Context: an optimization exercise on an open-source flow, tuned for small area and a short achievable clock period. The choices shown serve that exercise and are no tape-out recipe.
Only simulation tests tie the RTL to the original design; equivalence was not proved.
Some runs may be left out. An edit can pass the tests and still lose a function that they never use.

==> flow/design.v <==
`timescale 1ns/100ps
module mac_unit #(parameter IP_SIZE=8,parameter OP_SIZE=24) (clk, rst, x_new, w_new, x_old, w_old, pe_val);
input clk;
input rst;
input [IP_SIZE-1:0] x_new;
input [IP_SIZE-1:0] w_new;
output [IP_SIZE-1:0] x_old;
output [IP_SIZE-1:0] w_old;
output [OP_SIZE-1:0] pe_val;
reg [IP_SIZE-1:0] x_new_reg;
reg [IP_SIZE-1:0] w_new_reg;
reg [OP_SIZE-1:0] partial_sum_reg;
always @ (posedge clk) begin
    if (rst) begin
        x_new_reg <= 0;
        w_new_reg <= 0;
    end
    else begin
        x_new_reg <= x_new;
        w_new_reg <= w_new;
    end
end
assign x_old = x_new_reg;
assign w_old = w_new_reg;
always @ (posedge clk) begin
    if (rst) begin
        partial_sum_reg <= 0;
    end
    else begin
        partial_sum_reg <= pe_val;
    end
end
assign pe_val = partial_sum_reg + (x_new*w_new);
endmodule
`timescale 1ns/100ps
module systolic_array#(
    parameter NUM_ROW = 8,
    parameter NUM_COL = 8,
    parameter IN_WORD_SIZE = 8,
    parameter OUT_WORD_SIZE = 24
)(
    clk,
    rst,
    top_inputs,
    left_inputs,
    compute_done,
    cycles_count,
    pe_register_vals
);
input clk;
input rst;
input [NUM_COL *  IN_WORD_SIZE -1 : 0] top_inputs;
input [NUM_ROW *  IN_WORD_SIZE -1 : 0] left_inputs;
output reg compute_done;
output reg  [OUT_WORD_SIZE-1:0] cycles_count;
output [0: OUT_WORD_SIZE * NUM_ROW * NUM_COL -1] pe_register_vals;
reg [IN_WORD_SIZE -1:0] x_new [0:63];
reg [IN_WORD_SIZE -1:0] w_new [0:63];
wire [IN_WORD_SIZE -1:0] x_old [0:63];
wire [IN_WORD_SIZE -1:0] w_old [0:63];
reg [IN_WORD_SIZE-1:0]row2_temp;
reg [IN_WORD_SIZE-1:0]col2_temp;
reg [IN_WORD_SIZE-1:0]row3_temp1;
reg [IN_WORD_SIZE-1:0]row3_temp2;
reg [IN_WORD_SIZE-1:0]col3_temp1;
reg [IN_WORD_SIZE-1:0]col3_temp2;
reg [IN_WORD_SIZE-1:0]row4_temp1;
reg [IN_WORD_SIZE-1:0]row4_temp2;
reg [IN_WORD_SIZE-1:0]row4_temp3;
reg [IN_WORD_SIZE-1:0]col4_temp1;
reg [IN_WORD_SIZE-1:0]col4_temp2;
reg [IN_WORD_SIZE-1:0]col4_temp3;
reg [IN_WORD_SIZE-1:0]row5_temp1;
reg [IN_WORD_SIZE-1:0]row5_temp2;
reg [IN_WORD_SIZE-1:0]row5_temp3;
reg [IN_WORD_SIZE-1:0]row5_temp4;
reg [IN_WORD_SIZE-1:0]col5_temp1;
reg [IN_WORD_SIZE-1:0]col5_temp2;
reg [IN_WORD_SIZE-1:0]col5_temp3;
reg [IN_WORD_SIZE-1:0]col5_temp4;
reg [IN_WORD_SIZE-1:0]row6_temp1;
reg [IN_WORD_SIZE-1:0]row6_temp2;
reg [IN_WORD_SIZE-1:0]row6_temp3;
reg [IN_WORD_SIZE-1:0]row6_temp4;
reg [IN_WORD_SIZE-1:0]row6_temp5;
reg [IN_WORD_SIZE-1:0]col6_temp1;
reg [IN_WORD_SIZE-1:0]col6_temp2;
reg [IN_WORD_SIZE-1:0]col6_temp3;
reg [IN_WORD_SIZE-1:0]col6_temp4;
reg [IN_WORD_SIZE-1:0]col6_temp5;
reg [IN_WORD_SIZE-1:0]row7_temp1;
reg [IN_WORD_SIZE-1:0]row7_temp2;
reg [IN_WORD_SIZE-1:0]row7_temp3;
reg [IN_WORD_SIZE-1:0]row7_temp4;
reg [IN_WORD_SIZE-1:0]row7_temp5;
reg [IN_WORD_SIZE-1:0]row7_temp6;
reg [IN_WORD_SIZE-1:0]col7_temp1;
reg [IN_WORD_SIZE-1:0]col7_temp2;
reg [IN_WORD_SIZE-1:0]col7_temp3;
reg [IN_WORD_SIZE-1:0]col7_temp4;
reg [IN_WORD_SIZE-1:0]col7_temp5;
reg [IN_WORD_SIZE-1:0]col7_temp6;
reg [IN_WORD_SIZE-1:0]row8_temp1;
reg [IN_WORD_SIZE-1:0]row8_temp2;
reg [IN_WORD_SIZE-1:0]row8_temp3;
reg [IN_WORD_SIZE-1:0]row8_temp4;
reg [IN_WORD_SIZE-1:0]row8_temp5;
reg [IN_WORD_SIZE-1:0]row8_temp6;
reg [IN_WORD_SIZE-1:0]row8_temp7;
reg [IN_WORD_SIZE-1:0]col8_temp1;
reg [IN_WORD_SIZE-1:0]col8_temp2;
reg [IN_WORD_SIZE-1:0]col8_temp3;
reg [IN_WORD_SIZE-1:0]col8_temp4;
reg [IN_WORD_SIZE-1:0]col8_temp5;
reg [IN_WORD_SIZE-1:0]col8_temp6;
reg [IN_WORD_SIZE-1:0]col8_temp7;
always @ (posedge clk) begin
    if (rst) begin
        cycles_count <= 0;
        end
    else begin
        cycles_count <= cycles_count + 1;
    end
end
always @(posedge clk) begin
    if (rst) begin
        x_new[0] <= 0;
        w_new[0] <= 0;
    end
    else begin
        x_new[0] <= left_inputs [7:0];
        w_new[0] <= top_inputs [7:0];
    end
end
always @(posedge clk) begin
    if (rst) begin
        row2_temp <= 0;
        col2_temp <= 0;
        x_new[8] <= 0;
        w_new[1] <= 0;
    end
    else begin
        row2_temp <= left_inputs [15:8];
        x_new [8] <= row2_temp;
        col2_temp <= top_inputs[15:8];
        w_new[1] <= col2_temp;
    end
end
always @(posedge clk) begin
    if (rst) begin
        row3_temp1 <= 0;
        row3_temp2 <= 0;
        x_new [16] <= 0;
        col3_temp1 <= 0;
        col3_temp2 <= 0;
        w_new [2] <= 0;
    end
    else begin
        row3_temp1 <= left_inputs[23:16];
        row3_temp2 <= row3_temp1;
        x_new [16] <= row3_temp2;
        col3_temp1 <= top_inputs[23:16];
        col3_temp2 <= col3_temp1;
        w_new [2] <= col3_temp2;
    end
end
always @(posedge clk) begin
    if (rst) begin
        row4_temp1 <= 0;
        row4_temp2 <= 0;
        row4_temp3 <= 0;
        x_new [24] <= 0;
        col4_temp1 <= 0;
        col4_temp2 <= 0;
        col4_temp3 <= 0;
        w_new [3] <= 0;
    end
    else begin
        row4_temp1 <= left_inputs[31:24];
        row4_temp2 <= row4_temp1;
        row4_temp3 <= row4_temp2;
        x_new [24] <= row4_temp3;
        col4_temp1 <= top_inputs[31:24];
        col4_temp2 <= col4_temp1;
        col4_temp3 <= col4_temp2;
        w_new [3] <= col4_temp3;
    end
end
always @(posedge clk) begin
    if (rst) begin
        row5_temp1 <= 0;
        row5_temp2 <= 0;
        row5_temp3 <= 0;
        row5_temp4 <= 0;
        x_new [32] <= 0;
        col5_temp1 <= 0;
        col5_temp2 <= 0;
        col5_temp3 <= 0;
        col5_temp4 <= 0;
        w_new [4] <= 0;
    end
    else begin
        row5_temp1 <= left_inputs[39:32];
        row5_temp2 <= row5_temp1;
        row5_temp3 <= row5_temp2;
        row5_temp4 <= row5_temp3;
        x_new [32] <= row5_temp4;
        col5_temp1 <= top_inputs[39:32];
        col5_temp2 <= col5_temp1;
        col5_temp3 <= col5_temp2;
        col5_temp4 <= col5_temp3;
        w_new [4] <= col5_temp4;
    end
end
always @(posedge clk) begin
    if (rst) begin
        row6_temp1 <= 0;
        row6_temp2 <= 0;
        row6_temp3 <= 0;
        row6_temp4 <= 0;
        row6_temp5 <= 0;
        x_new [40] <= 0;
        col6_temp1 <= 0;
        col6_temp2 <= 0;
        col6_temp3 <= 0;
        col6_temp4 <= 0;
        col6_temp5 <= 0;
        w_new [5] <= 0;
    end
    else begin
        row6_temp1 <= left_inputs[47:40];
        row6_temp2 <= row6_temp1;
        row6_temp3 <= row6_temp2;
        row6_temp4 <= row6_temp3;
        row6_temp5 <= row6_temp4;
        x_new [40] <= row6_temp5;
        col6_temp1 <= top_inputs[47:40];
        col6_temp2 <= col6_temp1;
        col6_temp3 <= col6_temp2;
        col6_temp4 <= col6_temp3;
        col6_temp5 <= col6_temp4;
        w_new [5] <= col6_temp5;
    end
end
always @(posedge clk) begin
    if (rst) begin
        row7_temp1 <= 0;
        row7_temp2 <= 0;
        row7_temp3 <= 0;
        row7_temp4 <= 0;
        row7_temp5 <= 0;
        row7_temp6 <= 0;
        x_new [48] <= 0;
        col7_temp1 <= 0;
        col7_temp2 <= 0;
        col7_temp3 <= 0;
        col7_temp4 <= 0;
        col7_temp5 <= 0;
        col7_temp6 <= 0;
        w_new [6] <= 0;
    end
    else begin
        row7_temp1 <= left_inputs[55:48];
        row7_temp2 <= row7_temp1;
        row7_temp3 <= row7_temp2;
        row7_temp4 <= row7_temp3;
        row7_temp5 <= row7_temp4;
        row7_temp6 <= row7_temp5;
        x_new [48] <= row7_temp6;
        col7_temp1 <= top_inputs[55:48];
        col7_temp2 <= col7_temp1;
        col7_temp3 <= col7_temp2;
        col7_temp4 <= col7_temp3;
        col7_temp5 <= col7_temp4;
        col7_temp6 <= col7_temp5;
        w_new [6] <= col7_temp6;
    end
end
always @(posedge clk) begin
    if (rst) begin
        row8_temp1 <= 0;
        row8_temp2 <= 0;
        row8_temp3 <= 0;
        row8_temp4 <= 0;
        row8_temp5 <= 0;
        row8_temp6 <= 0;
        row8_temp7 <= 0;
        x_new [56] <= 0;
        col8_temp1 <= 0;
        col8_temp2 <= 0;
        col8_temp3 <= 0;
        col8_temp4 <= 0;
        col8_temp5 <= 0;
        col8_temp6 <= 0;
        col8_temp7 <= 0;
        w_new [7] <= 0;
    end
    else begin
        row8_temp1 <= left_inputs[63:56];
        row8_temp2 <= row8_temp1;
        row8_temp3 <= row8_temp2;
        row8_temp4 <= row8_temp3;
        row8_temp5 <= row8_temp4;
        row8_temp6 <= row8_temp5;
        row8_temp7 <= row8_temp6;
        x_new [56] <= row8_temp7;
        col8_temp1 <= top_inputs[63:56];
        col8_temp2 <= col8_temp1;
        col8_temp3 <= col8_temp2;
        col8_temp4 <= col8_temp3;
        col8_temp5 <= col8_temp4;
        col8_temp6 <= col8_temp5;
        col8_temp7 <= col8_temp6;
        w_new [7] <= col8_temp7;
    end
end
mac_unit m0 (clk,rst,x_new[0],w_new[0],x_old[0],w_old[0],pe_register_vals[0:23]);
mac_unit m1 (clk,rst,x_old[0],w_new[1],x_old[1],w_old[1],pe_register_vals[24:47]);
mac_unit m2 (clk,rst,x_old[1],w_new[2],x_old[2],w_old[2],pe_register_vals[48:71]);
mac_unit m3 (clk,rst,x_old[2],w_new[3],x_old[3],w_old[3],pe_register_vals[72:95]);
mac_unit m4 (clk,rst,x_old[3],w_new[4],x_old[4],w_old[4],pe_register_vals[96:119]);
mac_unit m5 (clk,rst,x_old[4],w_new[5],x_old[5],w_old[5],pe_register_vals[120:143]);
mac_unit m6 (clk,rst,x_old[5],w_new[6],x_old[6],w_old[6],pe_register_vals[144:167]);
mac_unit m7 (clk,rst,x_old[6],w_new[7],x_old[7],w_old[7],pe_register_vals[168:191]);
mac_unit m8 (clk,rst,x_new[8],w_old[0],x_old[8],w_old[8],pe_register_vals[192:215]);
mac_unit m9 (clk,rst,x_old[8],w_old[1],x_old[9],w_old[9],pe_register_vals[216:239]);
mac_unit m10(clk,rst,x_old[9],w_old[2],x_old[10],w_old[10],pe_register_vals[240:263]);
mac_unit m11(clk,rst,x_old[10],w_old[3],x_old[11],w_old[11],pe_register_vals[264:287]);
mac_unit m12(clk,rst,x_old[11],w_old[4],x_old[12],w_old[12],pe_register_vals[288:311]);
mac_unit m13(clk,rst,x_old[12],w_old[5],x_old[13],w_old[13],pe_register_vals[312:335]);
mac_unit m14(clk,rst,x_old[13],w_old[6],x_old[14],w_old[14],pe_register_vals[336:359]);
mac_unit m15(clk,rst,x_old[14],w_old[7],x_old[15],w_old[15],pe_register_vals[360:383]);
mac_unit m16(clk,rst,x_new[16],w_old[8],x_old[16],w_old[16],pe_register_vals[384:407]);
mac_unit m17(clk,rst,x_old[16],w_old[9],x_old[17],w_old[17],pe_register_vals[408:431]);
mac_unit m18(clk,rst,x_old[17],w_old[10],x_old[18],w_old[18],pe_register_vals[432:455]);
mac_unit m19(clk,rst,x_old[18],w_old[11],x_old[19],w_old[19],pe_register_vals[456:479]);
mac_unit m20(clk,rst,x_old[19],w_old[12],x_old[20],w_old[20],pe_register_vals[480:503]);
mac_unit m21(clk,rst,x_old[20],w_old[13],x_old[21],w_old[21],pe_register_vals[504:527]);
mac_unit m22(clk,rst,x_old[21],w_old[14],x_old[22],w_old[22],pe_register_vals[528:551]);
mac_unit m23(clk,rst,x_old[22],w_old[15],x_old[23],w_old[23],pe_register_vals[552:575]);
mac_unit m24(clk,rst,x_new[24],w_old[16],x_old[24],w_old[24],pe_register_vals[576:599]);
mac_unit m25(clk,rst,x_old[24],w_old[17],x_old[25],w_old[25],pe_register_vals[600:623]);
mac_unit m26(clk,rst,x_old[25],w_old[18],x_old[26],w_old[26],pe_register_vals[624:647]);
mac_unit m27(clk,rst,x_old[26],w_old[19],x_old[27],w_old[27],pe_register_vals[648:671]);
mac_unit m28(clk,rst,x_old[27],w_old[20],x_old[28],w_old[28],pe_register_vals[672:695]);
mac_unit m29(clk,rst,x_old[28],w_old[21],x_old[29],w_old[29],pe_register_vals[696:719]);
mac_unit m30(clk,rst,x_old[29],w_old[22],x_old[30],w_old[30],pe_register_vals[720:743]);
mac_unit m31(clk,rst,x_old[30],w_old[23],x_old[31],w_old[31],pe_register_vals[744:767]);
mac_unit m32(clk,rst,x_new[32],w_old[24],x_old[32],w_old[32],pe_register_vals[768:791]);
mac_unit m33(clk,rst,x_old[32],w_old[25],x_old[33],w_old[33],pe_register_vals[792:815]);
mac_unit m34(clk,rst,x_old[33],w_old[26],x_old[34],w_old[34],pe_register_vals[816:839]);
mac_unit m35(clk,rst,x_old[34],w_old[27],x_old[35],w_old[35],pe_register_vals[840:863]);
mac_unit m36(clk,rst,x_old[35],w_old[28],x_old[36],w_old[36],pe_register_vals[864:887]);
mac_unit m37(clk,rst,x_old[36],w_old[29],x_old[37],w_old[37],pe_register_vals[888:911]);
mac_unit m38(clk,rst,x_old[37],w_old[30],x_old[38],w_old[38],pe_register_vals[912:935]);
mac_unit m39(clk,rst,x_old[38],w_old[31],x_old[39],w_old[39],pe_register_vals[936:959]);
mac_unit m40(clk,rst,x_new[40],w_old[32],x_old[40],w_old[40],pe_register_vals[960:983]);
mac_unit m41(clk,rst,x_old[40],w_old[33],x_old[41],w_old[41],pe_register_vals[984:1007]);
mac_unit m42(clk,rst,x_old[41],w_old[34],x_old[42],w_old[42],pe_register_vals[1008:1031]);
mac_unit m43(clk,rst,x_old[42],w_old[35],x_old[43],w_old[43],pe_register_vals[1032:1055]);
mac_unit m44(clk,rst,x_old[43],w_old[36],x_old[44],w_old[44],pe_register_vals[1056:1079]);
mac_unit m45(clk,rst,x_old[44],w_old[37],x_old[45],w_old[45],pe_register_vals[1080:1103]);
mac_unit m46(clk,rst,x_old[45],w_old[38],x_old[46],w_old[46],pe_register_vals[1104:1127]);
mac_unit m47(clk,rst,x_old[46],w_old[39],x_old[47],w_old[47],pe_register_vals[1128:1151]);
mac_unit m48(clk,rst,x_new[48],w_old[40],x_old[48],w_old[48],pe_register_vals[1152:1175]);
mac_unit m49(clk,rst,x_old[48],w_old[41],x_old[49],w_old[49],pe_register_vals[1176:1199]);
mac_unit m50(clk,rst,x_old[49],w_old[42],x_old[50],w_old[50],pe_register_vals[1200:1223]);
mac_unit m51(clk,rst,x_old[50],w_old[43],x_old[51],w_old[51],pe_register_vals[1224:1247]);
mac_unit m52(clk,rst,x_old[51],w_old[44],x_old[52],w_old[52],pe_register_vals[1248:1271]);
mac_unit m53(clk,rst,x_old[52],w_old[45],x_old[53],w_old[53],pe_register_vals[1272:1295]);
mac_unit m54(clk,rst,x_old[53],w_old[46],x_old[54],w_old[54],pe_register_vals[1296:1319]);
mac_unit m55(clk,rst,x_old[54],w_old[47],x_old[55],w_old[55],pe_register_vals[1320:1343]);
mac_unit m56(clk,rst,x_new[56],w_old[48],x_old[56],w_old[56],pe_register_vals[1344:1367]);
mac_unit m57(clk,rst,x_old[56],w_old[49],x_old[57],w_old[57],pe_register_vals[1368:1391]);
mac_unit m58(clk,rst,x_old[57],w_old[50],x_old[58],w_old[58],pe_register_vals[1392:1415]);
mac_unit m59(clk,rst,x_old[58],w_old[51],x_old[59],w_old[59],pe_register_vals[1416:1439]);
mac_unit m60(clk,rst,x_old[59],w_old[52],x_old[60],w_old[60],pe_register_vals[1440:1463]);
mac_unit m61(clk,rst,x_old[60],w_old[53],x_old[61],w_old[61],pe_register_vals[1464:1487]);
mac_unit m62(clk,rst,x_old[61],w_old[54],x_old[62],w_old[62],pe_register_vals[1488:1511]);
mac_unit m63(clk,rst,x_old[62],w_old[55],x_old[63],w_old[63],pe_register_vals[1512:1535]);
always @(posedge clk)
begin
    if(rst)
        begin
            compute_done <= 1'b0;
        end
    else
        begin
            if (cycles_count == 22)
            begin
                compute_done <= 1'b1;
            end
        end
end
endmodule
==> flow/run.sh <==
#!/bin/bash
# synth_recipe.tcl (not shown) runs the flow's synth.tcl, then flattens the netlist and writes it again
# the make line also repeats each setting of config.mk as NAME=value (left out here)
make -C /OpenROAD-flow-scripts/flow DESIGN_CONFIG=/design/flow/config.mk WORK_HOME=/design/flow/orfs CLKGATE_MAP_FILE= SYNTH_SCRIPT=/design/flow/synth_recipe.tcl finish
==> flow/config.mk <==
export PLATFORM = sky130hd
export DESIGN_NAME = systolic_array
export DESIGN_NICKNAME = systolic_array
export VERILOG_FILES = /design/flow/design.v
export SDC_FILE = /design/flow/constraint.sdc
export NUM_CORES = 4
export LEC_CHECK = 0
export CAP_MARGIN = 20
export CORE_MARGIN = 2
export CORE_UTILIZATION = 40
export SLEW_MARGIN = 20
==> flow/constraint.sdc <==
create_clock -name core_clock -period 10.0 [get_ports {clk}]
set_input_delay 2.0000 -clock core_clock [delete_from_list [all_inputs] [get_ports {clk}]]
set_output_delay 2.0000 -clock core_clock [all_outputs]
set_load 0.01 [all_outputs]
==> results.txt, run 1 <==
- Outcome: timing/DRC/antenna clean
- Final Skew: 0.06271 ns
- R2r endpoint: m3.partial_sum_reg[23]
- Synthesis warning total: 6
- Slowest CP cell: clkdlybuf4s50_1
- Final hold vios: 0
- FF-to-FF path depth: 21
- Gr usage total: 23.64%
- DRC viols: 0
- GPL Wtd Cong: 0.9160
- Clock buffer depth: 4
- Hold_buf cts: 0
- CTS tree: yes
- Chip width: 837.1 um
- Post-synthesis cell type count: 98
- Crit path time final: 9.758 ns
- Crit path required time: 8.00 ns
- Origin of the worst setup path: m9.w_new_reg[3]
- Reg-to-Reg Start: w_new[3][2]
- Hold WS: 0.4145 ns
- Delay-heaviest family, CP: adder cells
- First DRT Iteration DRCs: 10.35k
- Root Driver: clkbuf_16
- Slowest stage delay, CP: 0.62 ns
- EDFF count, synth: 0
- Least-Margin Pin Slew: 1.347 ns
- CP Buf/Inv Count: 4
- Synth Instances: 30.63k
- Syn Area/Cell: 9.065 um^2
- HP Class: reg -> reg
- WP data arrival: 7.76 ns
- Port buffer count: 1690
- Placed Instances: 41.21k
- Max-cap viol count: 0
- Top_reg_cell synth: dfxtp_1
- Core area: 693000 um^2
- Grt total ovfl: 0
- Largest net degree at the start of global routing: 189
- Cell count of the worst hold path: 1
- Full die area: 700800 um^2
- Starting Density: 40.06%
- Fmax: 0.1025 GHz
- CP startpoint kind: flop
- Seq/Total Area, Yosys: 21.87%
- Flop2flop setup slack: 3.59 ns
- Final HPWL DP: 694.8 mm
- Cell repeated most along the worst path: fa_1
- Via/cell ratio: 5.075
- Wire length of the first global-routing pass: 1300 mm
- Slew Viols, Final: 0
- Clock Latency Late Sink: 1.06 ns
- Crit Path Max Fanout: 9
- Area grow syn2layout: 15.93%
- Top Ports: 1691
- Worst Hold End: row8_temp5[5]
- Clock slew at reported path FFs: 0.06 ns
- Syn nets: 36.58k
## run 1: cell usage after synthesis, types with 109 or more instances
master | n | area share [%]
a21oi_1 | 1525 | 2.7
o21ai_0 | 579 | 1.0
o21a_1 | 230 | 0.62
or3_1 | 143 | 0.32
clkbuf_1 | 461 | 0.62
nand3_1 | 419 | 0.76
a211oi_1 | 147 | 0.40
nand4_1 | 157 | 0.35
dfxtp_1 | 3033 | 22
xnor2_1 | 1285 | 4.1
a31oi_1 | 191 | 0.43
and2_1 | 4560 | 10
o21bai_1 | 199 | 0.54
nor3_1 | 414 | 0.75
o211ai_1 | 138 | 0.37
inv_1 | 3637 | 4.9
nor2_1 | 1129 | 1.5
mux2_2 | 236 | 0.96
o31ai_1 | 109 | 0.29
nand2_1 | 1412 | 1.9
and3_1 | 240 | 0.54
nand2b_1 | 188 | 0.42
nor2b_1 | 1972 | 4.4
or2_2 | 123 | 0.28
a21o_1 | 607 | 1.6
xor2_1 | 709 | 2.2
ha_1 | 3454 | 16
fa_1 | 2368 | 17
## run 1: worst register-to-register path, stage by stage (launching register included)
cell and delay (ns):
dfxtp_4 0.40, and2_1 0.20, fa_1 0.52, fa_1 0.54
fa_1 0.52, inv_1 0.05, fa_1 0.48, inv_1 0.04
ha_1 0.31, or2_2 0.32, a21oi_1 0.24, nor3_1 0.10
a2111oi_2 0.40, xnor2_1 0.15, ha_1 0.41, a21o_1 0.21
a211oi_1 0.50, nor2_1 0.10, a21oi_1 0.35, buf_4 0.23
xnor2_1 0.08, and2_1 0.16
## run 1: per-stage QoR
step           cell area [um^2]  worst slack, ns
2_1_floorplan            277600            2.157
3_3_place_gp             305400           0.4766
3_5_place_dp             305400           0.5062
4_1_cts                  319900         0.001233
5_1_grt                  321800         -0.09189
6_report                 321900           0.2418
## run 1: layout make-up
class | count | area (um^2)
Fill cell | 66640 | 371100
Multi-Input combinational cell | 23490 | 202900
Sequential cell | 3033 | 60990
Timing Repair Buffer | 1815 | 18000
Inverter | 3638 | 13660
Tap cell | 9240 | 11560
Clock buffer | 519 | 11010
Clock inverter | 205 | 3038
Antenna cell | 297 | 743.2
## run 1: repair_timing
item | 4_1_cts | 5_1_grt
setup buffers | 0 | 10
resized for setup | 136 | 384
pin swaps | 2 | 26
endpoints found under the setup margin | 159 | 372
## run 1: metal layers
metal  part of all wire, %  wire length, um  GRT usage [%]
met5                0.0080               68              0
met2                    49           417700          41.93
met4                   6.0            50870          11.87
met1                    41           344400          28.08
met3                   4.2            35200          3.024
## run 1: kinds of logic after synthesis
| family | Yosys count | share of synthesized area (%) |
|---|---|---|
| AO/OA/AOI/OAI | 4369 | 10.20 |
| XOR/XNOR | 1994 | 6.290 |
| adder cells (fa/ha/maj) | 5822 | 32.64 |
| buffers and inverters | 4105 | 5.550 |
| flip-flops | 3033 | 21.87 |
| multiplexers | 288 | 1.145 |
| AND/OR/NAND/NOR | 11020 | 22.31 |
## run 1: cell usage in the layout, fill, tap and decap left out, types with 157 or more instances in the layout
| cell type | netlist | final |
|---|---|---|
| clkbuf_16 | 0 | 392 |
| ha_1 | 3454 | 3446 |
| nor2b_1 | 1972 | 1961 |
| o21bai_1 | 199 | 199 |
| inv_1 | 3637 | 3637 |
| xnor2_1 | 1285 | 1244 |
| nand3_1 | 419 | 419 |
| diode_2 | 0 | 297 |
| a21o_1 | 607 | 607 |
| xor2_1 | 709 | 696 |
| o21ai_0 | 579 | 563 |
| clkdlybuf4s50_1 | 0 | 1672 |
| nor2_1 | 1129 | 1124 |
| a31oi_1 | 191 | 183 |
| fa_1 | 2368 | 2368 |
| dfxtp_1 | 3033 | 2825 |
| o21a_1 | 230 | 230 |
| and2_1 | 4560 | 4560 |
| nand2_1 | 1412 | 1412 |
| dfxtp_2 | 0 | 202 |
| a21oi_1 | 1525 | 1513 |
| and3_1 | 240 | 240 |
| nand4_1 | 157 | 157 |
| nor3_1 | 414 | 402 |
| mux2_2 | 236 | 236 |
| nand2b_1 | 188 | 188 |
Figure 1. Layout detail (run 1).
Region (608, 608) to (648, 648) um. Cells in grey, sequential cells in the stronger grey; small squares are vias.
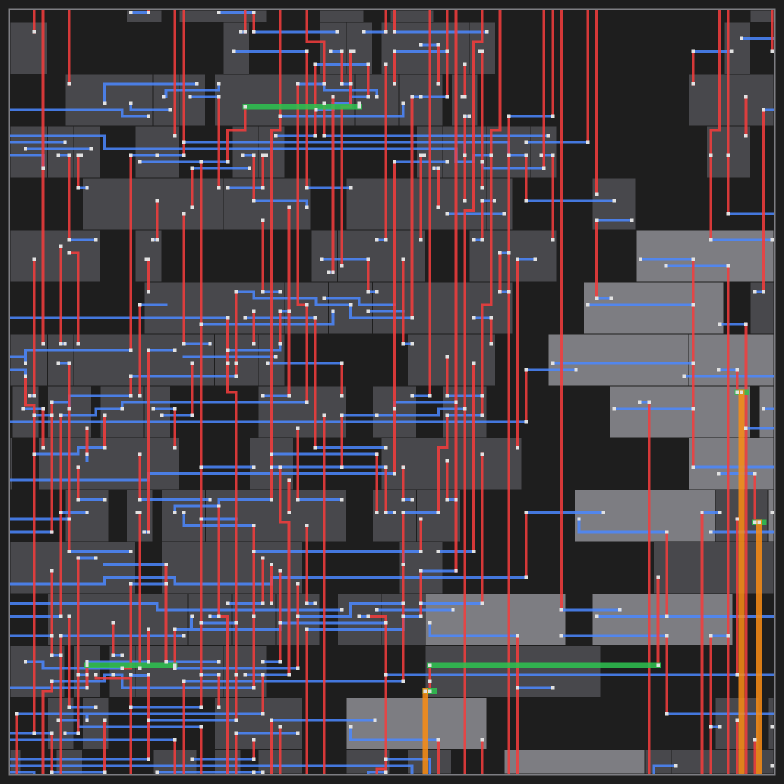
| colour | layer |
|---|---|
| orange | metal 4 |
| red | metal 2 |
| green | metal 3 |
| blue | metal 1 |
most frequent: inv_1 (23), and2_1 (22), fa_1 (14)
netlist names of flops here include: m39.w_new_reg (4), m52.x_new_reg (4), m46.x_new_reg (2)
sequential cells in the window: 10
cells with their middle in the window: 91

Figure 2. Ports around the boundary (run 1).
Scale bar: 200 um. Pins as bars across the die edge, other pins in grey.
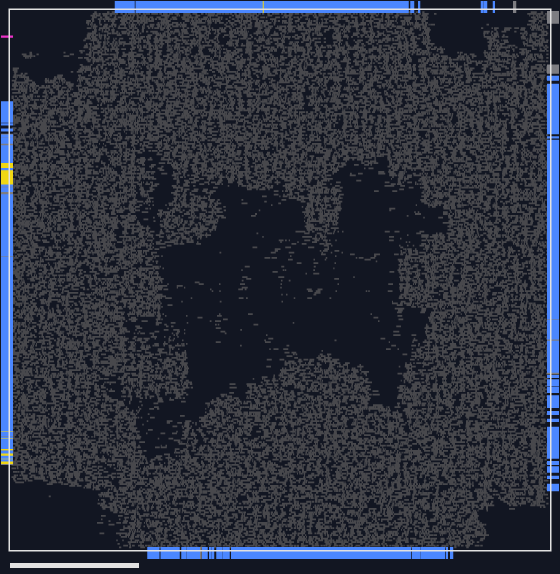
| colour | port | pins | direction | edge |
|---|---|---|---|---|
| yellow | top_inputs | 64 | input | 42 left, 16 top, 6 bottom |
| blue | pe_register_vals | 1536 | output | 426 top, 400 bottom, 384 right, 326 left |
| magenta | clk | 1 | input | left |

Figure 3. Full-chip view from the flow's report step (run 1).
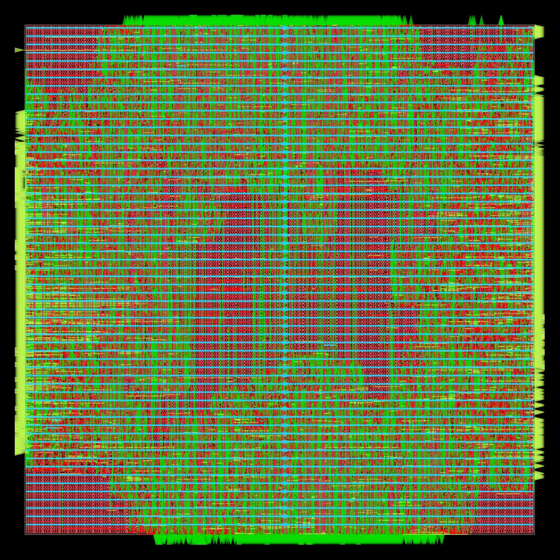
fin area: 321900 um^2
Chip Height: 837.1 um

Figure 4. Routing view (run 1).
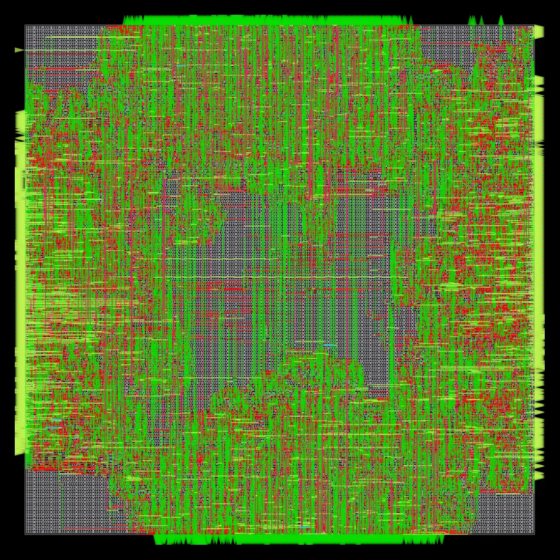

## Run 2: files that changed since run 1, shown whole
==> flow/design.v <==
`timescale 1ns/100ps
module mac_unit (
    input             clk,
    input             clr,
    input      [7:0]  x,
    input      [7:0]  w,
    output reg [23:0] acc
);
wire pp0_0 = x[0] & w[0];
wire pp0_1 = x[0] & w[1];
wire pp0_2 = x[0] & w[2];
wire pp0_3 = x[0] & w[3];
wire pp0_4 = x[0] & w[4];
wire pp0_5 = x[0] & w[5];
wire pp0_6 = x[0] & w[6];
wire pp0_7 = x[0] & w[7];
wire pp1_0 = x[1] & w[0];
wire pp1_1 = x[1] & w[1];
wire pp1_2 = x[1] & w[2];
wire pp1_3 = x[1] & w[3];
wire pp1_4 = x[1] & w[4];
wire pp1_5 = x[1] & w[5];
wire pp1_6 = x[1] & w[6];
wire pp1_7 = x[1] & w[7];
wire pp2_0 = x[2] & w[0];
wire pp2_1 = x[2] & w[1];
wire pp2_2 = x[2] & w[2];
wire pp2_3 = x[2] & w[3];
wire pp2_4 = x[2] & w[4];
wire pp2_5 = x[2] & w[5];
wire pp2_6 = x[2] & w[6];
wire pp2_7 = x[2] & w[7];
wire pp3_0 = x[3] & w[0];
wire pp3_1 = x[3] & w[1];
wire pp3_2 = x[3] & w[2];
wire pp3_3 = x[3] & w[3];
wire pp3_4 = x[3] & w[4];
wire pp3_5 = x[3] & w[5];
wire pp3_6 = x[3] & w[6];
wire pp3_7 = x[3] & w[7];
wire pp4_0 = x[4] & w[0];
wire pp4_1 = x[4] & w[1];
wire pp4_2 = x[4] & w[2];
wire pp4_3 = x[4] & w[3];
wire pp4_4 = x[4] & w[4];
wire pp4_5 = x[4] & w[5];
wire pp4_6 = x[4] & w[6];
wire pp4_7 = x[4] & w[7];
wire pp5_0 = x[5] & w[0];
wire pp5_1 = x[5] & w[1];
wire pp5_2 = x[5] & w[2];
wire pp5_3 = x[5] & w[3];
wire pp5_4 = x[5] & w[4];
wire pp5_5 = x[5] & w[5];
wire pp5_6 = x[5] & w[6];
wire pp5_7 = x[5] & w[7];
wire pp6_0 = x[6] & w[0];
wire pp6_1 = x[6] & w[1];
wire pp6_2 = x[6] & w[2];
wire pp6_3 = x[6] & w[3];
wire pp6_4 = x[6] & w[4];
wire pp6_5 = x[6] & w[5];
wire pp6_6 = x[6] & w[6];
wire pp6_7 = x[6] & w[7];
wire pp7_0 = x[7] & w[0];
wire pp7_1 = x[7] & w[1];
wire pp7_2 = x[7] & w[2];
wire pp7_3 = x[7] & w[3];
wire pp7_4 = x[7] & w[4];
wire pp7_5 = x[7] & w[5];
wire pp7_6 = x[7] & w[6];
wire pp7_7 = x[7] & w[7];
wire hs0 = acc[5] ^ pp0_5;
wire hc0 = acc[5] & pp0_5;
wire fs0 = acc[6] ^ pp0_6 ^ pp1_5;
wire fc0 = (acc[6] & pp0_6) | (acc[6] & pp1_5) | (pp0_6 & pp1_5);
wire hs1 = pp2_4 ^ pp3_3;
wire hc1 = pp2_4 & pp3_3;
wire fs1 = acc[7] ^ pp0_7 ^ pp1_6;
wire fc1 = (acc[7] & pp0_7) | (acc[7] & pp1_6) | (pp0_7 & pp1_6);
wire fs2 = pp2_5 ^ pp3_4 ^ pp4_3;
wire fc2 = (pp2_5 & pp3_4) | (pp2_5 & pp4_3) | (pp3_4 & pp4_3);
wire hs2 = pp5_2 ^ pp6_1;
wire hc2 = pp5_2 & pp6_1;
wire fs3 = acc[8] ^ pp1_7 ^ pp2_6;
wire fc3 = (acc[8] & pp1_7) | (acc[8] & pp2_6) | (pp1_7 & pp2_6);
wire fs4 = pp3_5 ^ pp4_4 ^ pp5_3;
wire fc4 = (pp3_5 & pp4_4) | (pp3_5 & pp5_3) | (pp4_4 & pp5_3);
wire hs3 = pp6_2 ^ pp7_1;
wire hc3 = pp6_2 & pp7_1;
wire fs5 = acc[9] ^ pp2_7 ^ pp3_6;
wire fc5 = (acc[9] & pp2_7) | (acc[9] & pp3_6) | (pp2_7 & pp3_6);
wire fs6 = pp4_5 ^ pp5_4 ^ pp6_3;
wire fc6 = (pp4_5 & pp5_4) | (pp4_5 & pp6_3) | (pp5_4 & pp6_3);
wire fs7 = acc[10] ^ pp3_7 ^ pp4_6;
wire fc7 = (acc[10] & pp3_7) | (acc[10] & pp4_6) | (pp3_7 & pp4_6);
wire hs4 = acc[3] ^ pp0_3;
wire hc4 = acc[3] & pp0_3;
wire fs8 = acc[4] ^ pp0_4 ^ pp1_3;
wire fc8 = (acc[4] & pp0_4) | (acc[4] & pp1_3) | (pp0_4 & pp1_3);
wire hs5 = pp2_2 ^ pp3_1;
wire hc5 = pp2_2 & pp3_1;
wire fs9 = pp1_4 ^ pp2_3 ^ pp3_2;
wire fc9 = (pp1_4 & pp2_3) | (pp1_4 & pp3_2) | (pp2_3 & pp3_2);
wire fs10 = pp4_1 ^ pp5_0 ^ hs0;
wire fc10 = (pp4_1 & pp5_0) | (pp4_1 & hs0) | (pp5_0 & hs0);
wire fs11 = pp4_2 ^ pp5_1 ^ pp6_0;
wire fc11 = (pp4_2 & pp5_1) | (pp4_2 & pp6_0) | (pp5_1 & pp6_0);
wire fs12 = hc0 ^ hs1 ^ fs0;
wire fc12 = (hc0 & hs1) | (hc0 & fs0) | (hs1 & fs0);
wire fs13 = pp7_0 ^ hc1 ^ hs2;
wire fc13 = (pp7_0 & hc1) | (pp7_0 & hs2) | (hc1 & hs2);
wire fs14 = fc0 ^ fs1 ^ fs2;
wire fc14 = (fc0 & fs1) | (fc0 & fs2) | (fs1 & fs2);
wire fs15 = hc2 ^ hs3 ^ fc1;
wire fc15 = (hc2 & hs3) | (hc2 & fc1) | (hs3 & fc1);
wire fs16 = fc2 ^ fs3 ^ fs4;
wire fc16 = (fc2 & fs3) | (fc2 & fs4) | (fs3 & fs4);
wire fs17 = pp7_2 ^ hc3 ^ fc3;
wire fc17 = (pp7_2 & hc3) | (pp7_2 & fc3) | (hc3 & fc3);
wire fs18 = fc4 ^ fs5 ^ fs6;
wire fc18 = (fc4 & fs5) | (fc4 & fs6) | (fs5 & fs6);
wire fs19 = pp5_5 ^ pp6_4 ^ pp7_3;
wire fc19 = (pp5_5 & pp6_4) | (pp5_5 & pp7_3) | (pp6_4 & pp7_3);
wire fs20 = fc5 ^ fc6 ^ fs7;
wire fc20 = (fc5 & fc6) | (fc5 & fs7) | (fc6 & fs7);
wire fs21 = acc[11] ^ pp4_7 ^ pp5_6;
wire fc21 = (acc[11] & pp4_7) | (acc[11] & pp5_6) | (pp4_7 & pp5_6);
wire fs22 = pp6_5 ^ pp7_4 ^ fc7;
wire fc22 = (pp6_5 & pp7_4) | (pp6_5 & fc7) | (pp7_4 & fc7);
wire fs23 = acc[12] ^ pp5_7 ^ pp6_6;
wire fc23 = (acc[12] & pp5_7) | (acc[12] & pp6_6) | (pp5_7 & pp6_6);
wire hs6 = acc[2] ^ pp0_2;
wire hc6 = acc[2] & pp0_2;
wire fs24 = pp1_2 ^ pp2_1 ^ pp3_0;
wire fc24 = (pp1_2 & pp2_1) | (pp1_2 & pp3_0) | (pp2_1 & pp3_0);
wire fs25 = pp4_0 ^ hc4 ^ hs5;
wire fc25 = (pp4_0 & hc4) | (pp4_0 & hs5) | (hc4 & hs5);
wire fs26 = hc5 ^ fc8 ^ fs9;
wire fc26 = (hc5 & fc8) | (hc5 & fs9) | (fc8 & fs9);
wire fs27 = fc9 ^ fs11 ^ fc10;
wire fc27 = (fc9 & fs11) | (fc9 & fc10) | (fs11 & fc10);
wire fs28 = fc11 ^ fs13 ^ fc12;
wire fc28 = (fc11 & fs13) | (fc11 & fc12) | (fs13 & fc12);
wire fs29 = fc13 ^ fc14 ^ fs15;
wire fc29 = (fc13 & fc14) | (fc13 & fs15) | (fc14 & fs15);
wire fs30 = fc15 ^ fc16 ^ fs17;
wire fc30 = (fc15 & fc16) | (fc15 & fs17) | (fc16 & fs17);
wire fs31 = fs19 ^ fc17 ^ fc18;
wire fc31 = (fs19 & fc17) | (fs19 & fc18) | (fc17 & fc18);
wire fs32 = fc19 ^ fs21 ^ fc20;
wire fc32 = (fc19 & fs21) | (fc19 & fc20) | (fs21 & fc20);
wire fs33 = pp7_5 ^ fc21 ^ fs23;
wire fc33 = (pp7_5 & fc21) | (pp7_5 & fs23) | (fc21 & fs23);
wire fs34 = acc[13] ^ pp6_7 ^ pp7_6;
wire fc34 = (acc[13] & pp6_7) | (acc[13] & pp7_6) | (pp6_7 & pp7_6);
wire hs7 = acc[1] ^ pp0_1;
wire hc7 = acc[1] & pp0_1;
wire fs35 = pp1_1 ^ pp2_0 ^ hs6;
wire fc35 = (pp1_1 & pp2_0) | (pp1_1 & hs6) | (pp2_0 & hs6);
wire fs36 = hc6 ^ hs4 ^ fs24;
wire fc36 = (hc6 & hs4) | (hc6 & fs24) | (hs4 & fs24);
wire fs37 = fc24 ^ fs8 ^ fs25;
wire fc37 = (fc24 & fs8) | (fc24 & fs25) | (fs8 & fs25);
wire fs38 = fc25 ^ fs10 ^ fs26;
wire fc38 = (fc25 & fs10) | (fc25 & fs26) | (fs10 & fs26);
wire fs39 = fc26 ^ fs12 ^ fs27;
wire fc39 = (fc26 & fs12) | (fc26 & fs27) | (fs12 & fs27);
wire fs40 = fs14 ^ fc27 ^ fs28;
wire fc40 = (fs14 & fc27) | (fs14 & fs28) | (fc27 & fs28);
wire fs41 = fs16 ^ fc28 ^ fs29;
wire fc41 = (fs16 & fc28) | (fs16 & fs29) | (fc28 & fs29);
wire fs42 = fs18 ^ fc29 ^ fs30;
wire fc42 = (fs18 & fc29) | (fs18 & fs30) | (fc29 & fs30);
wire fs43 = fs20 ^ fc30 ^ fs31;
wire fc43 = (fs20 & fc30) | (fs20 & fs31) | (fc30 & fs31);
wire fs44 = fs22 ^ fc31 ^ fs32;
wire fc44 = (fs22 & fc31) | (fs22 & fs32) | (fc31 & fs32);
wire fs45 = fc22 ^ fs33 ^ fc32;
wire fc45 = (fc22 & fs33) | (fc22 & fc32) | (fs33 & fc32);
wire fs46 = fc23 ^ fs34 ^ fc33;
wire fc46 = (fc23 & fs34) | (fc23 & fc33) | (fs34 & fc33);
wire fs47 = acc[14] ^ pp7_7 ^ fc34;
wire fc47 = (acc[14] & pp7_7) | (acc[14] & fc34) | (pp7_7 & fc34);
wire sumg0 = acc[0] & pp0_0;
wire sump0 = acc[0] ^ pp0_0;
wire sumg1 = pp1_0 & hs7;
wire sump1 = pp1_0 ^ hs7;
wire sumg2 = hc7 & fs35;
wire sump2 = hc7 ^ fs35;
wire sumg3 = fc35 & fs36;
wire sump3 = fc35 ^ fs36;
wire sumg4 = fc36 & fs37;
wire sump4 = fc36 ^ fs37;
wire sumg5 = fc37 & fs38;
wire sump5 = fc37 ^ fs38;
wire sumg6 = fc38 & fs39;
wire sump6 = fc38 ^ fs39;
wire sumg7 = fc39 & fs40;
wire sump7 = fc39 ^ fs40;
wire sumg8 = fc40 & fs41;
wire sump8 = fc40 ^ fs41;
wire sumg9 = fc41 & fs42;
wire sump9 = fc41 ^ fs42;
wire sumg10 = fc42 & fs43;
wire sump10 = fc42 ^ fs43;
wire sumg11 = fc43 & fs44;
wire sump11 = fc43 ^ fs44;
wire sumg12 = fc44 & fs45;
wire sump12 = fc44 ^ fs45;
wire sumg13 = fs46 & fc45;
wire sump13 = fs46 ^ fc45;
wire sumg14 = fs47 & fc46;
wire sump14 = fs47 ^ fc46;
wire sumg15 = acc[15] & fc47;
wire sump15 = acc[15] ^ fc47;
wire sumG0 = sumg1 | (sump1 & sumg0);
wire sumP0 = sump1 & sump0;
wire sumG1 = sumg3 | (sump3 & sumg2);
wire sumP1 = sump3 & sump2;
wire sumG2 = sumg5 | (sump5 & sumg4);
wire sumP2 = sump5 & sump4;
wire sumG3 = sumg7 | (sump7 & sumg6);
wire sumP3 = sump7 & sump6;
wire sumG4 = sumg9 | (sump9 & sumg8);
wire sumP4 = sump9 & sump8;
wire sumG5 = sumg11 | (sump11 & sumg10);
wire sumP5 = sump11 & sump10;
wire sumG6 = sumg13 | (sump13 & sumg12);
wire sumP6 = sump13 & sump12;
wire sumG7 = sumg15 | (sump15 & sumg14);
wire sumP7 = sump15 & sump14;
wire sumP8 = acc[17] & acc[16];
wire sumP9 = acc[19] & acc[18];
wire sumP10 = acc[21] & acc[20];
wire sumP11 = acc[23] & acc[22];
wire sumG12 = sumg2 | (sump2 & sumG0);
wire sumP12 = sump2 & sumP0;
wire sumG13 = sumG1 | (sumP1 & sumG0);
wire sumP13 = sumP1 & sumP0;
wire sumG14 = sumg6 | (sump6 & sumG2);
wire sumP14 = sump6 & sumP2;
wire sumG15 = sumG3 | (sumP3 & sumG2);
wire sumP15 = sumP3 & sumP2;
wire sumG16 = sumg10 | (sump10 & sumG4);
wire sumP16 = sump10 & sumP4;
wire sumG17 = sumG5 | (sumP5 & sumG4);
wire sumP17 = sumP5 & sumP4;
wire sumG18 = sumg14 | (sump14 & sumG6);
wire sumP18 = sump14 & sumP6;
wire sumG19 = sumG7 | (sumP7 & sumG6);
wire sumP19 = sumP7 & sumP6;
wire sumP20 = acc[18] & sumP8;
wire sumP21 = sumP9 & sumP8;
wire sumP22 = acc[22] & sumP10;
wire sumP23 = sumP11 & sumP10;
wire sumG24 = sumg4 | (sump4 & sumG13);
wire sumP24 = sump4 & sumP13;
wire sumG25 = sumG2 | (sumP2 & sumG13);
wire sumP25 = sumP2 & sumP13;
wire sumG26 = sumG14 | (sumP14 & sumG13);
wire sumP26 = sumP14 & sumP13;
wire sumG27 = sumG15 | (sumP15 & sumG13);
wire sumP27 = sumP15 & sumP13;
wire sumG28 = sumg12 | (sump12 & sumG17);
wire sumP28 = sump12 & sumP17;
wire sumG29 = sumG6 | (sumP6 & sumG17);
wire sumP29 = sumP6 & sumP17;
wire sumG30 = sumG18 | (sumP18 & sumG17);
wire sumP30 = sumP18 & sumP17;
wire sumG31 = sumG19 | (sumP19 & sumG17);
wire sumP31 = sumP19 & sumP17;
wire sumP32 = acc[20] & sumP21;
wire sumP33 = sumP10 & sumP21;
wire sumP34 = sumP22 & sumP21;
wire sumP35 = sumP23 & sumP21;
wire sumG36 = sumg8 | (sump8 & sumG27);
wire sumP36 = sump8 & sumP27;
wire sumG37 = sumG4 | (sumP4 & sumG27);
wire sumP37 = sumP4 & sumP27;
wire sumG38 = sumG16 | (sumP16 & sumG27);
wire sumP38 = sumP16 & sumP27;
wire sumG39 = sumG17 | (sumP17 & sumG27);
wire sumP39 = sumP17 & sumP27;
wire sumG40 = sumG28 | (sumP28 & sumG27);
wire sumP40 = sumP28 & sumP27;
wire sumG41 = sumG29 | (sumP29 & sumG27);
wire sumP41 = sumP29 & sumP27;
wire sumG42 = sumG30 | (sumP30 & sumG27);
wire sumP42 = sumP30 & sumP27;
wire sumG43 = sumG31 | (sumP31 & sumG27);
wire sumP43 = sumP31 & sumP27;
wire sumG44 = acc[16] & sumG43;
wire sumP44 = acc[16] & sumP43;
wire sumG45 = sumP8 & sumG43;
wire sumP45 = sumP8 & sumP43;
wire sumG46 = sumP20 & sumG43;
wire sumP46 = sumP20 & sumP43;
wire sumG47 = sumP21 & sumG43;
wire sumP47 = sumP21 & sumP43;
wire sumG48 = sumP32 & sumG43;
wire sumP48 = sumP32 & sumP43;
wire sumG49 = sumP33 & sumG43;
wire sumP49 = sumP33 & sumP43;
wire sumG50 = sumP34 & sumG43;
wire sumP50 = sumP34 & sumP43;
wire sumG51 = sumP35 & sumG43;
wire sumP51 = sumP35 & sumP43;
wire [23:0] sum = {acc[23] ^ sumG50, acc[22] ^ sumG49, acc[21] ^ sumG48, acc[20] ^ sumG47, acc[19] ^ sumG46, acc[18] ^ sumG45, acc[17] ^ sumG44, acc[16] ^ sumG43, sump15 ^ sumG42, sump14 ^ sumG41, sump13 ^ sumG40, sump12 ^ sumG39, sump11 ^ sumG38, sump10 ^ sumG37, sump9 ^ sumG36, sump8 ^ sumG27, sump7 ^ sumG26, sump6 ^ sumG25, sump5 ^ sumG24, sump4 ^ sumG13, sump3 ^ sumG12, sump2 ^ sumG0, sump1 ^ sumg0, sump0};
always @(posedge clk) begin
    if (clr)
        acc <= 24'd0;
    else
        acc <= sum;
end
endmodule
module mac_unit0 (
    input         clk,
    input         clr,
    input  [7:0]  x,
    input  [7:0]  w,
    output [23:0] sum
);
reg [23:0] acc;
reg [15:0] ps, pc;
wire pp0_0 = x[0] & w[0];
wire pp0_1 = x[0] & w[1];
wire pp0_2 = x[0] & w[2];
wire pp0_3 = x[0] & w[3];
wire pp0_4 = x[0] & w[4];
wire pp0_5 = x[0] & w[5];
wire pp0_6 = x[0] & w[6];
wire pp0_7 = x[0] & w[7];
wire pp1_0 = x[1] & w[0];
wire pp1_1 = x[1] & w[1];
wire pp1_2 = x[1] & w[2];
wire pp1_3 = x[1] & w[3];
wire pp1_4 = x[1] & w[4];
wire pp1_5 = x[1] & w[5];
wire pp1_6 = x[1] & w[6];
wire pp1_7 = x[1] & w[7];
wire pp2_0 = x[2] & w[0];
wire pp2_1 = x[2] & w[1];
wire pp2_2 = x[2] & w[2];
wire pp2_3 = x[2] & w[3];
wire pp2_4 = x[2] & w[4];
wire pp2_5 = x[2] & w[5];
wire pp2_6 = x[2] & w[6];
wire pp2_7 = x[2] & w[7];
wire pp3_0 = x[3] & w[0];
wire pp3_1 = x[3] & w[1];
wire pp3_2 = x[3] & w[2];
wire pp3_3 = x[3] & w[3];
wire pp3_4 = x[3] & w[4];
wire pp3_5 = x[3] & w[5];
wire pp3_6 = x[3] & w[6];
wire pp3_7 = x[3] & w[7];
wire pp4_0 = x[4] & w[0];
wire pp4_1 = x[4] & w[1];
wire pp4_2 = x[4] & w[2];
wire pp4_3 = x[4] & w[3];
wire pp4_4 = x[4] & w[4];
wire pp4_5 = x[4] & w[5];
wire pp4_6 = x[4] & w[6];
wire pp4_7 = x[4] & w[7];
wire pp5_0 = x[5] & w[0];
wire pp5_1 = x[5] & w[1];
wire pp5_2 = x[5] & w[2];
wire pp5_3 = x[5] & w[3];
wire pp5_4 = x[5] & w[4];
wire pp5_5 = x[5] & w[5];
wire pp5_6 = x[5] & w[6];
wire pp5_7 = x[5] & w[7];
wire pp6_0 = x[6] & w[0];
wire pp6_1 = x[6] & w[1];
wire pp6_2 = x[6] & w[2];
wire pp6_3 = x[6] & w[3];
wire pp6_4 = x[6] & w[4];
wire pp6_5 = x[6] & w[5];
wire pp6_6 = x[6] & w[6];
wire pp6_7 = x[6] & w[7];
wire pp7_0 = x[7] & w[0];
wire pp7_1 = x[7] & w[1];
wire pp7_2 = x[7] & w[2];
wire pp7_3 = x[7] & w[3];
wire pp7_4 = x[7] & w[4];
wire pp7_5 = x[7] & w[5];
wire pp7_6 = x[7] & w[6];
wire pp7_7 = x[7] & w[7];
wire hs0 = pp0_6 ^ pp1_5;
wire hc0 = pp0_6 & pp1_5;
wire fs0 = pp0_7 ^ pp1_6 ^ pp2_5;
wire fc0 = (pp0_7 & pp1_6) | (pp0_7 & pp2_5) | (pp1_6 & pp2_5);
wire hs1 = pp3_4 ^ pp4_3;
wire hc1 = pp3_4 & pp4_3;
wire fs1 = pp1_7 ^ pp2_6 ^ pp3_5;
wire fc1 = (pp1_7 & pp2_6) | (pp1_7 & pp3_5) | (pp2_6 & pp3_5);
wire hs2 = pp4_4 ^ pp5_3;
wire hc2 = pp4_4 & pp5_3;
wire fs2 = pp2_7 ^ pp3_6 ^ pp4_5;
wire fc2 = (pp2_7 & pp3_6) | (pp2_7 & pp4_5) | (pp3_6 & pp4_5);
wire hs3 = pp0_4 ^ pp1_3;
wire hc3 = pp0_4 & pp1_3;
wire fs3 = pp0_5 ^ pp1_4 ^ pp2_3;
wire fc3 = (pp0_5 & pp1_4) | (pp0_5 & pp2_3) | (pp1_4 & pp2_3);
wire hs4 = pp3_2 ^ pp4_1;
wire hc4 = pp3_2 & pp4_1;
wire fs4 = pp2_4 ^ pp3_3 ^ pp4_2;
wire fc4 = (pp2_4 & pp3_3) | (pp2_4 & pp4_2) | (pp3_3 & pp4_2);
wire fs5 = pp5_1 ^ pp6_0 ^ hs0;
wire fc5 = (pp5_1 & pp6_0) | (pp5_1 & hs0) | (pp6_0 & hs0);
wire fs6 = pp5_2 ^ pp6_1 ^ pp7_0;
wire fc6 = (pp5_2 & pp6_1) | (pp5_2 & pp7_0) | (pp6_1 & pp7_0);
wire fs7 = hc0 ^ hs1 ^ fs0;
wire fc7 = (hc0 & hs1) | (hc0 & fs0) | (hs1 & fs0);
wire fs8 = pp6_2 ^ pp7_1 ^ hc1;
wire fc8 = (pp6_2 & pp7_1) | (pp6_2 & hc1) | (pp7_1 & hc1);
wire fs9 = hs2 ^ fc0 ^ fs1;
wire fc9 = (hs2 & fc0) | (hs2 & fs1) | (fc0 & fs1);
wire fs10 = pp5_4 ^ pp6_3 ^ pp7_2;
wire fc10 = (pp5_4 & pp6_3) | (pp5_4 & pp7_2) | (pp6_3 & pp7_2);
wire fs11 = hc2 ^ fc1 ^ fs2;
wire fc11 = (hc2 & fc1) | (hc2 & fs2) | (fc1 & fs2);
wire fs12 = pp3_7 ^ pp4_6 ^ pp5_5;
wire fc12 = (pp3_7 & pp4_6) | (pp3_7 & pp5_5) | (pp4_6 & pp5_5);
wire fs13 = pp6_4 ^ pp7_3 ^ fc2;
wire fc13 = (pp6_4 & pp7_3) | (pp6_4 & fc2) | (pp7_3 & fc2);
wire fs14 = pp4_7 ^ pp5_6 ^ pp6_5;
wire fc14 = (pp4_7 & pp5_6) | (pp4_7 & pp6_5) | (pp5_6 & pp6_5);
wire hs5 = pp0_3 ^ pp1_2;
wire hc5 = pp0_3 & pp1_2;
wire fs15 = pp2_2 ^ pp3_1 ^ pp4_0;
wire fc15 = (pp2_2 & pp3_1) | (pp2_2 & pp4_0) | (pp3_1 & pp4_0);
wire fs16 = pp5_0 ^ hc3 ^ hs4;
wire fc16 = (pp5_0 & hc3) | (pp5_0 & hs4) | (hc3 & hs4);
wire fs17 = hc4 ^ fc3 ^ fs4;
wire fc17 = (hc4 & fc3) | (hc4 & fs4) | (fc3 & fs4);
wire fs18 = fc4 ^ fs6 ^ fc5;
wire fc18 = (fc4 & fs6) | (fc4 & fc5) | (fs6 & fc5);
wire fs19 = fc6 ^ fs8 ^ fc7;
wire fc19 = (fc6 & fs8) | (fc6 & fc7) | (fs8 & fc7);
wire fs20 = fs10 ^ fc8 ^ fc9;
wire fc20 = (fs10 & fc8) | (fs10 & fc9) | (fc8 & fc9);
wire fs21 = fc10 ^ fs12 ^ fs13;
wire fc21 = (fc10 & fs12) | (fc10 & fs13) | (fs12 & fs13);
wire fs22 = pp7_4 ^ fc12 ^ fs14;
wire fc22 = (pp7_4 & fc12) | (pp7_4 & fs14) | (fc12 & fs14);
wire fs23 = pp5_7 ^ pp6_6 ^ pp7_5;
wire fc23 = (pp5_7 & pp6_6) | (pp5_7 & pp7_5) | (pp6_6 & pp7_5);
wire hs6 = pp0_2 ^ pp1_1;
wire hc6 = pp0_2 & pp1_1;
wire fs24 = pp2_1 ^ pp3_0 ^ hs5;
wire fc24 = (pp2_1 & pp3_0) | (pp2_1 & hs5) | (pp3_0 & hs5);
wire fs25 = hc5 ^ hs3 ^ fs15;
wire fc25 = (hc5 & hs3) | (hc5 & fs15) | (hs3 & fs15);
wire fs26 = fc15 ^ fs3 ^ fs16;
wire fc26 = (fc15 & fs3) | (fc15 & fs16) | (fs3 & fs16);
wire fs27 = fc16 ^ fs5 ^ fs17;
wire fc27 = (fc16 & fs5) | (fc16 & fs17) | (fs5 & fs17);
wire fs28 = fc17 ^ fs7 ^ fs18;
wire fc28 = (fc17 & fs7) | (fc17 & fs18) | (fs7 & fs18);
wire fs29 = fs9 ^ fc18 ^ fs19;
wire fc29 = (fs9 & fc18) | (fs9 & fs19) | (fc18 & fs19);
wire fs30 = fs11 ^ fc19 ^ fs20;
wire fc30 = (fs11 & fc19) | (fs11 & fs20) | (fc19 & fs20);
wire fs31 = fc11 ^ fc20 ^ fs21;
wire fc31 = (fc11 & fc20) | (fc11 & fs21) | (fc20 & fs21);
wire fs32 = fc13 ^ fs22 ^ fc21;
wire fc32 = (fc13 & fs22) | (fc13 & fc21) | (fs22 & fc21);
wire fs33 = fc14 ^ fs23 ^ fc22;
wire fc33 = (fc14 & fs23) | (fc14 & fc22) | (fs23 & fc22);
wire fs34 = pp6_7 ^ pp7_6 ^ fc23;
wire fc34 = (pp6_7 & pp7_6) | (pp6_7 & fc23) | (pp7_6 & fc23);
wire [15:0] ps_d = {1'b0, pp7_7, fs34, fs33, fc31, fc30, fc29, fc28, fc27, fc26, fc25, fc24, hc6, pp2_0, pp0_1, pp0_0};
wire [15:0] pc_d = {1'b0, fc34, fc33, fc32, fs32, fs31, fs30, fs29, fs28, fs27, fs26, fs25, fs24, hs6, pp1_0, 1'b0};
always @(posedge clk) begin
    if (clr) begin
        ps <= 16'd0;
        pc <= 16'd0;
    end else begin
        ps <= ps_d;
        pc <= pc_d;
    end
end
wire ahs0 = acc[0] ^ pc[0];
wire ahc0 = acc[0] & pc[0];
wire afs0 = acc[1] ^ pc[1] ^ ps[1];
wire afc0 = (acc[1] & pc[1]) | (acc[1] & ps[1]) | (pc[1] & ps[1]);
wire afs1 = acc[2] ^ pc[2] ^ ps[2];
wire afc1 = (acc[2] & pc[2]) | (acc[2] & ps[2]) | (pc[2] & ps[2]);
wire afs2 = acc[3] ^ pc[3] ^ ps[3];
wire afc2 = (acc[3] & pc[3]) | (acc[3] & ps[3]) | (pc[3] & ps[3]);
wire afs3 = acc[4] ^ pc[4] ^ ps[4];
wire afc3 = (acc[4] & pc[4]) | (acc[4] & ps[4]) | (pc[4] & ps[4]);
wire afs4 = acc[5] ^ pc[5] ^ ps[5];
wire afc4 = (acc[5] & pc[5]) | (acc[5] & ps[5]) | (pc[5] & ps[5]);
wire afs5 = acc[6] ^ pc[6] ^ ps[6];
wire afc5 = (acc[6] & pc[6]) | (acc[6] & ps[6]) | (pc[6] & ps[6]);
wire afs6 = acc[7] ^ pc[7] ^ ps[7];
wire afc6 = (acc[7] & pc[7]) | (acc[7] & ps[7]) | (pc[7] & ps[7]);
wire afs7 = acc[8] ^ pc[8] ^ ps[8];
wire afc7 = (acc[8] & pc[8]) | (acc[8] & ps[8]) | (pc[8] & ps[8]);
wire afs8 = acc[9] ^ pc[9] ^ ps[9];
wire afc8 = (acc[9] & pc[9]) | (acc[9] & ps[9]) | (pc[9] & ps[9]);
wire afs9 = acc[10] ^ pc[10] ^ ps[10];
wire afc9 = (acc[10] & pc[10]) | (acc[10] & ps[10]) | (pc[10] & ps[10]);
wire afs10 = acc[11] ^ pc[11] ^ ps[11];
wire afc10 = (acc[11] & pc[11]) | (acc[11] & ps[11]) | (pc[11] & ps[11]);
wire afs11 = acc[12] ^ pc[12] ^ ps[12];
wire afc11 = (acc[12] & pc[12]) | (acc[12] & ps[12]) | (pc[12] & ps[12]);
wire afs12 = acc[13] ^ pc[13] ^ ps[13];
wire afc12 = (acc[13] & pc[13]) | (acc[13] & ps[13]) | (pc[13] & ps[13]);
wire afs13 = acc[14] ^ pc[14] ^ ps[14];
wire afc13 = (acc[14] & pc[14]) | (acc[14] & ps[14]) | (pc[14] & ps[14]);
wire afs14 = acc[15] ^ pc[15] ^ ps[15];
wire afc14 = (acc[15] & pc[15]) | (acc[15] & ps[15]) | (pc[15] & ps[15]);
wire sumg0 = ps[0] & ahs0;
wire sump0 = ps[0] ^ ahs0;
wire sumg1 = ahc0 & afs0;
wire sump1 = ahc0 ^ afs0;
wire sumg2 = afc0 & afs1;
wire sump2 = afc0 ^ afs1;
wire sumg3 = afc1 & afs2;
wire sump3 = afc1 ^ afs2;
wire sumg4 = afc2 & afs3;
wire sump4 = afc2 ^ afs3;
wire sumg5 = afc3 & afs4;
wire sump5 = afc3 ^ afs4;
wire sumg6 = afc4 & afs5;
wire sump6 = afc4 ^ afs5;
wire sumg7 = afc5 & afs6;
wire sump7 = afc5 ^ afs6;
wire sumg8 = afc6 & afs7;
wire sump8 = afc6 ^ afs7;
wire sumg9 = afc7 & afs8;
wire sump9 = afc7 ^ afs8;
wire sumg10 = afc8 & afs9;
wire sump10 = afc8 ^ afs9;
wire sumg11 = afc9 & afs10;
wire sump11 = afc9 ^ afs10;
wire sumg12 = afc10 & afs11;
wire sump12 = afc10 ^ afs11;
wire sumg13 = afc11 & afs12;
wire sump13 = afc11 ^ afs12;
wire sumg14 = afc12 & afs13;
wire sump14 = afc12 ^ afs13;
wire sumg15 = afc13 & afs14;
wire sump15 = afc13 ^ afs14;
wire sumg16 = acc[16] & afc14;
wire sump16 = acc[16] ^ afc14;
wire sumG0 = sumg1 | (sump1 & sumg0);
wire sumP0 = sump1 & sump0;
wire sumG1 = sumg3 | (sump3 & sumg2);
wire sumP1 = sump3 & sump2;
wire sumG2 = sumg5 | (sump5 & sumg4);
wire sumP2 = sump5 & sump4;
wire sumG3 = sumg7 | (sump7 & sumg6);
wire sumP3 = sump7 & sump6;
wire sumG4 = sumg9 | (sump9 & sumg8);
wire sumP4 = sump9 & sump8;
wire sumG5 = sumg11 | (sump11 & sumg10);
wire sumP5 = sump11 & sump10;
wire sumG6 = sumg13 | (sump13 & sumg12);
wire sumP6 = sump13 & sump12;
wire sumG7 = sumg15 | (sump15 & sumg14);
wire sumP7 = sump15 & sump14;
wire sumG8 = acc[17] & sumg16;
wire sumP8 = acc[17] & sump16;
wire sumP9 = acc[19] & acc[18];
wire sumP10 = acc[21] & acc[20];
wire sumP11 = acc[23] & acc[22];
wire sumG12 = sumg2 | (sump2 & sumG0);
wire sumP12 = sump2 & sumP0;
wire sumG13 = sumG1 | (sumP1 & sumG0);
wire sumP13 = sumP1 & sumP0;
wire sumG14 = sumg6 | (sump6 & sumG2);
wire sumP14 = sump6 & sumP2;
wire sumG15 = sumG3 | (sumP3 & sumG2);
wire sumP15 = sumP3 & sumP2;
wire sumG16 = sumg10 | (sump10 & sumG4);
wire sumP16 = sump10 & sumP4;
wire sumG17 = sumG5 | (sumP5 & sumG4);
wire sumP17 = sumP5 & sumP4;
wire sumG18 = sumg14 | (sump14 & sumG6);
wire sumP18 = sump14 & sumP6;
wire sumG19 = sumG7 | (sumP7 & sumG6);
wire sumP19 = sumP7 & sumP6;
wire sumG20 = acc[18] & sumG8;
wire sumP20 = acc[18] & sumP8;
wire sumG21 = sumP9 & sumG8;
wire sumP21 = sumP9 & sumP8;
wire sumP22 = acc[22] & sumP10;
wire sumP23 = sumP11 & sumP10;
wire sumG24 = sumg4 | (sump4 & sumG13);
wire sumP24 = sump4 & sumP13;
wire sumG25 = sumG2 | (sumP2 & sumG13);
wire sumP25 = sumP2 & sumP13;
wire sumG26 = sumG14 | (sumP14 & sumG13);
wire sumP26 = sumP14 & sumP13;
wire sumG27 = sumG15 | (sumP15 & sumG13);
wire sumP27 = sumP15 & sumP13;
wire sumG28 = sumg12 | (sump12 & sumG17);
wire sumP28 = sump12 & sumP17;
wire sumG29 = sumG6 | (sumP6 & sumG17);
wire sumP29 = sumP6 & sumP17;
wire sumG30 = sumG18 | (sumP18 & sumG17);
wire sumP30 = sumP18 & sumP17;
wire sumG31 = sumG19 | (sumP19 & sumG17);
wire sumP31 = sumP19 & sumP17;
wire sumG32 = acc[20] & sumG21;
wire sumP32 = acc[20] & sumP21;
wire sumG33 = sumP10 & sumG21;
wire sumP33 = sumP10 & sumP21;
wire sumG34 = sumP22 & sumG21;
wire sumP34 = sumP22 & sumP21;
wire sumG35 = sumP23 & sumG21;
wire sumP35 = sumP23 & sumP21;
wire sumG36 = sumg8 | (sump8 & sumG27);
wire sumP36 = sump8 & sumP27;
wire sumG37 = sumG4 | (sumP4 & sumG27);
wire sumP37 = sumP4 & sumP27;
wire sumG38 = sumG16 | (sumP16 & sumG27);
wire sumP38 = sumP16 & sumP27;
wire sumG39 = sumG17 | (sumP17 & sumG27);
wire sumP39 = sumP17 & sumP27;
wire sumG40 = sumG28 | (sumP28 & sumG27);
wire sumP40 = sumP28 & sumP27;
wire sumG41 = sumG29 | (sumP29 & sumG27);
wire sumP41 = sumP29 & sumP27;
wire sumG42 = sumG30 | (sumP30 & sumG27);
wire sumP42 = sumP30 & sumP27;
wire sumG43 = sumG31 | (sumP31 & sumG27);
wire sumP43 = sumP31 & sumP27;
wire sumG44 = sumg16 | (sump16 & sumG43);
wire sumP44 = sump16 & sumP43;
wire sumG45 = sumG8 | (sumP8 & sumG43);
wire sumP45 = sumP8 & sumP43;
wire sumG46 = sumG20 | (sumP20 & sumG43);
wire sumP46 = sumP20 & sumP43;
wire sumG47 = sumG21 | (sumP21 & sumG43);
wire sumP47 = sumP21 & sumP43;
wire sumG48 = sumG32 | (sumP32 & sumG43);
wire sumP48 = sumP32 & sumP43;
wire sumG49 = sumG33 | (sumP33 & sumG43);
wire sumP49 = sumP33 & sumP43;
wire sumG50 = sumG34 | (sumP34 & sumG43);
wire sumP50 = sumP34 & sumP43;
wire sumG51 = sumG35 | (sumP35 & sumG43);
wire sumP51 = sumP35 & sumP43;
assign sum = {acc[23] ^ sumG50, acc[22] ^ sumG49, acc[21] ^ sumG48, acc[20] ^ sumG47, acc[19] ^ sumG46, acc[18] ^ sumG45, acc[17] ^ sumG44, sump16 ^ sumG43, sump15 ^ sumG42, sump14 ^ sumG41, sump13 ^ sumG40, sump12 ^ sumG39, sump11 ^ sumG38, sump10 ^ sumG37, sump9 ^ sumG36, sump8 ^ sumG27, sump7 ^ sumG26, sump6 ^ sumG25, sump5 ^ sumG24, sump4 ^ sumG13, sump3 ^ sumG12, sump2 ^ sumG0, sump1 ^ sumg0, sump0};
always @(posedge clk) begin
    if (clr)
        acc <= 24'd0;
    else
        acc <= sum;
end
endmodule
`timescale 1ns/100ps
module systolic_array #(
    parameter NUM_ROW = 8,
    parameter NUM_COL = 8,
    parameter IN_WORD_SIZE = 8,
    parameter OUT_WORD_SIZE = 24
)(
    input                                           clk,
    input                                           rst,
    input      [NUM_COL*IN_WORD_SIZE-1:0]           top_inputs,
    input      [NUM_ROW*IN_WORD_SIZE-1:0]           left_inputs,
    output reg                                      compute_done,
    output reg [OUT_WORD_SIZE-1:0]                  cycles_count,
    output     [0:OUT_WORD_SIZE*NUM_ROW*NUM_COL-1]  pe_register_vals
);
localparam W = IN_WORD_SIZE;
localparam ND = NUM_ROW + NUM_COL - 2;    
always @(posedge clk) begin
    if (rst)
        cycles_count <= 0;
    else
        cycles_count <= cycles_count + 1;
end
always @(posedge clk) begin
    if (rst)
        compute_done <= 1'b0;
    else if (cycles_count == 22)
        compute_done <= 1'b1;
end
reg [ND-1:0] rst_hist;
always @(posedge clk)
    rst_hist <= {rst_hist[ND-2:0] | {(ND-1){rst}}, rst};
wire [ND:0] clr = {rst_hist | {ND{rst}}, rst};
genvar i, j;
generate
for (i = 0; i < NUM_ROW; i = i + 1) begin : row
    localparam N = i + NUM_COL - 1;
    reg  [W*N-1:0] dl;
    wire [W*(N+1)-1:0] st = {dl, left_inputs[W*i +: W]};
    always @(posedge clk)
        dl <= st[W*N-1:0];
end
for (j = 0; j < NUM_COL; j = j + 1) begin : col
    localparam N = j + NUM_ROW - 1;
    reg  [W*N-1:0] dl;
    wire [W*(N+1)-1:0] st = {dl, top_inputs[W*j +: W]};
    always @(posedge clk)
        dl <= st[W*N-1:0];
end
for (i = 0; i < NUM_ROW; i = i + 1) begin : pr
    for (j = 0; j < NUM_COL; j = j + 1) begin : pc
        if (i + j == 0) begin : g0
            mac_unit0 pe (
                .clk (clk),
                .clr (clr[0]),
                .x   (left_inputs[0 +: W]),
                .w   (top_inputs[0 +: W]),
                .sum (pe_register_vals[0 +: OUT_WORD_SIZE])
            );
        end else begin : g
            mac_unit pe (
                .clk (clk),
                .clr (clr[i+j]),
                .x   (row[i].st[W*(i+j) +: W]),
                .w   (col[j].st[W*(i+j) +: W]),
                .acc (pe_register_vals[OUT_WORD_SIZE*(NUM_COL*i+j) +: OUT_WORD_SIZE])
            );
        end
    end
end
endgenerate
endmodule
==> flow/config.mk <==
export PLATFORM = sky130hd
export DESIGN_NAME = systolic_array
export DESIGN_NICKNAME = systolic_array
export VERILOG_FILES = /design/flow/design.v
export SDC_FILE = /design/flow/constraint.sdc
export NUM_CORES = 4
export LEC_CHECK = 0
export CAP_MARGIN = 20
export CORE_MARGIN = 2
export CORE_UTILIZATION = 50
export SETUP_SLACK_MARGIN = 5
export SLEW_MARGIN = 20
Figure 5. Routing view (run 2).
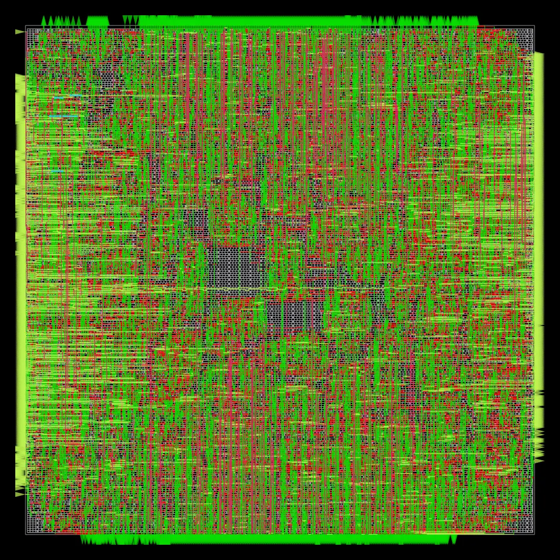
DRT met1 WL: 248.9 mm
vias: 151.2k
gr usage total: 29.50%
final wirelength: 636.5 mm

Figure 6. Full-chip view from the flow's report step (run 2).
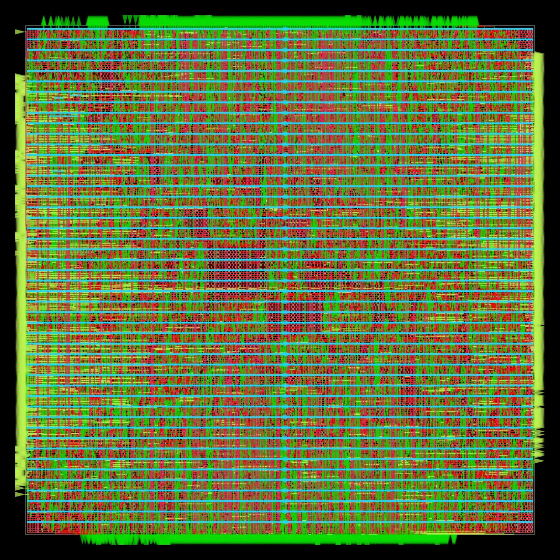
# rows: 240
Cell Count, Final, Fillers Out: 29.80k

==> run 2 against run 1 <==
Compared with the run above:
- non-clock buffer count fell by 54
- register-to-register slack improved by 1.6 ns
- sequential cell count fell by 85
- clock-buffer cell count fell by 65
- sequential share of layout area rose by 4.7 points
- via count fell by 29%
- final area fell by 21%
- critical path depth fell by 11
- clock skew fell by 0.022 ns
- still clean on timing, DRC and antenna
==> results.txt, run 2 <==
- Outcome: timing/DRC/antenna clean (unchanged)
- CP startpoint kind: flop (unchanged)
- Area grow syn2layout: 17.74% (was 15.93%)
- Synthesis warning total: 3 (was 6)
- Most frequent cells in the layout: inv_1, fa_1, nand2_1 (was and2_1, inv_1, ha_1)
- CP Class: reg -> out (unchanged)
- Crit share post-route: 57.06% (was 97.58%)
- FF+latch area: 59940 um^2 (was 60990 um^2)
- Post-synth top cells: inv_1, fa_1, dfxtp_1 (was and2_1, inv_1, ha_1)
- CP Buf/Inv Count: 3 (was 4)
- EDFF count, synth: 0 (unchanged)
- Largest register FFs: 1512
- Area taken by multi-input logic gates: 140100 um^2 (was 202900 um^2)
- Core area: 427900 um^2 (was 693000 um^2)
- Synth area leaders: fa_1, dfxtp_1, ha_1 (was dfxtp_1, fa_1, ha_1)
- Hold WS: 0.2984 ns (was 0.4145 ns)
- Syn nets: 26.89k (was 36.58k)
- FILL cells: 37.58k (was 66.64k)
- Syn Area/Cell: 9.829 um^2 (was 9.065 um^2)
- Delay-heaviest family, CP: compound AO/OA/AOI/OAI gates (was adder cells)
- Slowest CP cell: fa_2 (was clkdlybuf4s50_1)
- Starting Density: 50.28% (was 40.06%)
- Wire length of the first global-routing pass: 975.7 mm (was 1300 mm)
- First DRT Iteration DRCs: 7017 (was 10.35k)
- Chip Height: 660 um (was 837.1 um)
- Slowest stage delay, CP: 0.60 ns (was 0.62 ns)
- Post-synthesis cell type count: 81 (was 98)
- Via/cell ratio: 5.075 (about the same)
- Vias in the first global route: 159.8k (was 217.4k)
- Share of layout cells above drive strength 1: 6.079% (was 5.116%)
- Clock slew at reported path FFs: 0.06 ns (about the same)
- Fmax: 0.1753 GHz (was 0.1025 GHz)
- CP Capture Type: output pin (unchanged)
- CTS tree: yes (unchanged)
- Antenna violations before repair: 17 (was 60)
- Top reg by flops: pr.pc.g.pe.acc
- Hold_buf cts: 0 (unchanged)
- CTS Sinks: 2948 (was 3033)
- Drt pass-1 iters: 5 (was 6)
- Final setup viols: 0 (unchanged)
- WP data arrival: 3.71 ns (was 7.76 ns)
- DR WL/cell: 21.36 um (was 20.08 um)
- RSZ-0062 raised after global routing: true
- CTS Buf Count: 349 (was 389)
- Ys async rst share: 0% (unchanged)
- Crit Path Max Fanout: 3 (was 9)
- Grt total ovfl: 0 (unchanged)
- Setup WS post-layout: 4.294 ns (was 0.2418 ns)
- Clock buffer depth: 4 (unchanged)
- Final HPWL DP: 516.7 mm (was 694.8 mm)
- Root Driver: clkbuf_16 (unchanged)
- Syn Std Cell Area: 215200 um^2 (was 277600 um^2)
- Pre-CTS setup slack: 4.467 ns (was 0.5062 ns)
- Top Ports: 1691 (unchanged)
- Top_reg_cell synth: dfxtp_1 (unchanged)
- Crit path time final: 5.706 ns (was 9.758 ns)
- DRC viols: 0 (unchanged)
- Final cell utilization of the core: 59.21% (was 46.45%)
- Final Skew: 0.04062 ns (was 0.06271 ns)
- Synth area leader: fa_1 (was dfxtp_1)
- Crit path required time: 8.00 ns (about the same)
- Slew Viols, Final: 0 (unchanged)
- Most numerous cell in the Yosys netlist: inv_1 (was and2_1)
- Seq/Total Area, Yosys: 27.43% (was 21.87%)
- Max-cap viol count: 0 (unchanged)
- Maximum level of the CTS H-tree: 5 (unchanged)
- Most common cell after layout, fill and taps aside: inv_1 (was and2_1)
- Synth Instances: 21.89k (was 30.63k)
- Full die area: 435600 um^2 (was 700800 um^2)
- Synth top area share: 30.96% (was 21.87%)
- GPL Wtd Cong: 0.9246 (was 0.9160)
- Top Registers: pr.pc.g.pe.acc: 1512 flops, col.dl: 672 flops, row.dl: 672 flops
- Final setup TNS: 0 ns (unchanged)
- HP Class: reg -> reg (unchanged)
- Clock Latency Late Sink: 0.98 ns (was 1.06 ns)
- Port buffer count: 1690 (unchanged)
- Final hold vios: 0 (unchanged)
- Largest net degree at the start of global routing: 95 (was 189)
- Number of synthesized register bits: 2948 (was 3033)
- Routed Antenna Nets: 0 (unchanged)
- Least-Margin Pin Slew: 1.008 ns (was 1.347 ns)
- Normalized max-slew margin: 32.80% (was 9.764%)
- Critical path, cell by cell: fa_2 > ha_4 > a211oi_4 > o21a_4 > buf_6 > buf_6 > o21ai_4 > a21o_1 > a21o_1 > a21oi_2 > xnor2_2 > buf_2 (was and2_1 > fa_1 > fa_1 > fa_1 > inv_1 > fa_1 > inv_1 > ha_1 > or2_2 > o31ai_1 > a21oi_1 > a21oi_1 > xnor2_1 > ha_1 > nand4_1 > nor2_1 > nand3_1 > a21oi_1 > a31oi_1 > nor3b_2 > xor2_1 > buf_4 > clkdlybuf4s50_1)
- Nets: 28.81k (was 38.32k)
- Chip width: 660 um (was 837.1 um)
-- run 2: through the flow --
stage | cells | area, um^2
after global placement | 29120 | 238800
after CTS | 29760 | 251600
after global routing | 29790 | 253300
after detailed placement | 29120 | 238800
after floorplan | 21890 | 215200
final | 29800 | 253300
-- run 2: path summary, 6_finish.rpt --
path                           start                       end  slack (ns)  cells past startpoint
max          pr[0].pc[0].g0.pe.pc[2]      pe_register_vals[12]        4.29                     12
min reg2reg            row[5].dl[31]             row[5].dl[39]        0.30                      0
min                    row[5].dl[31]             row[5].dl[39]        0.30                      0
max reg2reg            row[7].dl[65]  pr[7].pc[2].g.pe.acc[23]        5.16                     17
-- run 2: routing by layer --
| metal | track usage, % | part of all wire (%) | up-vias | wire length, um |
|---|---|---|---|---|
| met3 | 6.684 | 6.6 | 1061 | 41980 |
| li1 | - | - | 70620 | - |
| met1 | 35.09 | 39 | 76090 | 248900 |
| met4 | 17.70 | 7.2 | 10 | 46090 |
| met2 | 48.82 | 47 | 3444 | 299400 |
| met5 | 0 | 0.011 | - | 69 |
-- run 2: logic make-up (layout without fill, tap and decap cells) --
logic type                 count (synthesis)  in the layout  share of synthesized area (%)
muxes                                      6              6                        0.02791
xor gates and xnor gates                 883            883                          3.594
other                                      0             12                              0
buffers and inverters                   4553           6758                          7.966
DFF                                     2948           2948                          27.43
adders and majority gates               4866           4866                          39.91
AOI/OAI and AO/OA                       1799           1800                          5.402
and+or+nand+nor                         6837           6837                          15.67
-- run 2: final cells by class --
type / instances / area share (%)
Multi-Input combinational cell: 14390 / 55.28
Sequential cell: 2948 / 23.66
Timing Repair Buffer: 1761 / 6.878
Inverter: 4365 / 6.476
Clock buffer: 454 / 3.911
Tap cell: 5687 / 2.809
Clock inverter: 178 / 0.9749
Antenna cell: 12 / 0.01185
-- run 2: what timing repair did --
item,4_1_cts,5_1_grt
resized for setup,250,655
cloned,0,1
endpoints found under the setup margin,139,398
pin swaps,34,46
buffers inserted,7,28
Figure 7. Nets reached from selected ports (run 2).
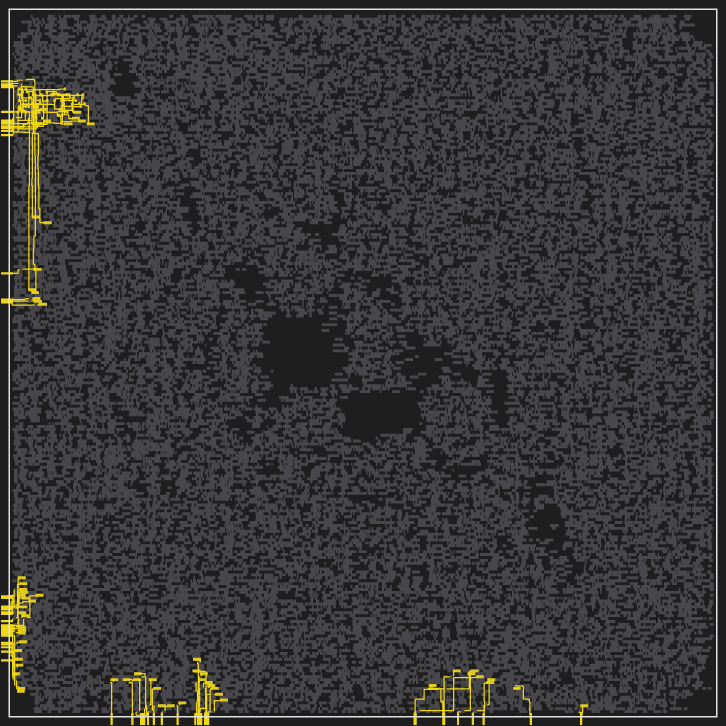

--- run 3: outline of the changes from run 2 ---
flow/design.v: 729 -> 834 lines; modules unchanged: 1
  mac_unit: edited, 315 -> 315 lines
  mac_unit0: edited, 341 -> 438 lines
  fa_cell: new, 4 lines
  ha_cell: new, 4 lines
==> module ha_cell as of run 3 <==
module ha_cell (input a, input b, output s, output co);
assign s = a ^ b;
assign co = a & b;
endmodule
==> module fa_cell as of run 3 <==
module fa_cell (input a, input b, input c, output s, output co);
assign s = a ^ b ^ c;
assign co = (a & b) | (a & c) | (b & c);
endmodule
--- a/flow/config.mk
+++ b/flow/config.mk
@@ -11,2 +11,4 @@
 export SETUP_SLACK_MARGIN = 5
 export SLEW_MARGIN = 20
+export SYNTH_HIERARCHICAL = 1
+export SYNTH_MINIMUM_KEEP_SIZE = 0
Figure 8. Nets reached from selected ports (run 3).
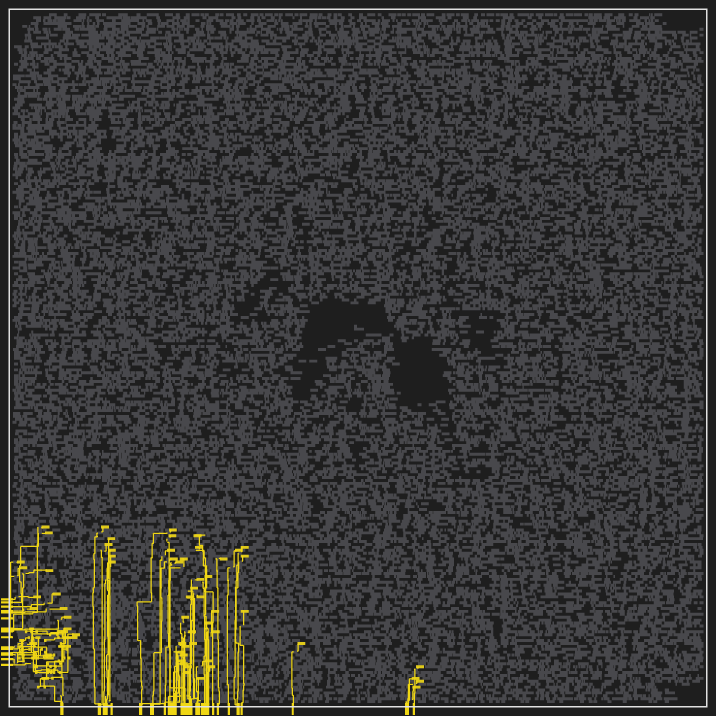
| colour | port | bits | direction | edge | end cells | buffers | wire |
|---|---|---|---|---|---|---|---|
| yellow | top_inputs | 64 | input | 48 bottom, 16 left | 128 | 64 | 6310 um |
port buffer count: 1690
Top Ports: 1691

Figure 9. Full-chip view from the flow's report step (run 3).
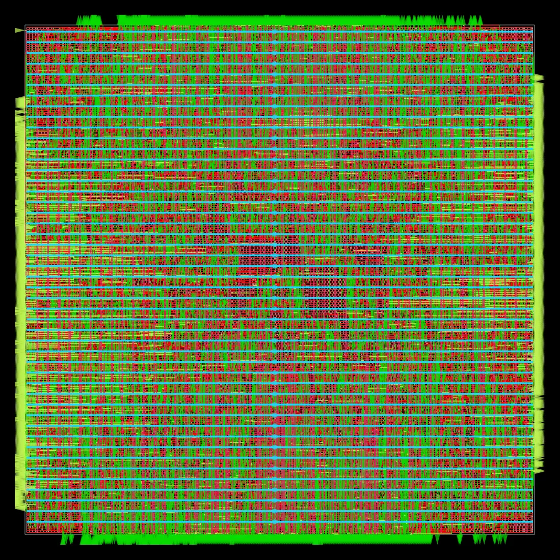
final cell utilization of the core: 58.83%
chip width: 650.5 um
fin area: 244900 um^2
Cell Count, Final, Fillers Out: 26.13k

==> run 3 against run 2 <==
Compared with the run above:
- critical path depth down 1
- clock-buffer cell count down 1
- via count down 7.7%
- worst setup slack better by 0.78 ns
- register-to-register slack better by 0.05 ns
- sequential cell count unchanged
- non-clock buffer count down 55
- largest cell class unchanged
- highest routed layer is now met4
==> results.txt, run 3 <==
- Outcome: timing/DRC/antenna clean (unchanged)
- CP Class: in -> reg (was reg -> out)
- Synth area leader: fa_1 (unchanged)
- Seq/Total Area, Yosys: 28.24% (was 27.43%)
- Starting Density: 50.19% (was 50.28%)
- EDFF count, synth: 0 (unchanged)
- Largest net degree at the start of global routing: 135 (was 95)
- Drt pass-1 iters: 5 (unchanged)
- Antenna violations before repair: 28 (was 17)
- Synth Instances: 18.41k (was 21.89k)
- Fmax: 0.2031 GHz (was 0.1753 GHz)
- Maximum level of the CTS H-tree: 5 (unchanged)
- Routed Antenna Nets: 0 (unchanged)
- Most numerous cell in the Yosys netlist: and2_1 (was inv_1)
- Final HPWL DP: 504.4 mm (was 516.7 mm)
- Top reg by flops: pr.pc.g.pe.acc (unchanged)
- Crit Path Max Fanout: 9 (was 3)
- Cell repeated most along the worst path: fa_1
- Top_reg_cell synth: dfxtp_1 (unchanged)
- CTS tree: yes (unchanged)
- Hold WS: 0.3017 ns (was 0.2984 ns)
- Vias: 139.7k (was 151.2k)
- Post-synthesis cell type count: 59 (was 81)
- Core area: 416300 um^2 (was 427900 um^2)
- Area grow syn2layout: 17.21% (was 17.74%)
- Root Driver: clkbuf_16 (unchanged)
- First DRT Iteration DRCs: 6484 (was 7017)
- Crit path time final: 4.923 ns (was 5.706 ns)
- Via/cell ratio: 5.344 (was 5.075)
- Gr usage total: 29.73% (was 29.50%)
- Synthesis warning total: 9 (was 3)
- Max-cap viol count: 0 (unchanged)
- CTS Buf Count: 347 (was 349)
- GPL Wtd Cong: 0.9118 (was 0.9246)
- Synth top area share: 31.85% (was 30.96%)
- WP data arrival: 5.74 ns (was 3.71 ns)
- RSZ-0062 raised after global routing: true (unchanged)
- DRC viols: 0 (unchanged)
- Nets: 25.32k (was 28.81k)
- Hold_buf cts: 0 (unchanged)
- Slew Viols, Final: 0 (unchanged)
- Post-CTS Setup Bufs: 0 (was 7)
- Wire length of the first global-routing pass: 954.6 mm (was 975.7 mm)
- Final hold vios: 0 (unchanged)
- Final setup TNS: 0 ns (unchanged)
- Final Skew: 0.06414 ns (was 0.04062 ns)
- Most frequent cells in the layout: and2_1, fa_1, dfxtp_1 (was inv_1, fa_1, nand2_1)
- Final wirelength: 623.4 mm (was 636.5 mm)
- Syn Std Cell Area: 209000 um^2 (was 215200 um^2)
- Clock Latency Late Sink: 1.00 ns (was 0.98 ns)
- Largest register FFs: 1512 (unchanged)
- CTS Sinks: 2948 (unchanged)
- Full die area: 423100 um^2 (was 435600 um^2)
- Clock buffer depth: 4 (unchanged)
- Slowest CP cell: clkdlybuf4s50_1 (was fa_2)
- Number of synthesized register bits: 2948 (unchanged)
- Crit path required time: 10.81 ns (was 8.00 ns)
- Top Registers: pr.pc.g.pe.acc: 1512 flops, col.dl: 672 flops, row.dl: 672 flops (unchanged)
- Syn nets: 23.41k (was 26.89k)
- Most common cell after layout, fill and taps aside: and2_1 (was inv_1)
==> run 3: cell types whose count changed after synthesis, moves of 100 or more <==
cell     previous run  this run
inv_1            4360       641
nand2_1          2454       460
and2_1           2218      4100
xnor2_1           500       266
nor3_1            167       381
a21oi_2             5       127
a21oi_1           544       650
or3_1             158       258
==> run 3: kinds of logic (layout without fill, tap and decap cells) <==
logic type               after synthesis  in the layout  synth area share [%]
buffers and inverters                783           2984                 1.414
AO/OA/AOI/OAI                       2124           2124                 7.311
AND/OR/NAND/NOR                     7030           7030                 19.18
adder cells (fa/ha/maj)             4864           4864                 41.07
XOR/XNOR                             659            659                 2.762
other                                  0             24                     0
flip-flops                          2948           2948                 28.24
multiplexers                           4              4               0.02155
==> run 3: per-stage QoR <==
stage	instance area [um^2]	std cells	worst slack [ns]
3_5_place_dp	232400	25480	4.064
2_1_floorplan	209000	18410	4.997
3_3_place_gp	232400	25480	4.099
5_1_grt	244900	26120	4.977
4_1_cts	244900	26110	5.131
6_report	244900	26130	5.077
==> run 3: worst paths after layout <==
check                           slack (ns)  cells past startpoint     startpoint                         end
worst min-delay path                  0.30                      0   col[2].dl[4]               col[2].dl[12]
worst min register to register        0.30                      0   col[2].dl[4]               col[2].dl[12]
worst max register to register        5.21                     15  row[6].dl[59]    pr[6].pc[2].g.pe.acc[17]
worst max-delay path                  5.08                     11  top_inputs[4]  pr[0].pc[0].g0.pe.r_sumG31
==> run 3: area by class of cell <==
class	instances	area, um^2
diodes	24	60.06
clock buffers	453	9769
clock inverters	181	2675
fillers	35400	171400
inverters	644	2419
multi-input cells	14680	147000
flip-flops and latches	2948	59020
well taps	5497	6878
repair buffers	1706	17090
==> run 3: Yosys stat by module (local to each module, per instance) <==
module          copies in the design  area [um^2]  cells inside  flops+latches
mac_unit                          63         1747           207             24
systolic_array                     1        28470          1512           1383
fa_cell                         3072        20.02             1              0
mac_unit0                          1         2542           275             53
ha_cell                          512        12.51             1              0
==> run 3: repair_timing <==
action	in CTS	in global routing
cloned	0	0
resized for setup	1	7
setup endpoints to repair	1	3
==> run 3: worst max-delay path, delay by kind of cell <==
family | cells | cell delay (ns)
and+or+nand+nor | 1 | 0.25
buffers and inverters | 1 | 0.60
AOI/OAI and AO/OA | 4 | 0.77
adders and majority gates | 5 | 2.11
==> run 3: routing by layer <==
layer	up-vias	global-route usage [%]	wire, um
met2	2901	49.46	296400
met3	973	6.265	36180
li1	64600	-	-
met4	0	16.88	42960
met1	71180	35.84	248000
met5	-	0	0
Figure 10. Flops by top-level scope (run 3).
Other sequential cells in the stronger grey, the rest of the logic in the fainter grey.
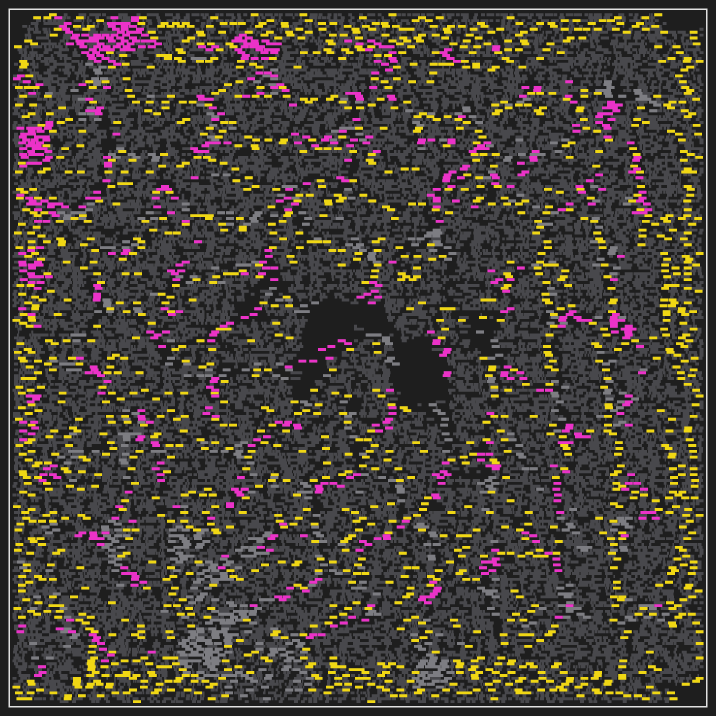

==> run 3 -> run 4 <==
==> flow/flow/run.sh (new file) <==
#!/bin/bash
set -euo pipefail
cd "$(dirname "$0")/.."
bash standard.sh "BUFFER_PORTS_ARGS=-buffer_cell sky130_fd_sc_hd__buf_1" \
    SETUP_SLACK_MARGIN=6 finish > orfs_make.log 2>&1
==> flow/standard.sh (new file) <==
#!/bin/bash
# synth_recipe.tcl (not shown) runs the flow's synth.tcl, then flattens the netlist and writes it again
# the make line also repeats each setting of config.mk as NAME=value (left out here)
make -C /OpenROAD-flow-scripts/flow DESIGN_CONFIG=/design/flow/config.mk WORK_HOME=/design/flow/orfs CLKGATE_MAP_FILE= SYNTH_SCRIPT=/design/flow/synth_recipe.tcl "${@:-finish}"
--- a/flow/config.mk
+++ b/flow/config.mk
@@ -8,7 +8,6 @@
 export CAP_MARGIN = 20
 export CORE_MARGIN = 2
 export CORE_UTILIZATION = 50
-export SETUP_SLACK_MARGIN = 5
 export SLEW_MARGIN = 20
 export SYNTH_HIERARCHICAL = 1
 export SYNTH_MINIMUM_KEEP_SIZE = 0
removed: flow/run.sh
Figure 11. Flops by top-level scope (run 4).
Other sequential cells in the stronger grey, the rest of the logic in the fainter grey.
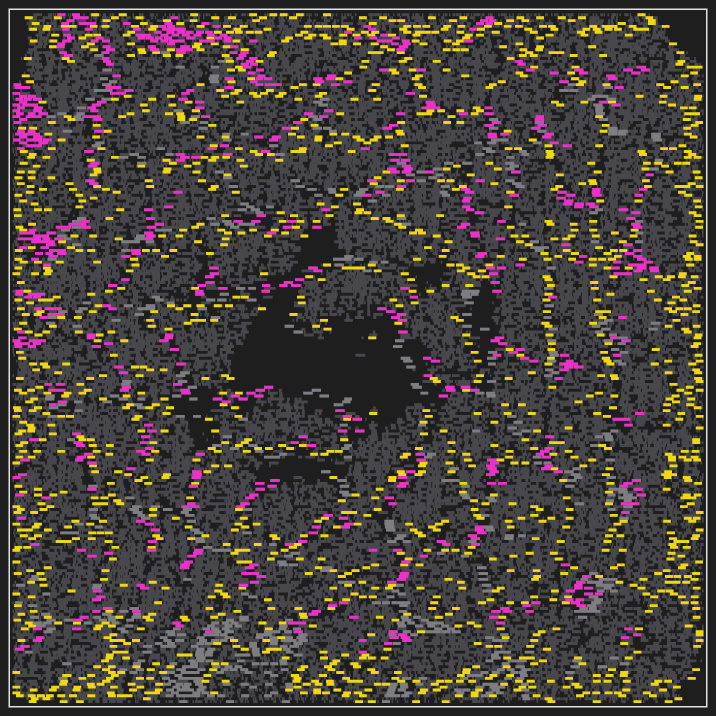
| colour | scope | flops | where |
|---|---|---|---|
| magenta | row | 672 | widely spread |
| yellow | pr | 1565 | widely spread |
not coloured: 711

Figure 12. Nets reached from selected ports (run 4).
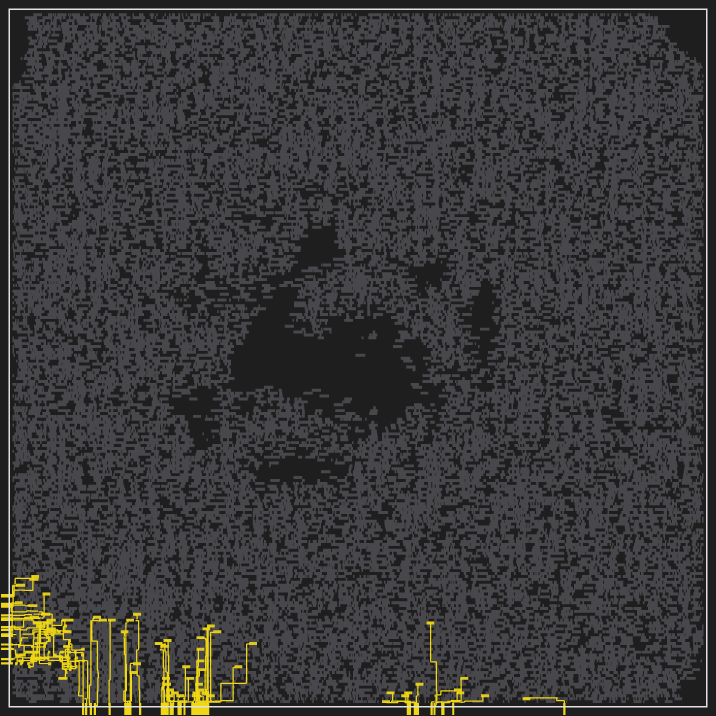
| colour | port | bits | direction | edge | end cells | buffers | wire |
|---|---|---|---|---|---|---|---|
| yellow | top_inputs | 64 | input | 48 bottom, 16 left | 128 | 68 | 3550 um |

==> run 4 against run 3 <==
Compared with the run above:
- sequential share of layout area fell by 0.55 points
- utilization grew 4.5 points
- still clean
- synthesized cell count unchanged
- worst setup slack better by 0.67 ns
- highest routed layer unchanged
==> results.txt, run 4 <==
- Outcome: timing/DRC/antenna clean (unchanged)
- # rows: 237 (unchanged)
- Clock Latency Late Sink: 0.97 ns (was 1.00 ns)
- HP Class: reg -> reg (unchanged)
- Crit path required time: 10.79 ns (was 10.81 ns)
- Met3 GRT Util: 6.140% (was 6.265%)
- Synth area leaders: fa_1, dfxtp_1, and2_1 (unchanged)
- Clock buffer depth: 4 (unchanged)
- CP Class: reg -> reg (was in -> reg)
- Crit share post-route: 42.49% (was 49.23%)
- Flop2flop setup slack: 5.75 ns (was 5.21 ns)
- DR WL/cell: 23.78 um (was 23.86 um)
- Hold WS: 0.3085 ns (was 0.3017 ns)
- Post-synth top cells: and2_1, fa_1, dfxtp_1 (unchanged)
- Drt pass-1 iters: 5 (unchanged)
- CTS Sinks: 2948 (unchanged)
- Post-synthesis cell type count: 59 (unchanged)
- Pre-CTS setup slack: 4.468 ns (was 4.064 ns)
- Least-Margin Pin Slew: 1.068 ns (about the same)
- Setup WS post-layout: 5.751 ns (was 5.077 ns)
- Final setup TNS: 0 ns (unchanged)
- Seq/Total Area, Yosys: 28.24% (unchanged)
- Final wirelength: 653.3 mm (was 623.4 mm)
- Final setup viols: 0 (unchanged)
- Reg-to-Reg Start: row[6].dl[97] (was row[6].dl[59])
- Most frequent cells in the layout: and2_1, fa_1, dfxtp_1 (unchanged)
- CTS tree: yes (unchanged)
- Fmax: 0.2353 GHz (was 0.2031 GHz)
- CP startpoint kind: flop (was primary input)
- Core area: 416300 um^2 (unchanged)
- Via/cell ratio: 5.394 (was 5.344)
- Syn Area/Cell: 11.35 um^2 (unchanged)
- Wire length of the first global-routing pass: 978.2 mm (was 954.6 mm)
- Share of layout cells above drive strength 1: 27.04% (was 5.574%)
- Antenna violations before repair: 13 (was 28)
- Final HPWL DP: 494.7 mm (was 504.4 mm)
- Synth Instances: 18.41k (unchanged)
- Max-cap viol count: 0 (unchanged)
- Gr usage total: 30.32% (was 29.73%)
- Hold Path Origin: row[5].dl[26] (was col[2].dl[4])
- Top Registers: pr.pc.g.pe.acc: 1512 flops, col.dl: 672 flops, row.dl: 672 flops (unchanged)
- Routed Antenna Nets: 0 (unchanged)
- Synth area leader: fa_1 (unchanged)
- Vias: 148.2k (was 139.7k)
- Final hold vios: 0 (unchanged)
- Crit path time final: 4.249 ns (was 4.923 ns)
- Most common cell after layout, fill and taps aside: and2_1 (unchanged)
- Clock slew at reported path FFs: 0.06 ns (about the same)
- Largest net degree at the start of global routing: 117 (was 135)
- R2r endpoint: pr[6].pc[7].g.pe.acc[16] (was pr[6].pc[2].g.pe.acc[17])
- First DRT Iteration DRCs: 6838 (was 6484)
- Syn Std Cell Area: 209000 um^2 (unchanged)
- Vias in the first global route: 156.2k (was 150.6k)
- Met2 global-route usage: 49.89% (was 49.46%)
- Port buffer count: 1690 (unchanged)
- CP Capture Type: flop (unchanged)
- Nets: 26.68k (was 25.32k)
- GR Util met1: 36.58% (was 35.84%)
- Largest register FFs: 1512 (unchanged)
- Maximum level of the CTS H-tree: 5 (unchanged)
- FF+latch area: 62090 um^2 (was 59020 um^2)
- Grt total ovfl: 0 (unchanged)
- Chip width: 650.5 um (unchanged)
- Most used routing layer: met2 (unchanged)
## run 4: worst max path at each step
stage / from / end / cells past startpoint
after global routing: row[6].dl[76] / pr[6].pc[4].g.pe.acc[23] / 14
after CTS: row[1].dl[53] / pr[1].pc[6].g.pe.acc[17] / 15
after floorplan: left_inputs[2] / pr[0].pc[0].g0.pe.r_sumG31 / 10
after global placement: left_inputs[3] / pr[0].pc[0].g0.pe.r_sumG31 / 11
after detailed placement: left_inputs[3] / pr[0].pc[0].g0.pe.r_sumG31 / 11
final: row[6].dl[97] / pr[6].pc[7].g.pe.acc[16] / 15
## run 4: kinds of logic (layout without fill, tap and decap cells)
logic type	Yosys count	after routing	synth area share, %
simple gates	7030	7031	19.18
fa+ha+maj	4864	4864	41.07
flops	2948	2948	28.24
compound gates	2124	2173	7.311
buf+inv	783	4289	1.414
xor+xnor	659	659	2.762
mux	4	4	0.02155
other cells	0	7	0
## run 4: stage by stage
| step | cell area (um^2) | utilization (%) | cells |
|---|---|---|---|
| 4_1_cts | 251700 | 60.46 | 26990 |
| 6_report | 263600 | 63.33 | 27470 |
| 3_3_place_gp | 224800 | 54.01 | 25480 |
| 5_1_grt | 263600 | 63.32 | 27470 |
| 3_5_place_dp | 224800 | 54.01 | 25480 |
| 2_1_floorplan | 212000 | - | 18410 |
## run 4: cell type report
type,instances,area share [%]
Clock buffer,465,3.767
Clock inverter,171,0.7873
Sequential cell,2948,23.55
Tap cell,5497,2.609
Timing Repair Buffer,3009,6.696
Multi-Input combinational cell,14730,61.66
Inverter,644,0.9193
Antenna cell,7,0.006644
## run 4: Yosys stat by module (local to each module, per instance)
| module | cells | flip-flops and latches | cell area (um^2) | copies in the design |
|---|---|---|---|---|
| mac_unit | 207 | 24 | 1747 | 63 |
| systolic_array | 1512 | 1383 | 28470 | 1 |
| fa_cell | 1 | 0 | 20.02 | 3072 |
| ha_cell | 1 | 0 | 12.51 | 512 |
| mac_unit0 | 275 | 53 | 2542 | 1 |
## run 4: what timing repair did
item                                    in CTS  in global routing
setup buffers                              841                455
pin swaps                                 1063                996
hold buffers                                 0                  0
endpoints found under the setup margin     775                861
resized for setup                         2547               1670
cloned                                      34                 18
## run 4: critical path: stages (launching register included)
cell and delay (ns):
dfxtp_4 0.36, buf_6 0.11, and2_4 0.15, fa_2 0.45
fa_2 0.37, fa_1 0.49, fa_1 0.57, ha_4 0.24
a21oi_4 0.14, o21a_1 0.17, o21ai_2 0.07, a22o_4 0.24
a31o_1 0.19, a21o_1 0.19, ha_4 0.23, nor2b_1 0.11
## run 4: layer usage
| metal | wire (um) | vias up | share of wire (%) |
|---|---|---|---|
| met3 | 37270 | 1099 | 5.7 |
| met5 | 0 | - | 0 |
| met4 | 49540 | 0 | 7.6 |
| met1 | 256100 | 76330 | 39 |
| met2 | 310300 | 3295 | 48 |
| li1 | - | 67470 | - |
Figure 13. Routing view (run 4).
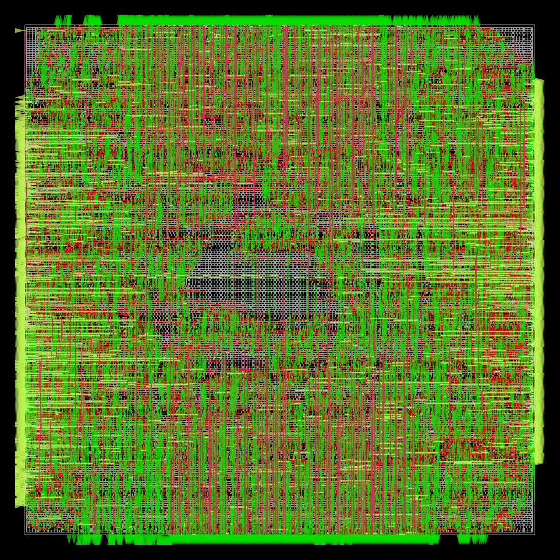

==> run 4 -> run 5 <==
==> flow/flow/run.sh (replaced) <==
#!/bin/bash
set -euo pipefail
cd "$(dirname "$0")/.."
bash standard.sh "BUFFER_PORTS_ARGS=-buffer_cell sky130_fd_sc_hd__buf_1" \
    SETUP_SLACK_MARGIN=6 TNS_END_PERCENT=5 finish > orfs_make.log 2>&1
Figure 14. Routing view (run 5).
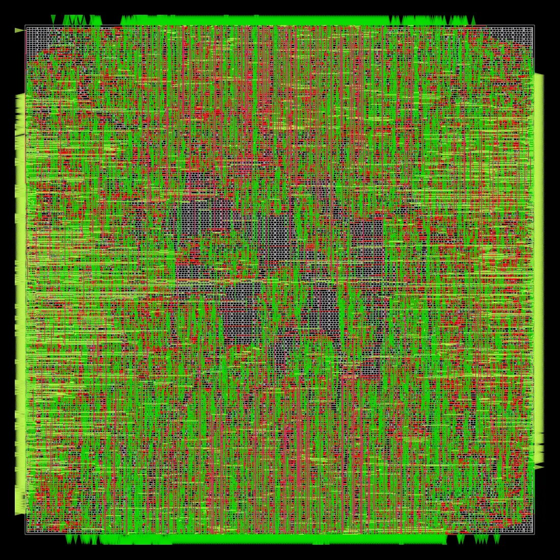
DRT met1 WL: 249.3 mm
gr usage total: 29.96%
WL met2: 302.6 mm
DR WL/cell: 23.59 um
top sig layer: met4

Figure 15. Flops by top-level scope (run 5).
Other sequential cells in the stronger grey, the rest of the logic in the fainter grey.
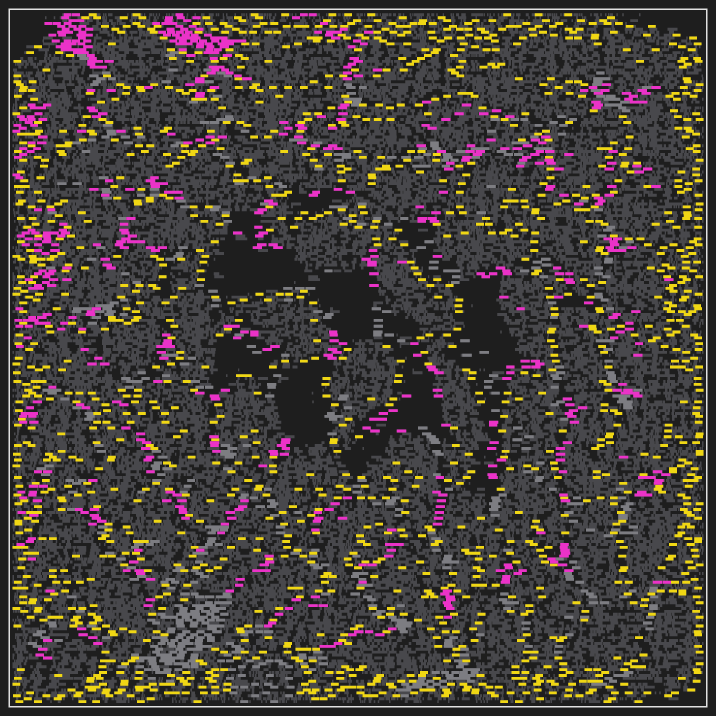
| colour | scope | flops | where |
|---|---|---|---|
| magenta | row | 672 | widely spread |
| yellow | pr | 1565 | widely spread |

==> run 5 against run 4 <==
Compared with the run above:
- final area decreased by 6.0%
- register-to-register slack got worse by 0.03 ns
- synthesized area unchanged
- critical path depth is 4 lower
- critical path type is now in -> reg
- utilization down 3.8 points
- die area did not move
==> results.txt, run 5 <==
- Fmax: 0.2315 GHz (was 0.2353 GHz)
- Synthesis warning total: 9 (unchanged)
- Hold WS: 0.3152 ns (was 0.3085 ns)
- Root Driver: clkbuf_16 (unchanged)
- Post-synthesis adder-cell area fraction: 41.07% (unchanged)
- DRC viols: 0 (unchanged)
- Crit Path Max Fanout: 9 (was 4)
- # rows: 237 (unchanged)
- Port buffer count: 1690 (unchanged)
- Final setup viols: 0 (unchanged)
- GPL Wtd Cong: 0.9028 (was 0.8981)
- Nets: 26.05k (was 26.68k)
- Simple-gate share of the synthesized area: 19.18% (unchanged)
- Chip Height: 650.5 um (unchanged)
- Maximum level of the CTS H-tree: 5 (unchanged)
- FF-to-FF path depth: 15 (unchanged)
- Area grow syn2layout: 18.64% (was 26.17%)
- Synth top area share: 31.85% (unchanged)
- Most frequent cells in the layout: and2_1, fa_1, dfxtp_1 (unchanged)
- Final hold vios: 0 (unchanged)
- Synth area leaders: fa_1, dfxtp_1, and2_1 (unchanged)
- Syn nets: 23.41k (unchanged)
- Top Ports: 1691 (unchanged)
- Vias in the first global route: 153.9k (was 156.2k)
- Clock Latency Late Sink: 0.99 ns (was 0.97 ns)
- Crit path time final: 4.320 ns (was 4.249 ns)
- Post-synthesis compound-gate area fraction: 7.311% (unchanged)
- Syn Area/Cell: 11.35 um^2 (unchanged)
- Post-synth top cells: and2_1, fa_1, dfxtp_1 (unchanged)
- Max-cap viol count: 0 (unchanged)
- Syn Std Cell Area: 209000 um^2 (unchanged)
- Top_reg_cell synth: dfxtp_1 (unchanged)
- Starting Density: 50.19% (unchanged)
- Core area: 416300 um^2 (unchanged)
- Synth Instances: 18.41k (unchanged)
- CP Capture Type: flop (unchanged)
- WP data arrival: 5.16 ns (was 5.04 ns)
- Flop2flop setup slack: 5.72 ns (was 5.75 ns)
- Top reg by flops: pr.pc.g.pe.acc (unchanged)
- Normalized max-slew margin: 26.95% (was 28.78%)
- Wire length of the first global-routing pass: 966.1 mm (was 978.2 mm)
- R2r endpoint: pr[7].pc[0].g.pe.acc[17] (was pr[6].pc[7].g.pe.acc[16])
- Via/cell ratio: 5.361 (was 5.394)
- Full die area: 423100 um^2 (unchanged)
- EDFF count, synth: 0 (unchanged)
- Final setup TNS: 0 ns (unchanged)
- CTS Sinks: 2948 (unchanged)
- Most numerous cell in the Yosys netlist: and2_1 (unchanged)
- Largest register FFs: 1512 (unchanged)
- Most used routing layer: met2 (unchanged)
- Share of layout cells above drive strength 1: 17.79% (was 27.04%)
- Met2 global-route usage: 49.87% (was 49.89%)
- First DRT Iteration DRCs: 6713 (was 6838)
- Largest family of logic cells by synthesized area: adder cells (unchanged)
- Outcome: timing/DRC/antenna clean (unchanged)
- Reg-to-Reg Start: col[0].dl[54] (was row[6].dl[97])
- Least-Margin Pin Slew: 1.096 ns (was 1.068 ns)
- Top Registers: pr.pc.g.pe.acc: 1512 flops, col.dl: 672 flops, row.dl: 672 flops (unchanged)
- Crit share post-route: 43.20% (was 42.49%)
- Final Skew: 0.04994 ns (was 0.04682 ns)
- Multiplexer share of the synthesized area: 0.02156% (unchanged)
run 5: stage by stage:
step	cell area (um^2)	std cells	setup slack (ns)	util, %
6_report	247900	26860	5.680	59.54
5_1_grt	247900	26860	5.620	59.54
4_1_cts	245000	26670	5.773	58.85
3_5_place_dp	221900	25480	4.447	53.30
3_3_place_gp	221900	25480	4.398	53.30
2_1_floorplan	209000	18410	5.059	-
run 5: how the worst max path moves through the flow:
stage,startpoint,to,slack [ns],depth (start not counted)
2_1_floorplan,left_inputs[2],pr[0].pc[0].g0.pe.r_sumG31,5.06,10
3_3_place_gp,left_inputs[4],pr[0].pc[0].g0.pe.r_sumG31,4.40,11
3_5_place_dp,left_inputs[2],pr[0].pc[0].g0.pe.r_sumG31,4.45,11
4_1_cts,col[1].dl[5],pr[0].pc[1].g.pe.acc[16],5.77,14
5_1_grt,col[6].dl[75],pr[4].pc[6].g.pe.acc[22],5.62,15
6_report,left_inputs[0],pr[0].pc[0].g0.pe.r_sumP29,5.68,11
run 5: cell families (layout without fill, tap and decap cells):
kind of cell    after synthesis  in the layout
fa+ha+maj                  4864           4864
compound gates             2124           2128
xor+xnor                    659            659
buf+inv                     783           3717
simple gates               7030           7030
mux                           4              4
other cells                   0             16
flops                      2948           2948
run 5: what timing repair did:
item	CTS	global route
pin swaps	634	299
gates cloned	0	4
gates resized for setup	2268	355
setup buffers	549	171
endpoints found under the setup margin	864	808
hold buffers	0	0
run 5: layout make-up:
type | count | area, um^2 | area share [%]
inverters | 644 | 2421 | 0.9766
well taps | 5497 | 6878 | 2.774
clock inverters | 192 | 2794 | 1.127
diodes | 16 | 40.04 | 0.01615
clock buffers | 453 | 9802 | 3.954
multi-input cells | 14690 | 152100 | 61.37
flip-flops and latches | 2948 | 61720 | 24.90
repair buffers | 2428 | 12100 | 4.881
run 5: per-module statistics from Yosys (local to each module, per instance):
module / cells inside / flops+latches
mac_unit: 207 / 24
fa_cell: 1 / 0
mac_unit0: 275 / 53
ha_cell: 1 / 0
systolic_array: 1512 / 1383
run 5: critical path: stages:
cell and delay [ns]:
buf_2 0.16, and2_1 0.19, fa_2 0.34, fa_2 0.56, fa_1 0.44, fa_1 0.52, ha_2 0.28, nor2b_1 0.14
and2_1 0.19, and3_4 0.20, and3_1 0.14
run 5: metal layers:
| metal | wire [um] | vias to the layer above | share of wire (%) |
|---|---|---|---|
| met5 | 0 | - | 0 |
| met1 | 249300 | 73620 | 39 |
| met3 | 36890 | 1085 | 5.8 |
| met2 | 302600 | 3220 | 48 |
| li1 | - | 66100 | - |
| met4 | 44910 | 0 | 7.1 |
Figure 16. Ports around the boundary (run 5).
Scale bar: 200 um. Pins as bars across the die edge, other pins in grey.
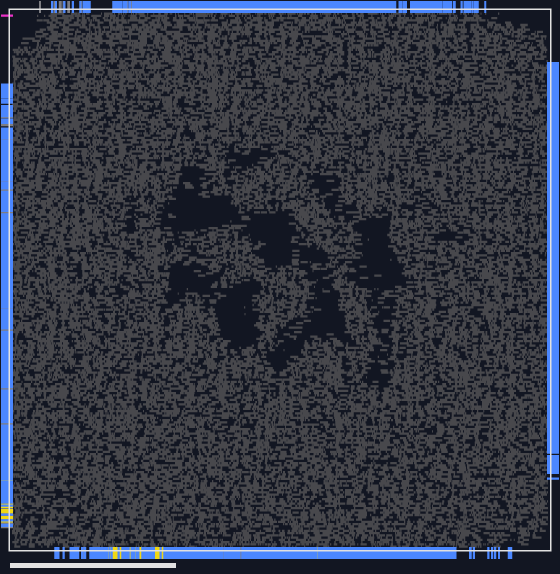

--- run 6: outline of the changes from run 5 ---
flow/design.v: 834 -> 822 lines; modules unchanged: 3
  mac_unit: edited, 315 -> 303 lines
  systolic_array: edited, 71 -> 71 lines
==> module systolic_array as of run 6 <==
module systolic_array #(
    parameter NUM_ROW = 8,
    parameter NUM_COL = 8,
    parameter IN_WORD_SIZE = 8,
    parameter OUT_WORD_SIZE = 24
)(
    input                                           clk,
    input                                           rst,
    input      [NUM_COL*IN_WORD_SIZE-1:0]           top_inputs,
    input      [NUM_ROW*IN_WORD_SIZE-1:0]           left_inputs,
    output reg                                      compute_done,
    output reg [OUT_WORD_SIZE-1:0]                  cycles_count,
    output     [0:OUT_WORD_SIZE*NUM_ROW*NUM_COL-1]  pe_register_vals
);
localparam W = IN_WORD_SIZE;
localparam ND = NUM_ROW + NUM_COL - 2;    
always @(posedge clk) begin
    if (rst)
        cycles_count <= 0;
    else
        cycles_count <= cycles_count + 1;
end
always @(posedge clk) begin
    if (rst)
        compute_done <= 1'b0;
    else if (cycles_count == 22)
        compute_done <= 1'b1;
end
reg [ND-1:0] rst_hist;
always @(posedge clk)
    rst_hist <= {rst_hist[ND-2:0] | {(ND-1){rst}}, rst};
wire [ND:0] clr = {rst_hist | {ND{rst}}, rst};
genvar i, j;
generate
for (i = 0; i < NUM_ROW; i = i + 1) begin : row
    localparam N = i + NUM_COL - 1;
    reg  [W*N-1:0] dl;
    wire [W*(N+1)-1:0] st = {dl, ~left_inputs[W*i +: W]};
    always @(posedge clk)
        dl <= st[W*N-1:0];
end
for (j = 0; j < NUM_COL; j = j + 1) begin : col
    localparam N = j + NUM_ROW - 1;
    reg  [W*N-1:0] dl;
    wire [W*(N+1)-1:0] st = {dl, ~top_inputs[W*j +: W]};
    always @(posedge clk)
        dl <= st[W*N-1:0];
end
for (i = 0; i < NUM_ROW; i = i + 1) begin : pr
    for (j = 0; j < NUM_COL; j = j + 1) begin : pc
        if (i + j == 0) begin : g0
            mac_unit0 pe (
                .clk (clk),
                .clr (clr[0]),
                .x   (left_inputs[0 +: W]),
                .w   (top_inputs[0 +: W]),
                .sum (pe_register_vals[0 +: OUT_WORD_SIZE])
            );
        end else begin : g
            mac_unit pe (
                .clk (clk),
                .clr (clr[i+j]),
                .xn  (row[i].st[W*(i+j) +: W]),
                .wn  (col[j].st[W*(i+j) +: W]),
                .acc (pe_register_vals[OUT_WORD_SIZE*(NUM_COL*i+j) +: OUT_WORD_SIZE])
            );
        end
    end
end
endgenerate
endmodule
Figure 17. Ports around the boundary (run 6).
Scale bar: 200 um. Pins as bars across the die edge, other pins in grey.
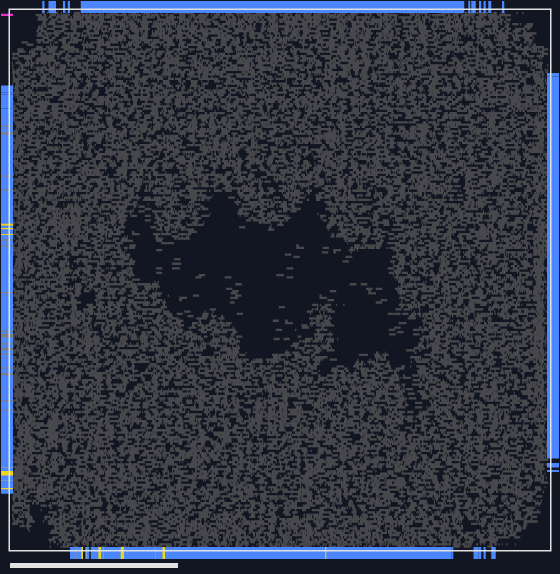
| colour | port | pins | direction | edge |
|---|---|---|---|---|
| yellow | top_inputs | 64 | input | 52 bottom, 12 left |
| magenta | clk | 1 | input | left |
| blue | pe_register_vals | 1536 | output | 485 top, 437 bottom, 339 right, 275 left |
all pins by edge: 509 top, 489 bottom, 354 left, 339 right
chip width: 643.9 um
Chip Height: 643.9 um

Figure 18. Nets reached from selected ports (run 6).
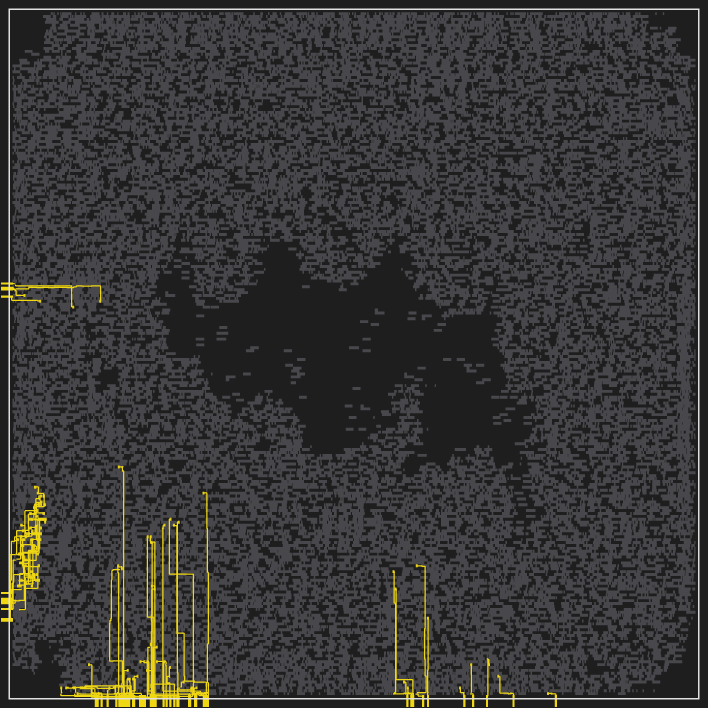
| colour | port | bits | direction | edge | end cells | buffers | wire |
|---|---|---|---|---|---|---|---|
| yellow | top_inputs | 64 | input | 52 bottom, 12 left | 128 | 68 | 5320 um |

==> run 6 against run 5 <==
Compared with the run above:
- still clean
- global-route usage is 1.9 points lower
- synthesized cell count up 3.7%
- critical path depth is 5 lower
- final area decreased by 6.3%
- die area is 2.0% lower
==> results.txt, run 6 <==
- Grt total ovfl: 0 (unchanged)
- Gr usage total: 28.05% (was 29.96%)
- Top sig layer: met5 (was met4)
- Post-synthesis cell type count: 58 (was 59)
- Normalized max-slew margin: 31.70% (was 26.95%)
- Crit share post-route: 43.89% (was 43.20%)
- Vias in the first global route: 144.4k (was 153.9k)
- Top_reg_cell synth: dfxtp_1 (unchanged)
- First DRT Iteration DRCs: 7681 (was 6713)
- Synth area leaders: fa_1, dfxtp_1, ha_1 (was fa_1, dfxtp_1, and2_1)
- Synth area leader: fa_1 (unchanged)
- Syn Area/Cell: 10.72 um^2 (was 11.35 um^2)
- Vias: 137.6k (was 144.0k)
- Maximum level of the CTS H-tree: 5 (unchanged)
- Most numerous cell in the Yosys netlist: nor2_1 (was and2_1)
- Ys async rst share: 0% (unchanged)
- Full die area: 414600 um^2 (was 423100 um^2)
- GPL Wtd Cong: 0.9079 (was 0.9028)
- Cell Count, Final, Fillers Out: 25.90k (was 26.86k)
- Final setup TNS: 0 ns (unchanged)
- Clock Latency Late Sink: 0.96 ns (was 0.99 ns)
- CP startpoint kind: flop (was primary input)
- Synth top area share: 32.50% (was 31.85%)
- # rows: 235 (was 237)
- WL met2: 281.4 mm (was 302.6 mm)
- Flop2flop setup slack: 5.68 ns (was 5.72 ns)
- CP Capture Type: output pin (was flop)
- Number of synthesized register bits: 3011 (was 2948)
- HP Class: reg -> reg (unchanged)
- Least-Margin Pin Slew: 1.024 ns (was 1.096 ns)
- Placed Instances: 25.05k (was 25.48k)
- Largest net degree at the start of global routing: 129 (unchanged)
- Outcome: timing/DRC/antenna clean (unchanged)
- Syn nets: 24.10k (was 23.41k)
- Pre-CTS setup slack: 4.539 ns (was 4.447 ns)
- Top Ports: 1691 (unchanged)
- Most common cell after layout, fill and taps aside: nor2_1 (was and2_1)
- Antenna violations before repair: 10 (was 18)
- Delay-heaviest family, CP: simple AND/OR/NAND/NOR gates (was adder cells)
- Final Skew: 0.03057 ns (was 0.04994 ns)
- Final cell utilization of the core: 56.84% (was 59.54%)
- Slew Viols, Final: 0 (unchanged)
- WP data arrival: 2.39 ns (was 5.16 ns)
- Drt pass-1 iters: 5 (unchanged)
- Most frequent cells in the layout: nor2_1, fa_1, dfxtp_1 (was and2_1, fa_1, dfxtp_1)
- Critical path, cell by cell: nand3_4 > nor2_4 > and3_4 > nand2_2 > xnor2_2 > buf_2 (was buf_2 > and2_1 > fa_2 > fa_2 > fa_1 > fa_1 > ha_2 > nor2b_1 > and2_1 > and3_4 > and3_1)
- Post-synth top cells: nor2_1, fa_1, dfxtp_1 (was and2_1, fa_1, dfxtp_1)
- CTS Sinks: 3011 (was 2948)
- Port buffer count: 1690 (unchanged)
- Clock slew at reported path FFs: 0.07 ns (was 0.06 ns)
- Slowest stage delay, CP: 0.40 ns (was 0.56 ns)
- Syn Std Cell Area: 204800 um^2 (was 209000 um^2)
- Fmax: 0.2278 GHz (was 0.2315 GHz)
- DR WL/cell: 22.48 um (was 23.59 um)
- Final HPWL DP: 466.1 mm (was 496.3 mm)
run 6: worst register-to-register path, cell delays in order, from the launching register on:
cell and delay (ns):
dfxtp_1 0.61, nor2_1 0.12, fa_1 0.51, fa_1 0.40, fa_1 0.55, fa_1 0.43
ha_1 0.36, nand2_1 0.07, o21ai_0 0.27, nor2_1 0.09, o221ai_2 0.28, a31oi_1 0.17
mux2_1 0.34
run 6: cell type report:
class                   count  area [um^2]
diodes                      7        17.52
repair buffers           1903         8339
multi-input cells       14360       141600
well taps                5451         6820
clock inverters           186         2462
fillers                 35180       176400
flip-flops and latches   3011        61300
clock buffers             461         9811
inverters                 524         1968
run 6: final timing paths:
path | startpoint | cells after the start | endpoint
max | pr[1].pc[3].g.pe.cy | 6 | pe_register_vals[265]
min | col[7].dl[42] | 0 | col[7].dl[50]
max reg2reg | row[7].dl[60] | 12 | pr[7].pc[1].g.pe.acc_lo[14]
min reg2reg | col[7].dl[42] | 0 | col[7].dl[50]
run 6: through the flow:
step / hold slack, ns / area, um^2
floorplan: 0.3096 / 204800
global placement: 0.3103 / 213600
detailed placement: 0.3121 / 213600
CTS: 0.3088 / 227800
global route: 0.3136 / 232300
finish: 0.3063 / 232300
run 6: layer usage:
metal / GRT usage, % / vias to the layer above
li1: - / 62760
met1: 34.74 / 70550
met2: 46.93 / 3437
met3: 5.142 / 882
met4: 14.42 / 4
met5: 0 / -
run 6: per-module statistics from Yosys (local to each module, per instance):
module,times used,flip-flops and latches,cells
fa_cell,3072,0,1
ha_cell,512,0,1
mac_unit,63,25,216
mac_unit0,1,53,275
systolic_array,1,1383,1635
run 6: cells by family after synthesis:
kind of cell,Yosys count,synth area share (%)
muxes,190,1.006
adders and majority gates,4864,41.91
AOI/OAI and AO/OA,1055,4.238
DFF,3011,29.44
xor gates and xnor gates,912,3.901
buffers and inverters,1734,3.198
and+or+nand+nor,7336,16.31
run 6: timing repair:
| action | CTS | global route |
|---|---|---|
| resized for setup | 375 | 1206 |
| cloned | 0 | 1 |
| endpoints found under the setup margin | 923 | 980 |
| pin swaps | 113 | 222 |
| buffers inserted | 58 | 133 |
Figure 19. Routing view (run 6).
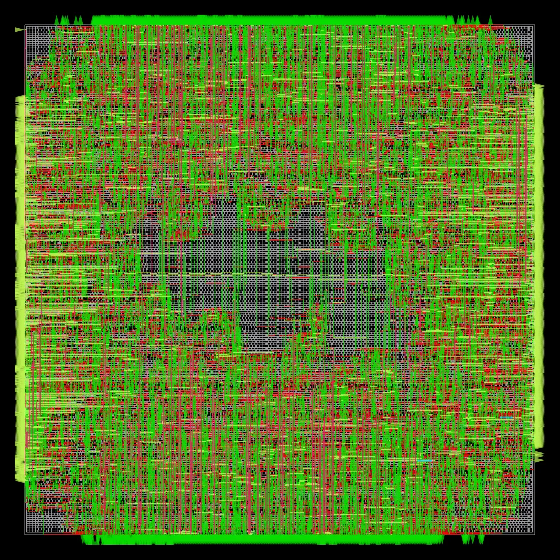

## Run 7: large edit since run 6, in outline
flow/design.v: 822 -> 931 lines; modules unchanged: 4
  mac_unit: edited, 303 -> 397 lines
  aoi21_cell: new, 3 lines
  oai21_cell: new, 3 lines
  nand2_cell: new, 3 lines
  nor2_cell: new, 3 lines
  inv_cell: new, 3 lines
==> module aoi21_cell as of run 7 <==
module aoi21_cell (input a1, input a2, input b1, output y);
assign y = ~((a1 & a2) | b1);
endmodule
==> module nor2_cell as of run 7 <==
module nor2_cell (input a, input b, output y);
assign y = ~(a | b);
endmodule
==> module oai21_cell as of run 7 <==
module oai21_cell (input a1, input a2, input b1, output y);
assign y = ~((a1 | a2) & b1);
endmodule
==> module nand2_cell as of run 7 <==
module nand2_cell (input a, input b, output y);
assign y = ~(a & b);
endmodule
==> module inv_cell as of run 7 <==
module inv_cell (input a, output y);
assign y = ~a;
endmodule
Figure 20. Routing view (run 7).
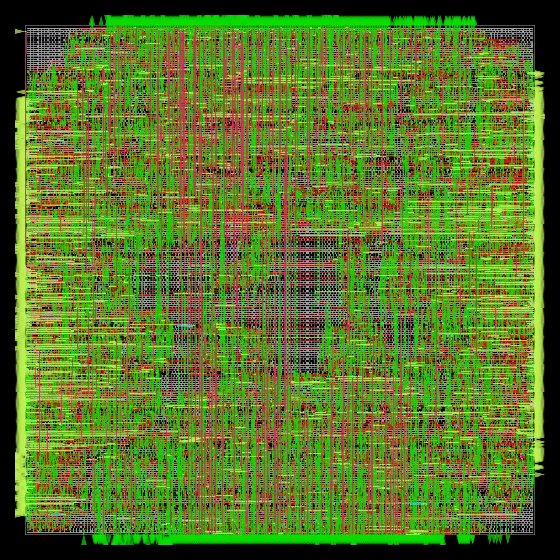
DR WL/cell: 22.95 um
met3 wire len: 41.33 mm

==> run 7 against run 6 <==
Compared with the run above:
- still clean
- sequential cell count is the same
- synthesized cell count increased by 9.2%
- die area increased by 2.2%
- non-clock buffer count is 37 lower
- via count up 6.3%
- sequential share of layout area decreased by 0.27 points
- clock skew increased by 0.012 ns
- critical path type unchanged
==> results.txt, run 7 <==
- Number of synthesized register bits: 3011 (unchanged)
- CP startpoint kind: flop (unchanged)
- Area grow syn2layout: 12.69% (was 13.46%)
- Synth area leader: fa_1 (unchanged)
- Top reg by flops: pr.pc.g.pe.acc_lo (unchanged)
- Cell Count, Final, Fillers Out: 27.74k (was 25.90k)
- Post-synthesis cell type count: 49 (was 58)
- Pre-CTS setup slack: 4.538 ns (was 4.539 ns)
- Synth Instances: 20.86k (was 19.10k)
- EDFF count, synth: 0 (unchanged)
- Maximum level of the CTS H-tree: 5 (unchanged)
- Seq/Total Area, Yosys: 28.80% (was 29.44%)
- Largest register FFs: 1008 (unchanged)
- HP Class: reg -> reg (unchanged)
- Grt total ovfl: 0 (unchanged)
- Clock slew at reported path FFs: 0.07 ns (about the same)
- Core area: 416600 um^2 (was 408700 um^2)
- Outcome: timing/DRC/antenna clean (unchanged)
- Ys async rst share: 0% (unchanged)
- Synth Area in XOR/XNOR: 6.189% (was 3.901%)
- Synth top area share: 29.38% (was 32.50%)
- Post-cts sizing count: 354 (was 375)
- Final setup viols: 0 (unchanged)
- Crit path required time: 8.00 ns (about the same)
- Vias in the first global route: 153.3k (was 144.4k)
- WP data arrival: 2.32 ns (was 2.39 ns)
- Placed inst area: 218300 um^2 (was 213600 um^2)
- Share of layout cells above drive strength 1: 14.97% (was 12.32%)
- Synth area leaders: fa_1, dfxtp_1, nor2_1 (was fa_1, dfxtp_1, ha_1)
- Simple-gate share of the synthesized area: 15.55% (was 16.31%)
- Starting Density: 50.23% (was 50.10%)
- CTS Sinks: 3011 (unchanged)
- Syn nets: 25.61k (was 24.10k)
Figure 21. Nets reached from selected ports (run 7).
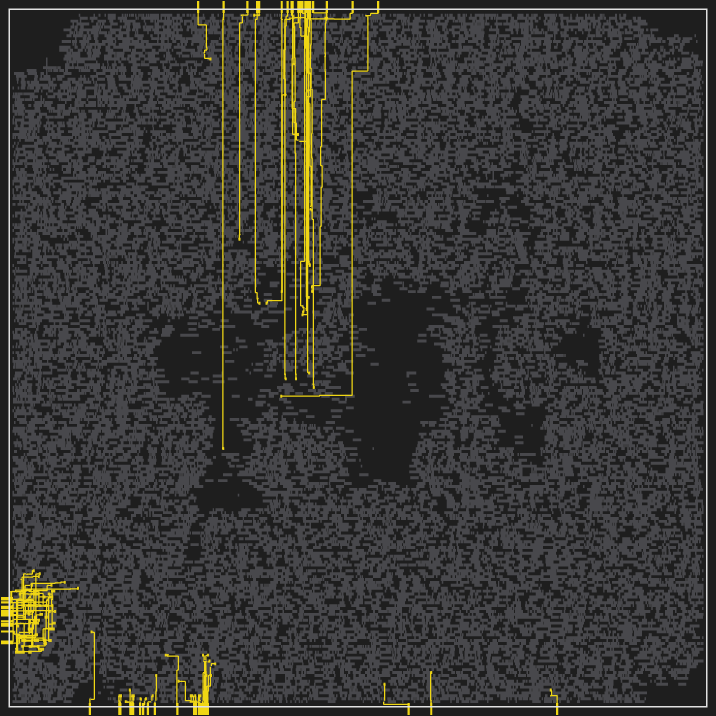
| colour | port | bits | direction | edge | end cells | buffers | wire |
|---|---|---|---|---|---|---|---|
| yellow | top_inputs | 64 | input | 28 bottom, 21 top, 15 left | 128 | 68 | 7510 um |

-- run 7: changes by cell type after synthesis, moves of 254 or more --
| cell | before | now |
|---|---|---|
| o21ai_1 | 1 | 757 |
| nand2_1 | 399 | 1215 |
| nor2_1 | 4890 | 5329 |
| nor2b_1 | 909 | 655 |
| inv_1 | 521 | 833 |
| a21oi_2 | 1 | 1261 |
| xor2_1 | 267 | 583 |
-- run 7: area by class of cell --
cell class	count	area (um^2)	area share, %
antenna	19	47.55	0.02016
clock buffer	449	9792	4.152
clock inverter	189	2708	1.148
inverter	836	3142	1.332
multi-input combinational	15870	143600	60.88
sequential	3011	61590	26.11
tap	5497	6878	2.916
timing repair buffer	1866	8118	3.442
-- run 7: cell families (layout without fill, tap and decap cells) --
family | count (synthesis) | in the layout
AO/OA/AOI/OAI | 2067 | 2067
adder cells (fa/ha/maj) | 4612 | 4612
other | 0 | 19
flip-flops | 3011 | 3011
XOR/XNOR | 1479 | 1479
buffers and inverters | 1981 | 3340
AND/OR/NAND/NOR | 7713 | 7713
-- run 7: worst paths after layout --
check | slack, ns | cells past startpoint | from | endpoint
max reg2reg | 5.77 | 13 | row[3].dl[56] | pr[3].pc[5].g.pe.acc_lo[15]
min | 0.30 | 0 | row[6].dl[36] | row[6].dl[44]
min reg2reg | 0.30 | 0 | row[6].dl[36] | row[6].dl[44]
max | 5.68 | 6 | pr[5].pc[1].g.pe.acc_hi[3] | pe_register_vals[985]
-- run 7: worst max-delay path, stage by stage (launching register included) --
cell and delay [ns]:
dfxtp_2 0.35, and4_4 0.25, buf_4 0.11, and3_4 0.18
nand2_4 0.06, xnor2_4 0.24, buf_6 0.15
-- run 7: metal layers --
| layer | vias to the layer above | part of all wire, % | track usage, % |
|---|---|---|---|
| met3 | 1096 | 6.5 | 6.636 |
| li1 | 67670 | - | - |
| met5 | - | 0.0069 | 0 |
| met4 | 6 | 7.6 | 18.85 |
| met2 | 3895 | 48 | 50.30 |
| met1 | 73630 | 38 | 34.61 |

-- what the ideal ports hide --
The flow's constraints put no driver on any port. The routed layouts listed below were extracted and timed again, unchanged, in two steps.
Step 1: set_driving_cell puts a clkbuf_16 on clk and a buf_2 on each other input, an assumption about the parent block.
Step 2 adds t to the input delays and takes it off the output delays; t is the mean of the earliest and latest rising clock arrival at the registers after step 1. Input paths then give back, and output paths get back, about the clock's delay inside the block.
a / b / c = no drivers / after step 1 / after step 2; a / b = the first two.
run | t, ns | setup WS [ns] | hold slack, ns | worst register clock-pin slew, ns
run 1 | 1.163 | 0.242 / 0.099 / 1.263 | 0.415 / 0.415 / 0.415 | 0.07 / 0.07
run 2 | 1.085 | 4.294 / 4.169 / 4.633 | 0.298 / 0.298 / 0.298 | 0.07 / 0.07
run 3 | 1.086 | 5.077 / 5.128 / 4.083 | 0.302 / 0.302 / 0.302 | 0.07 / 0.07
run 4 | 1.071 | 5.751 / 5.695 / 4.742 | 0.308 / 0.308 / 0.308 | 0.07 / 0.07
run 5 | 1.090 | 5.680 / 5.725 / 4.701 | 0.315 / 0.315 / 0.315 | 0.07 / 0.07
run 6 | 1.055 | 5.611 / 5.494 / 4.731 | 0.306 / 0.306 / 0.306 | 0.07 / 0.07
run 7 | 1.085 | 5.684 / 5.563 / 4.719 | 0.295 / 0.295 / 0.295 | 0.07 / 0.07
After both steps setup and hold are still met in every run listed. The setup slack of run 4, which loses most, moves by -0.056 ns with the drivers and by -1.009 ns with both steps.
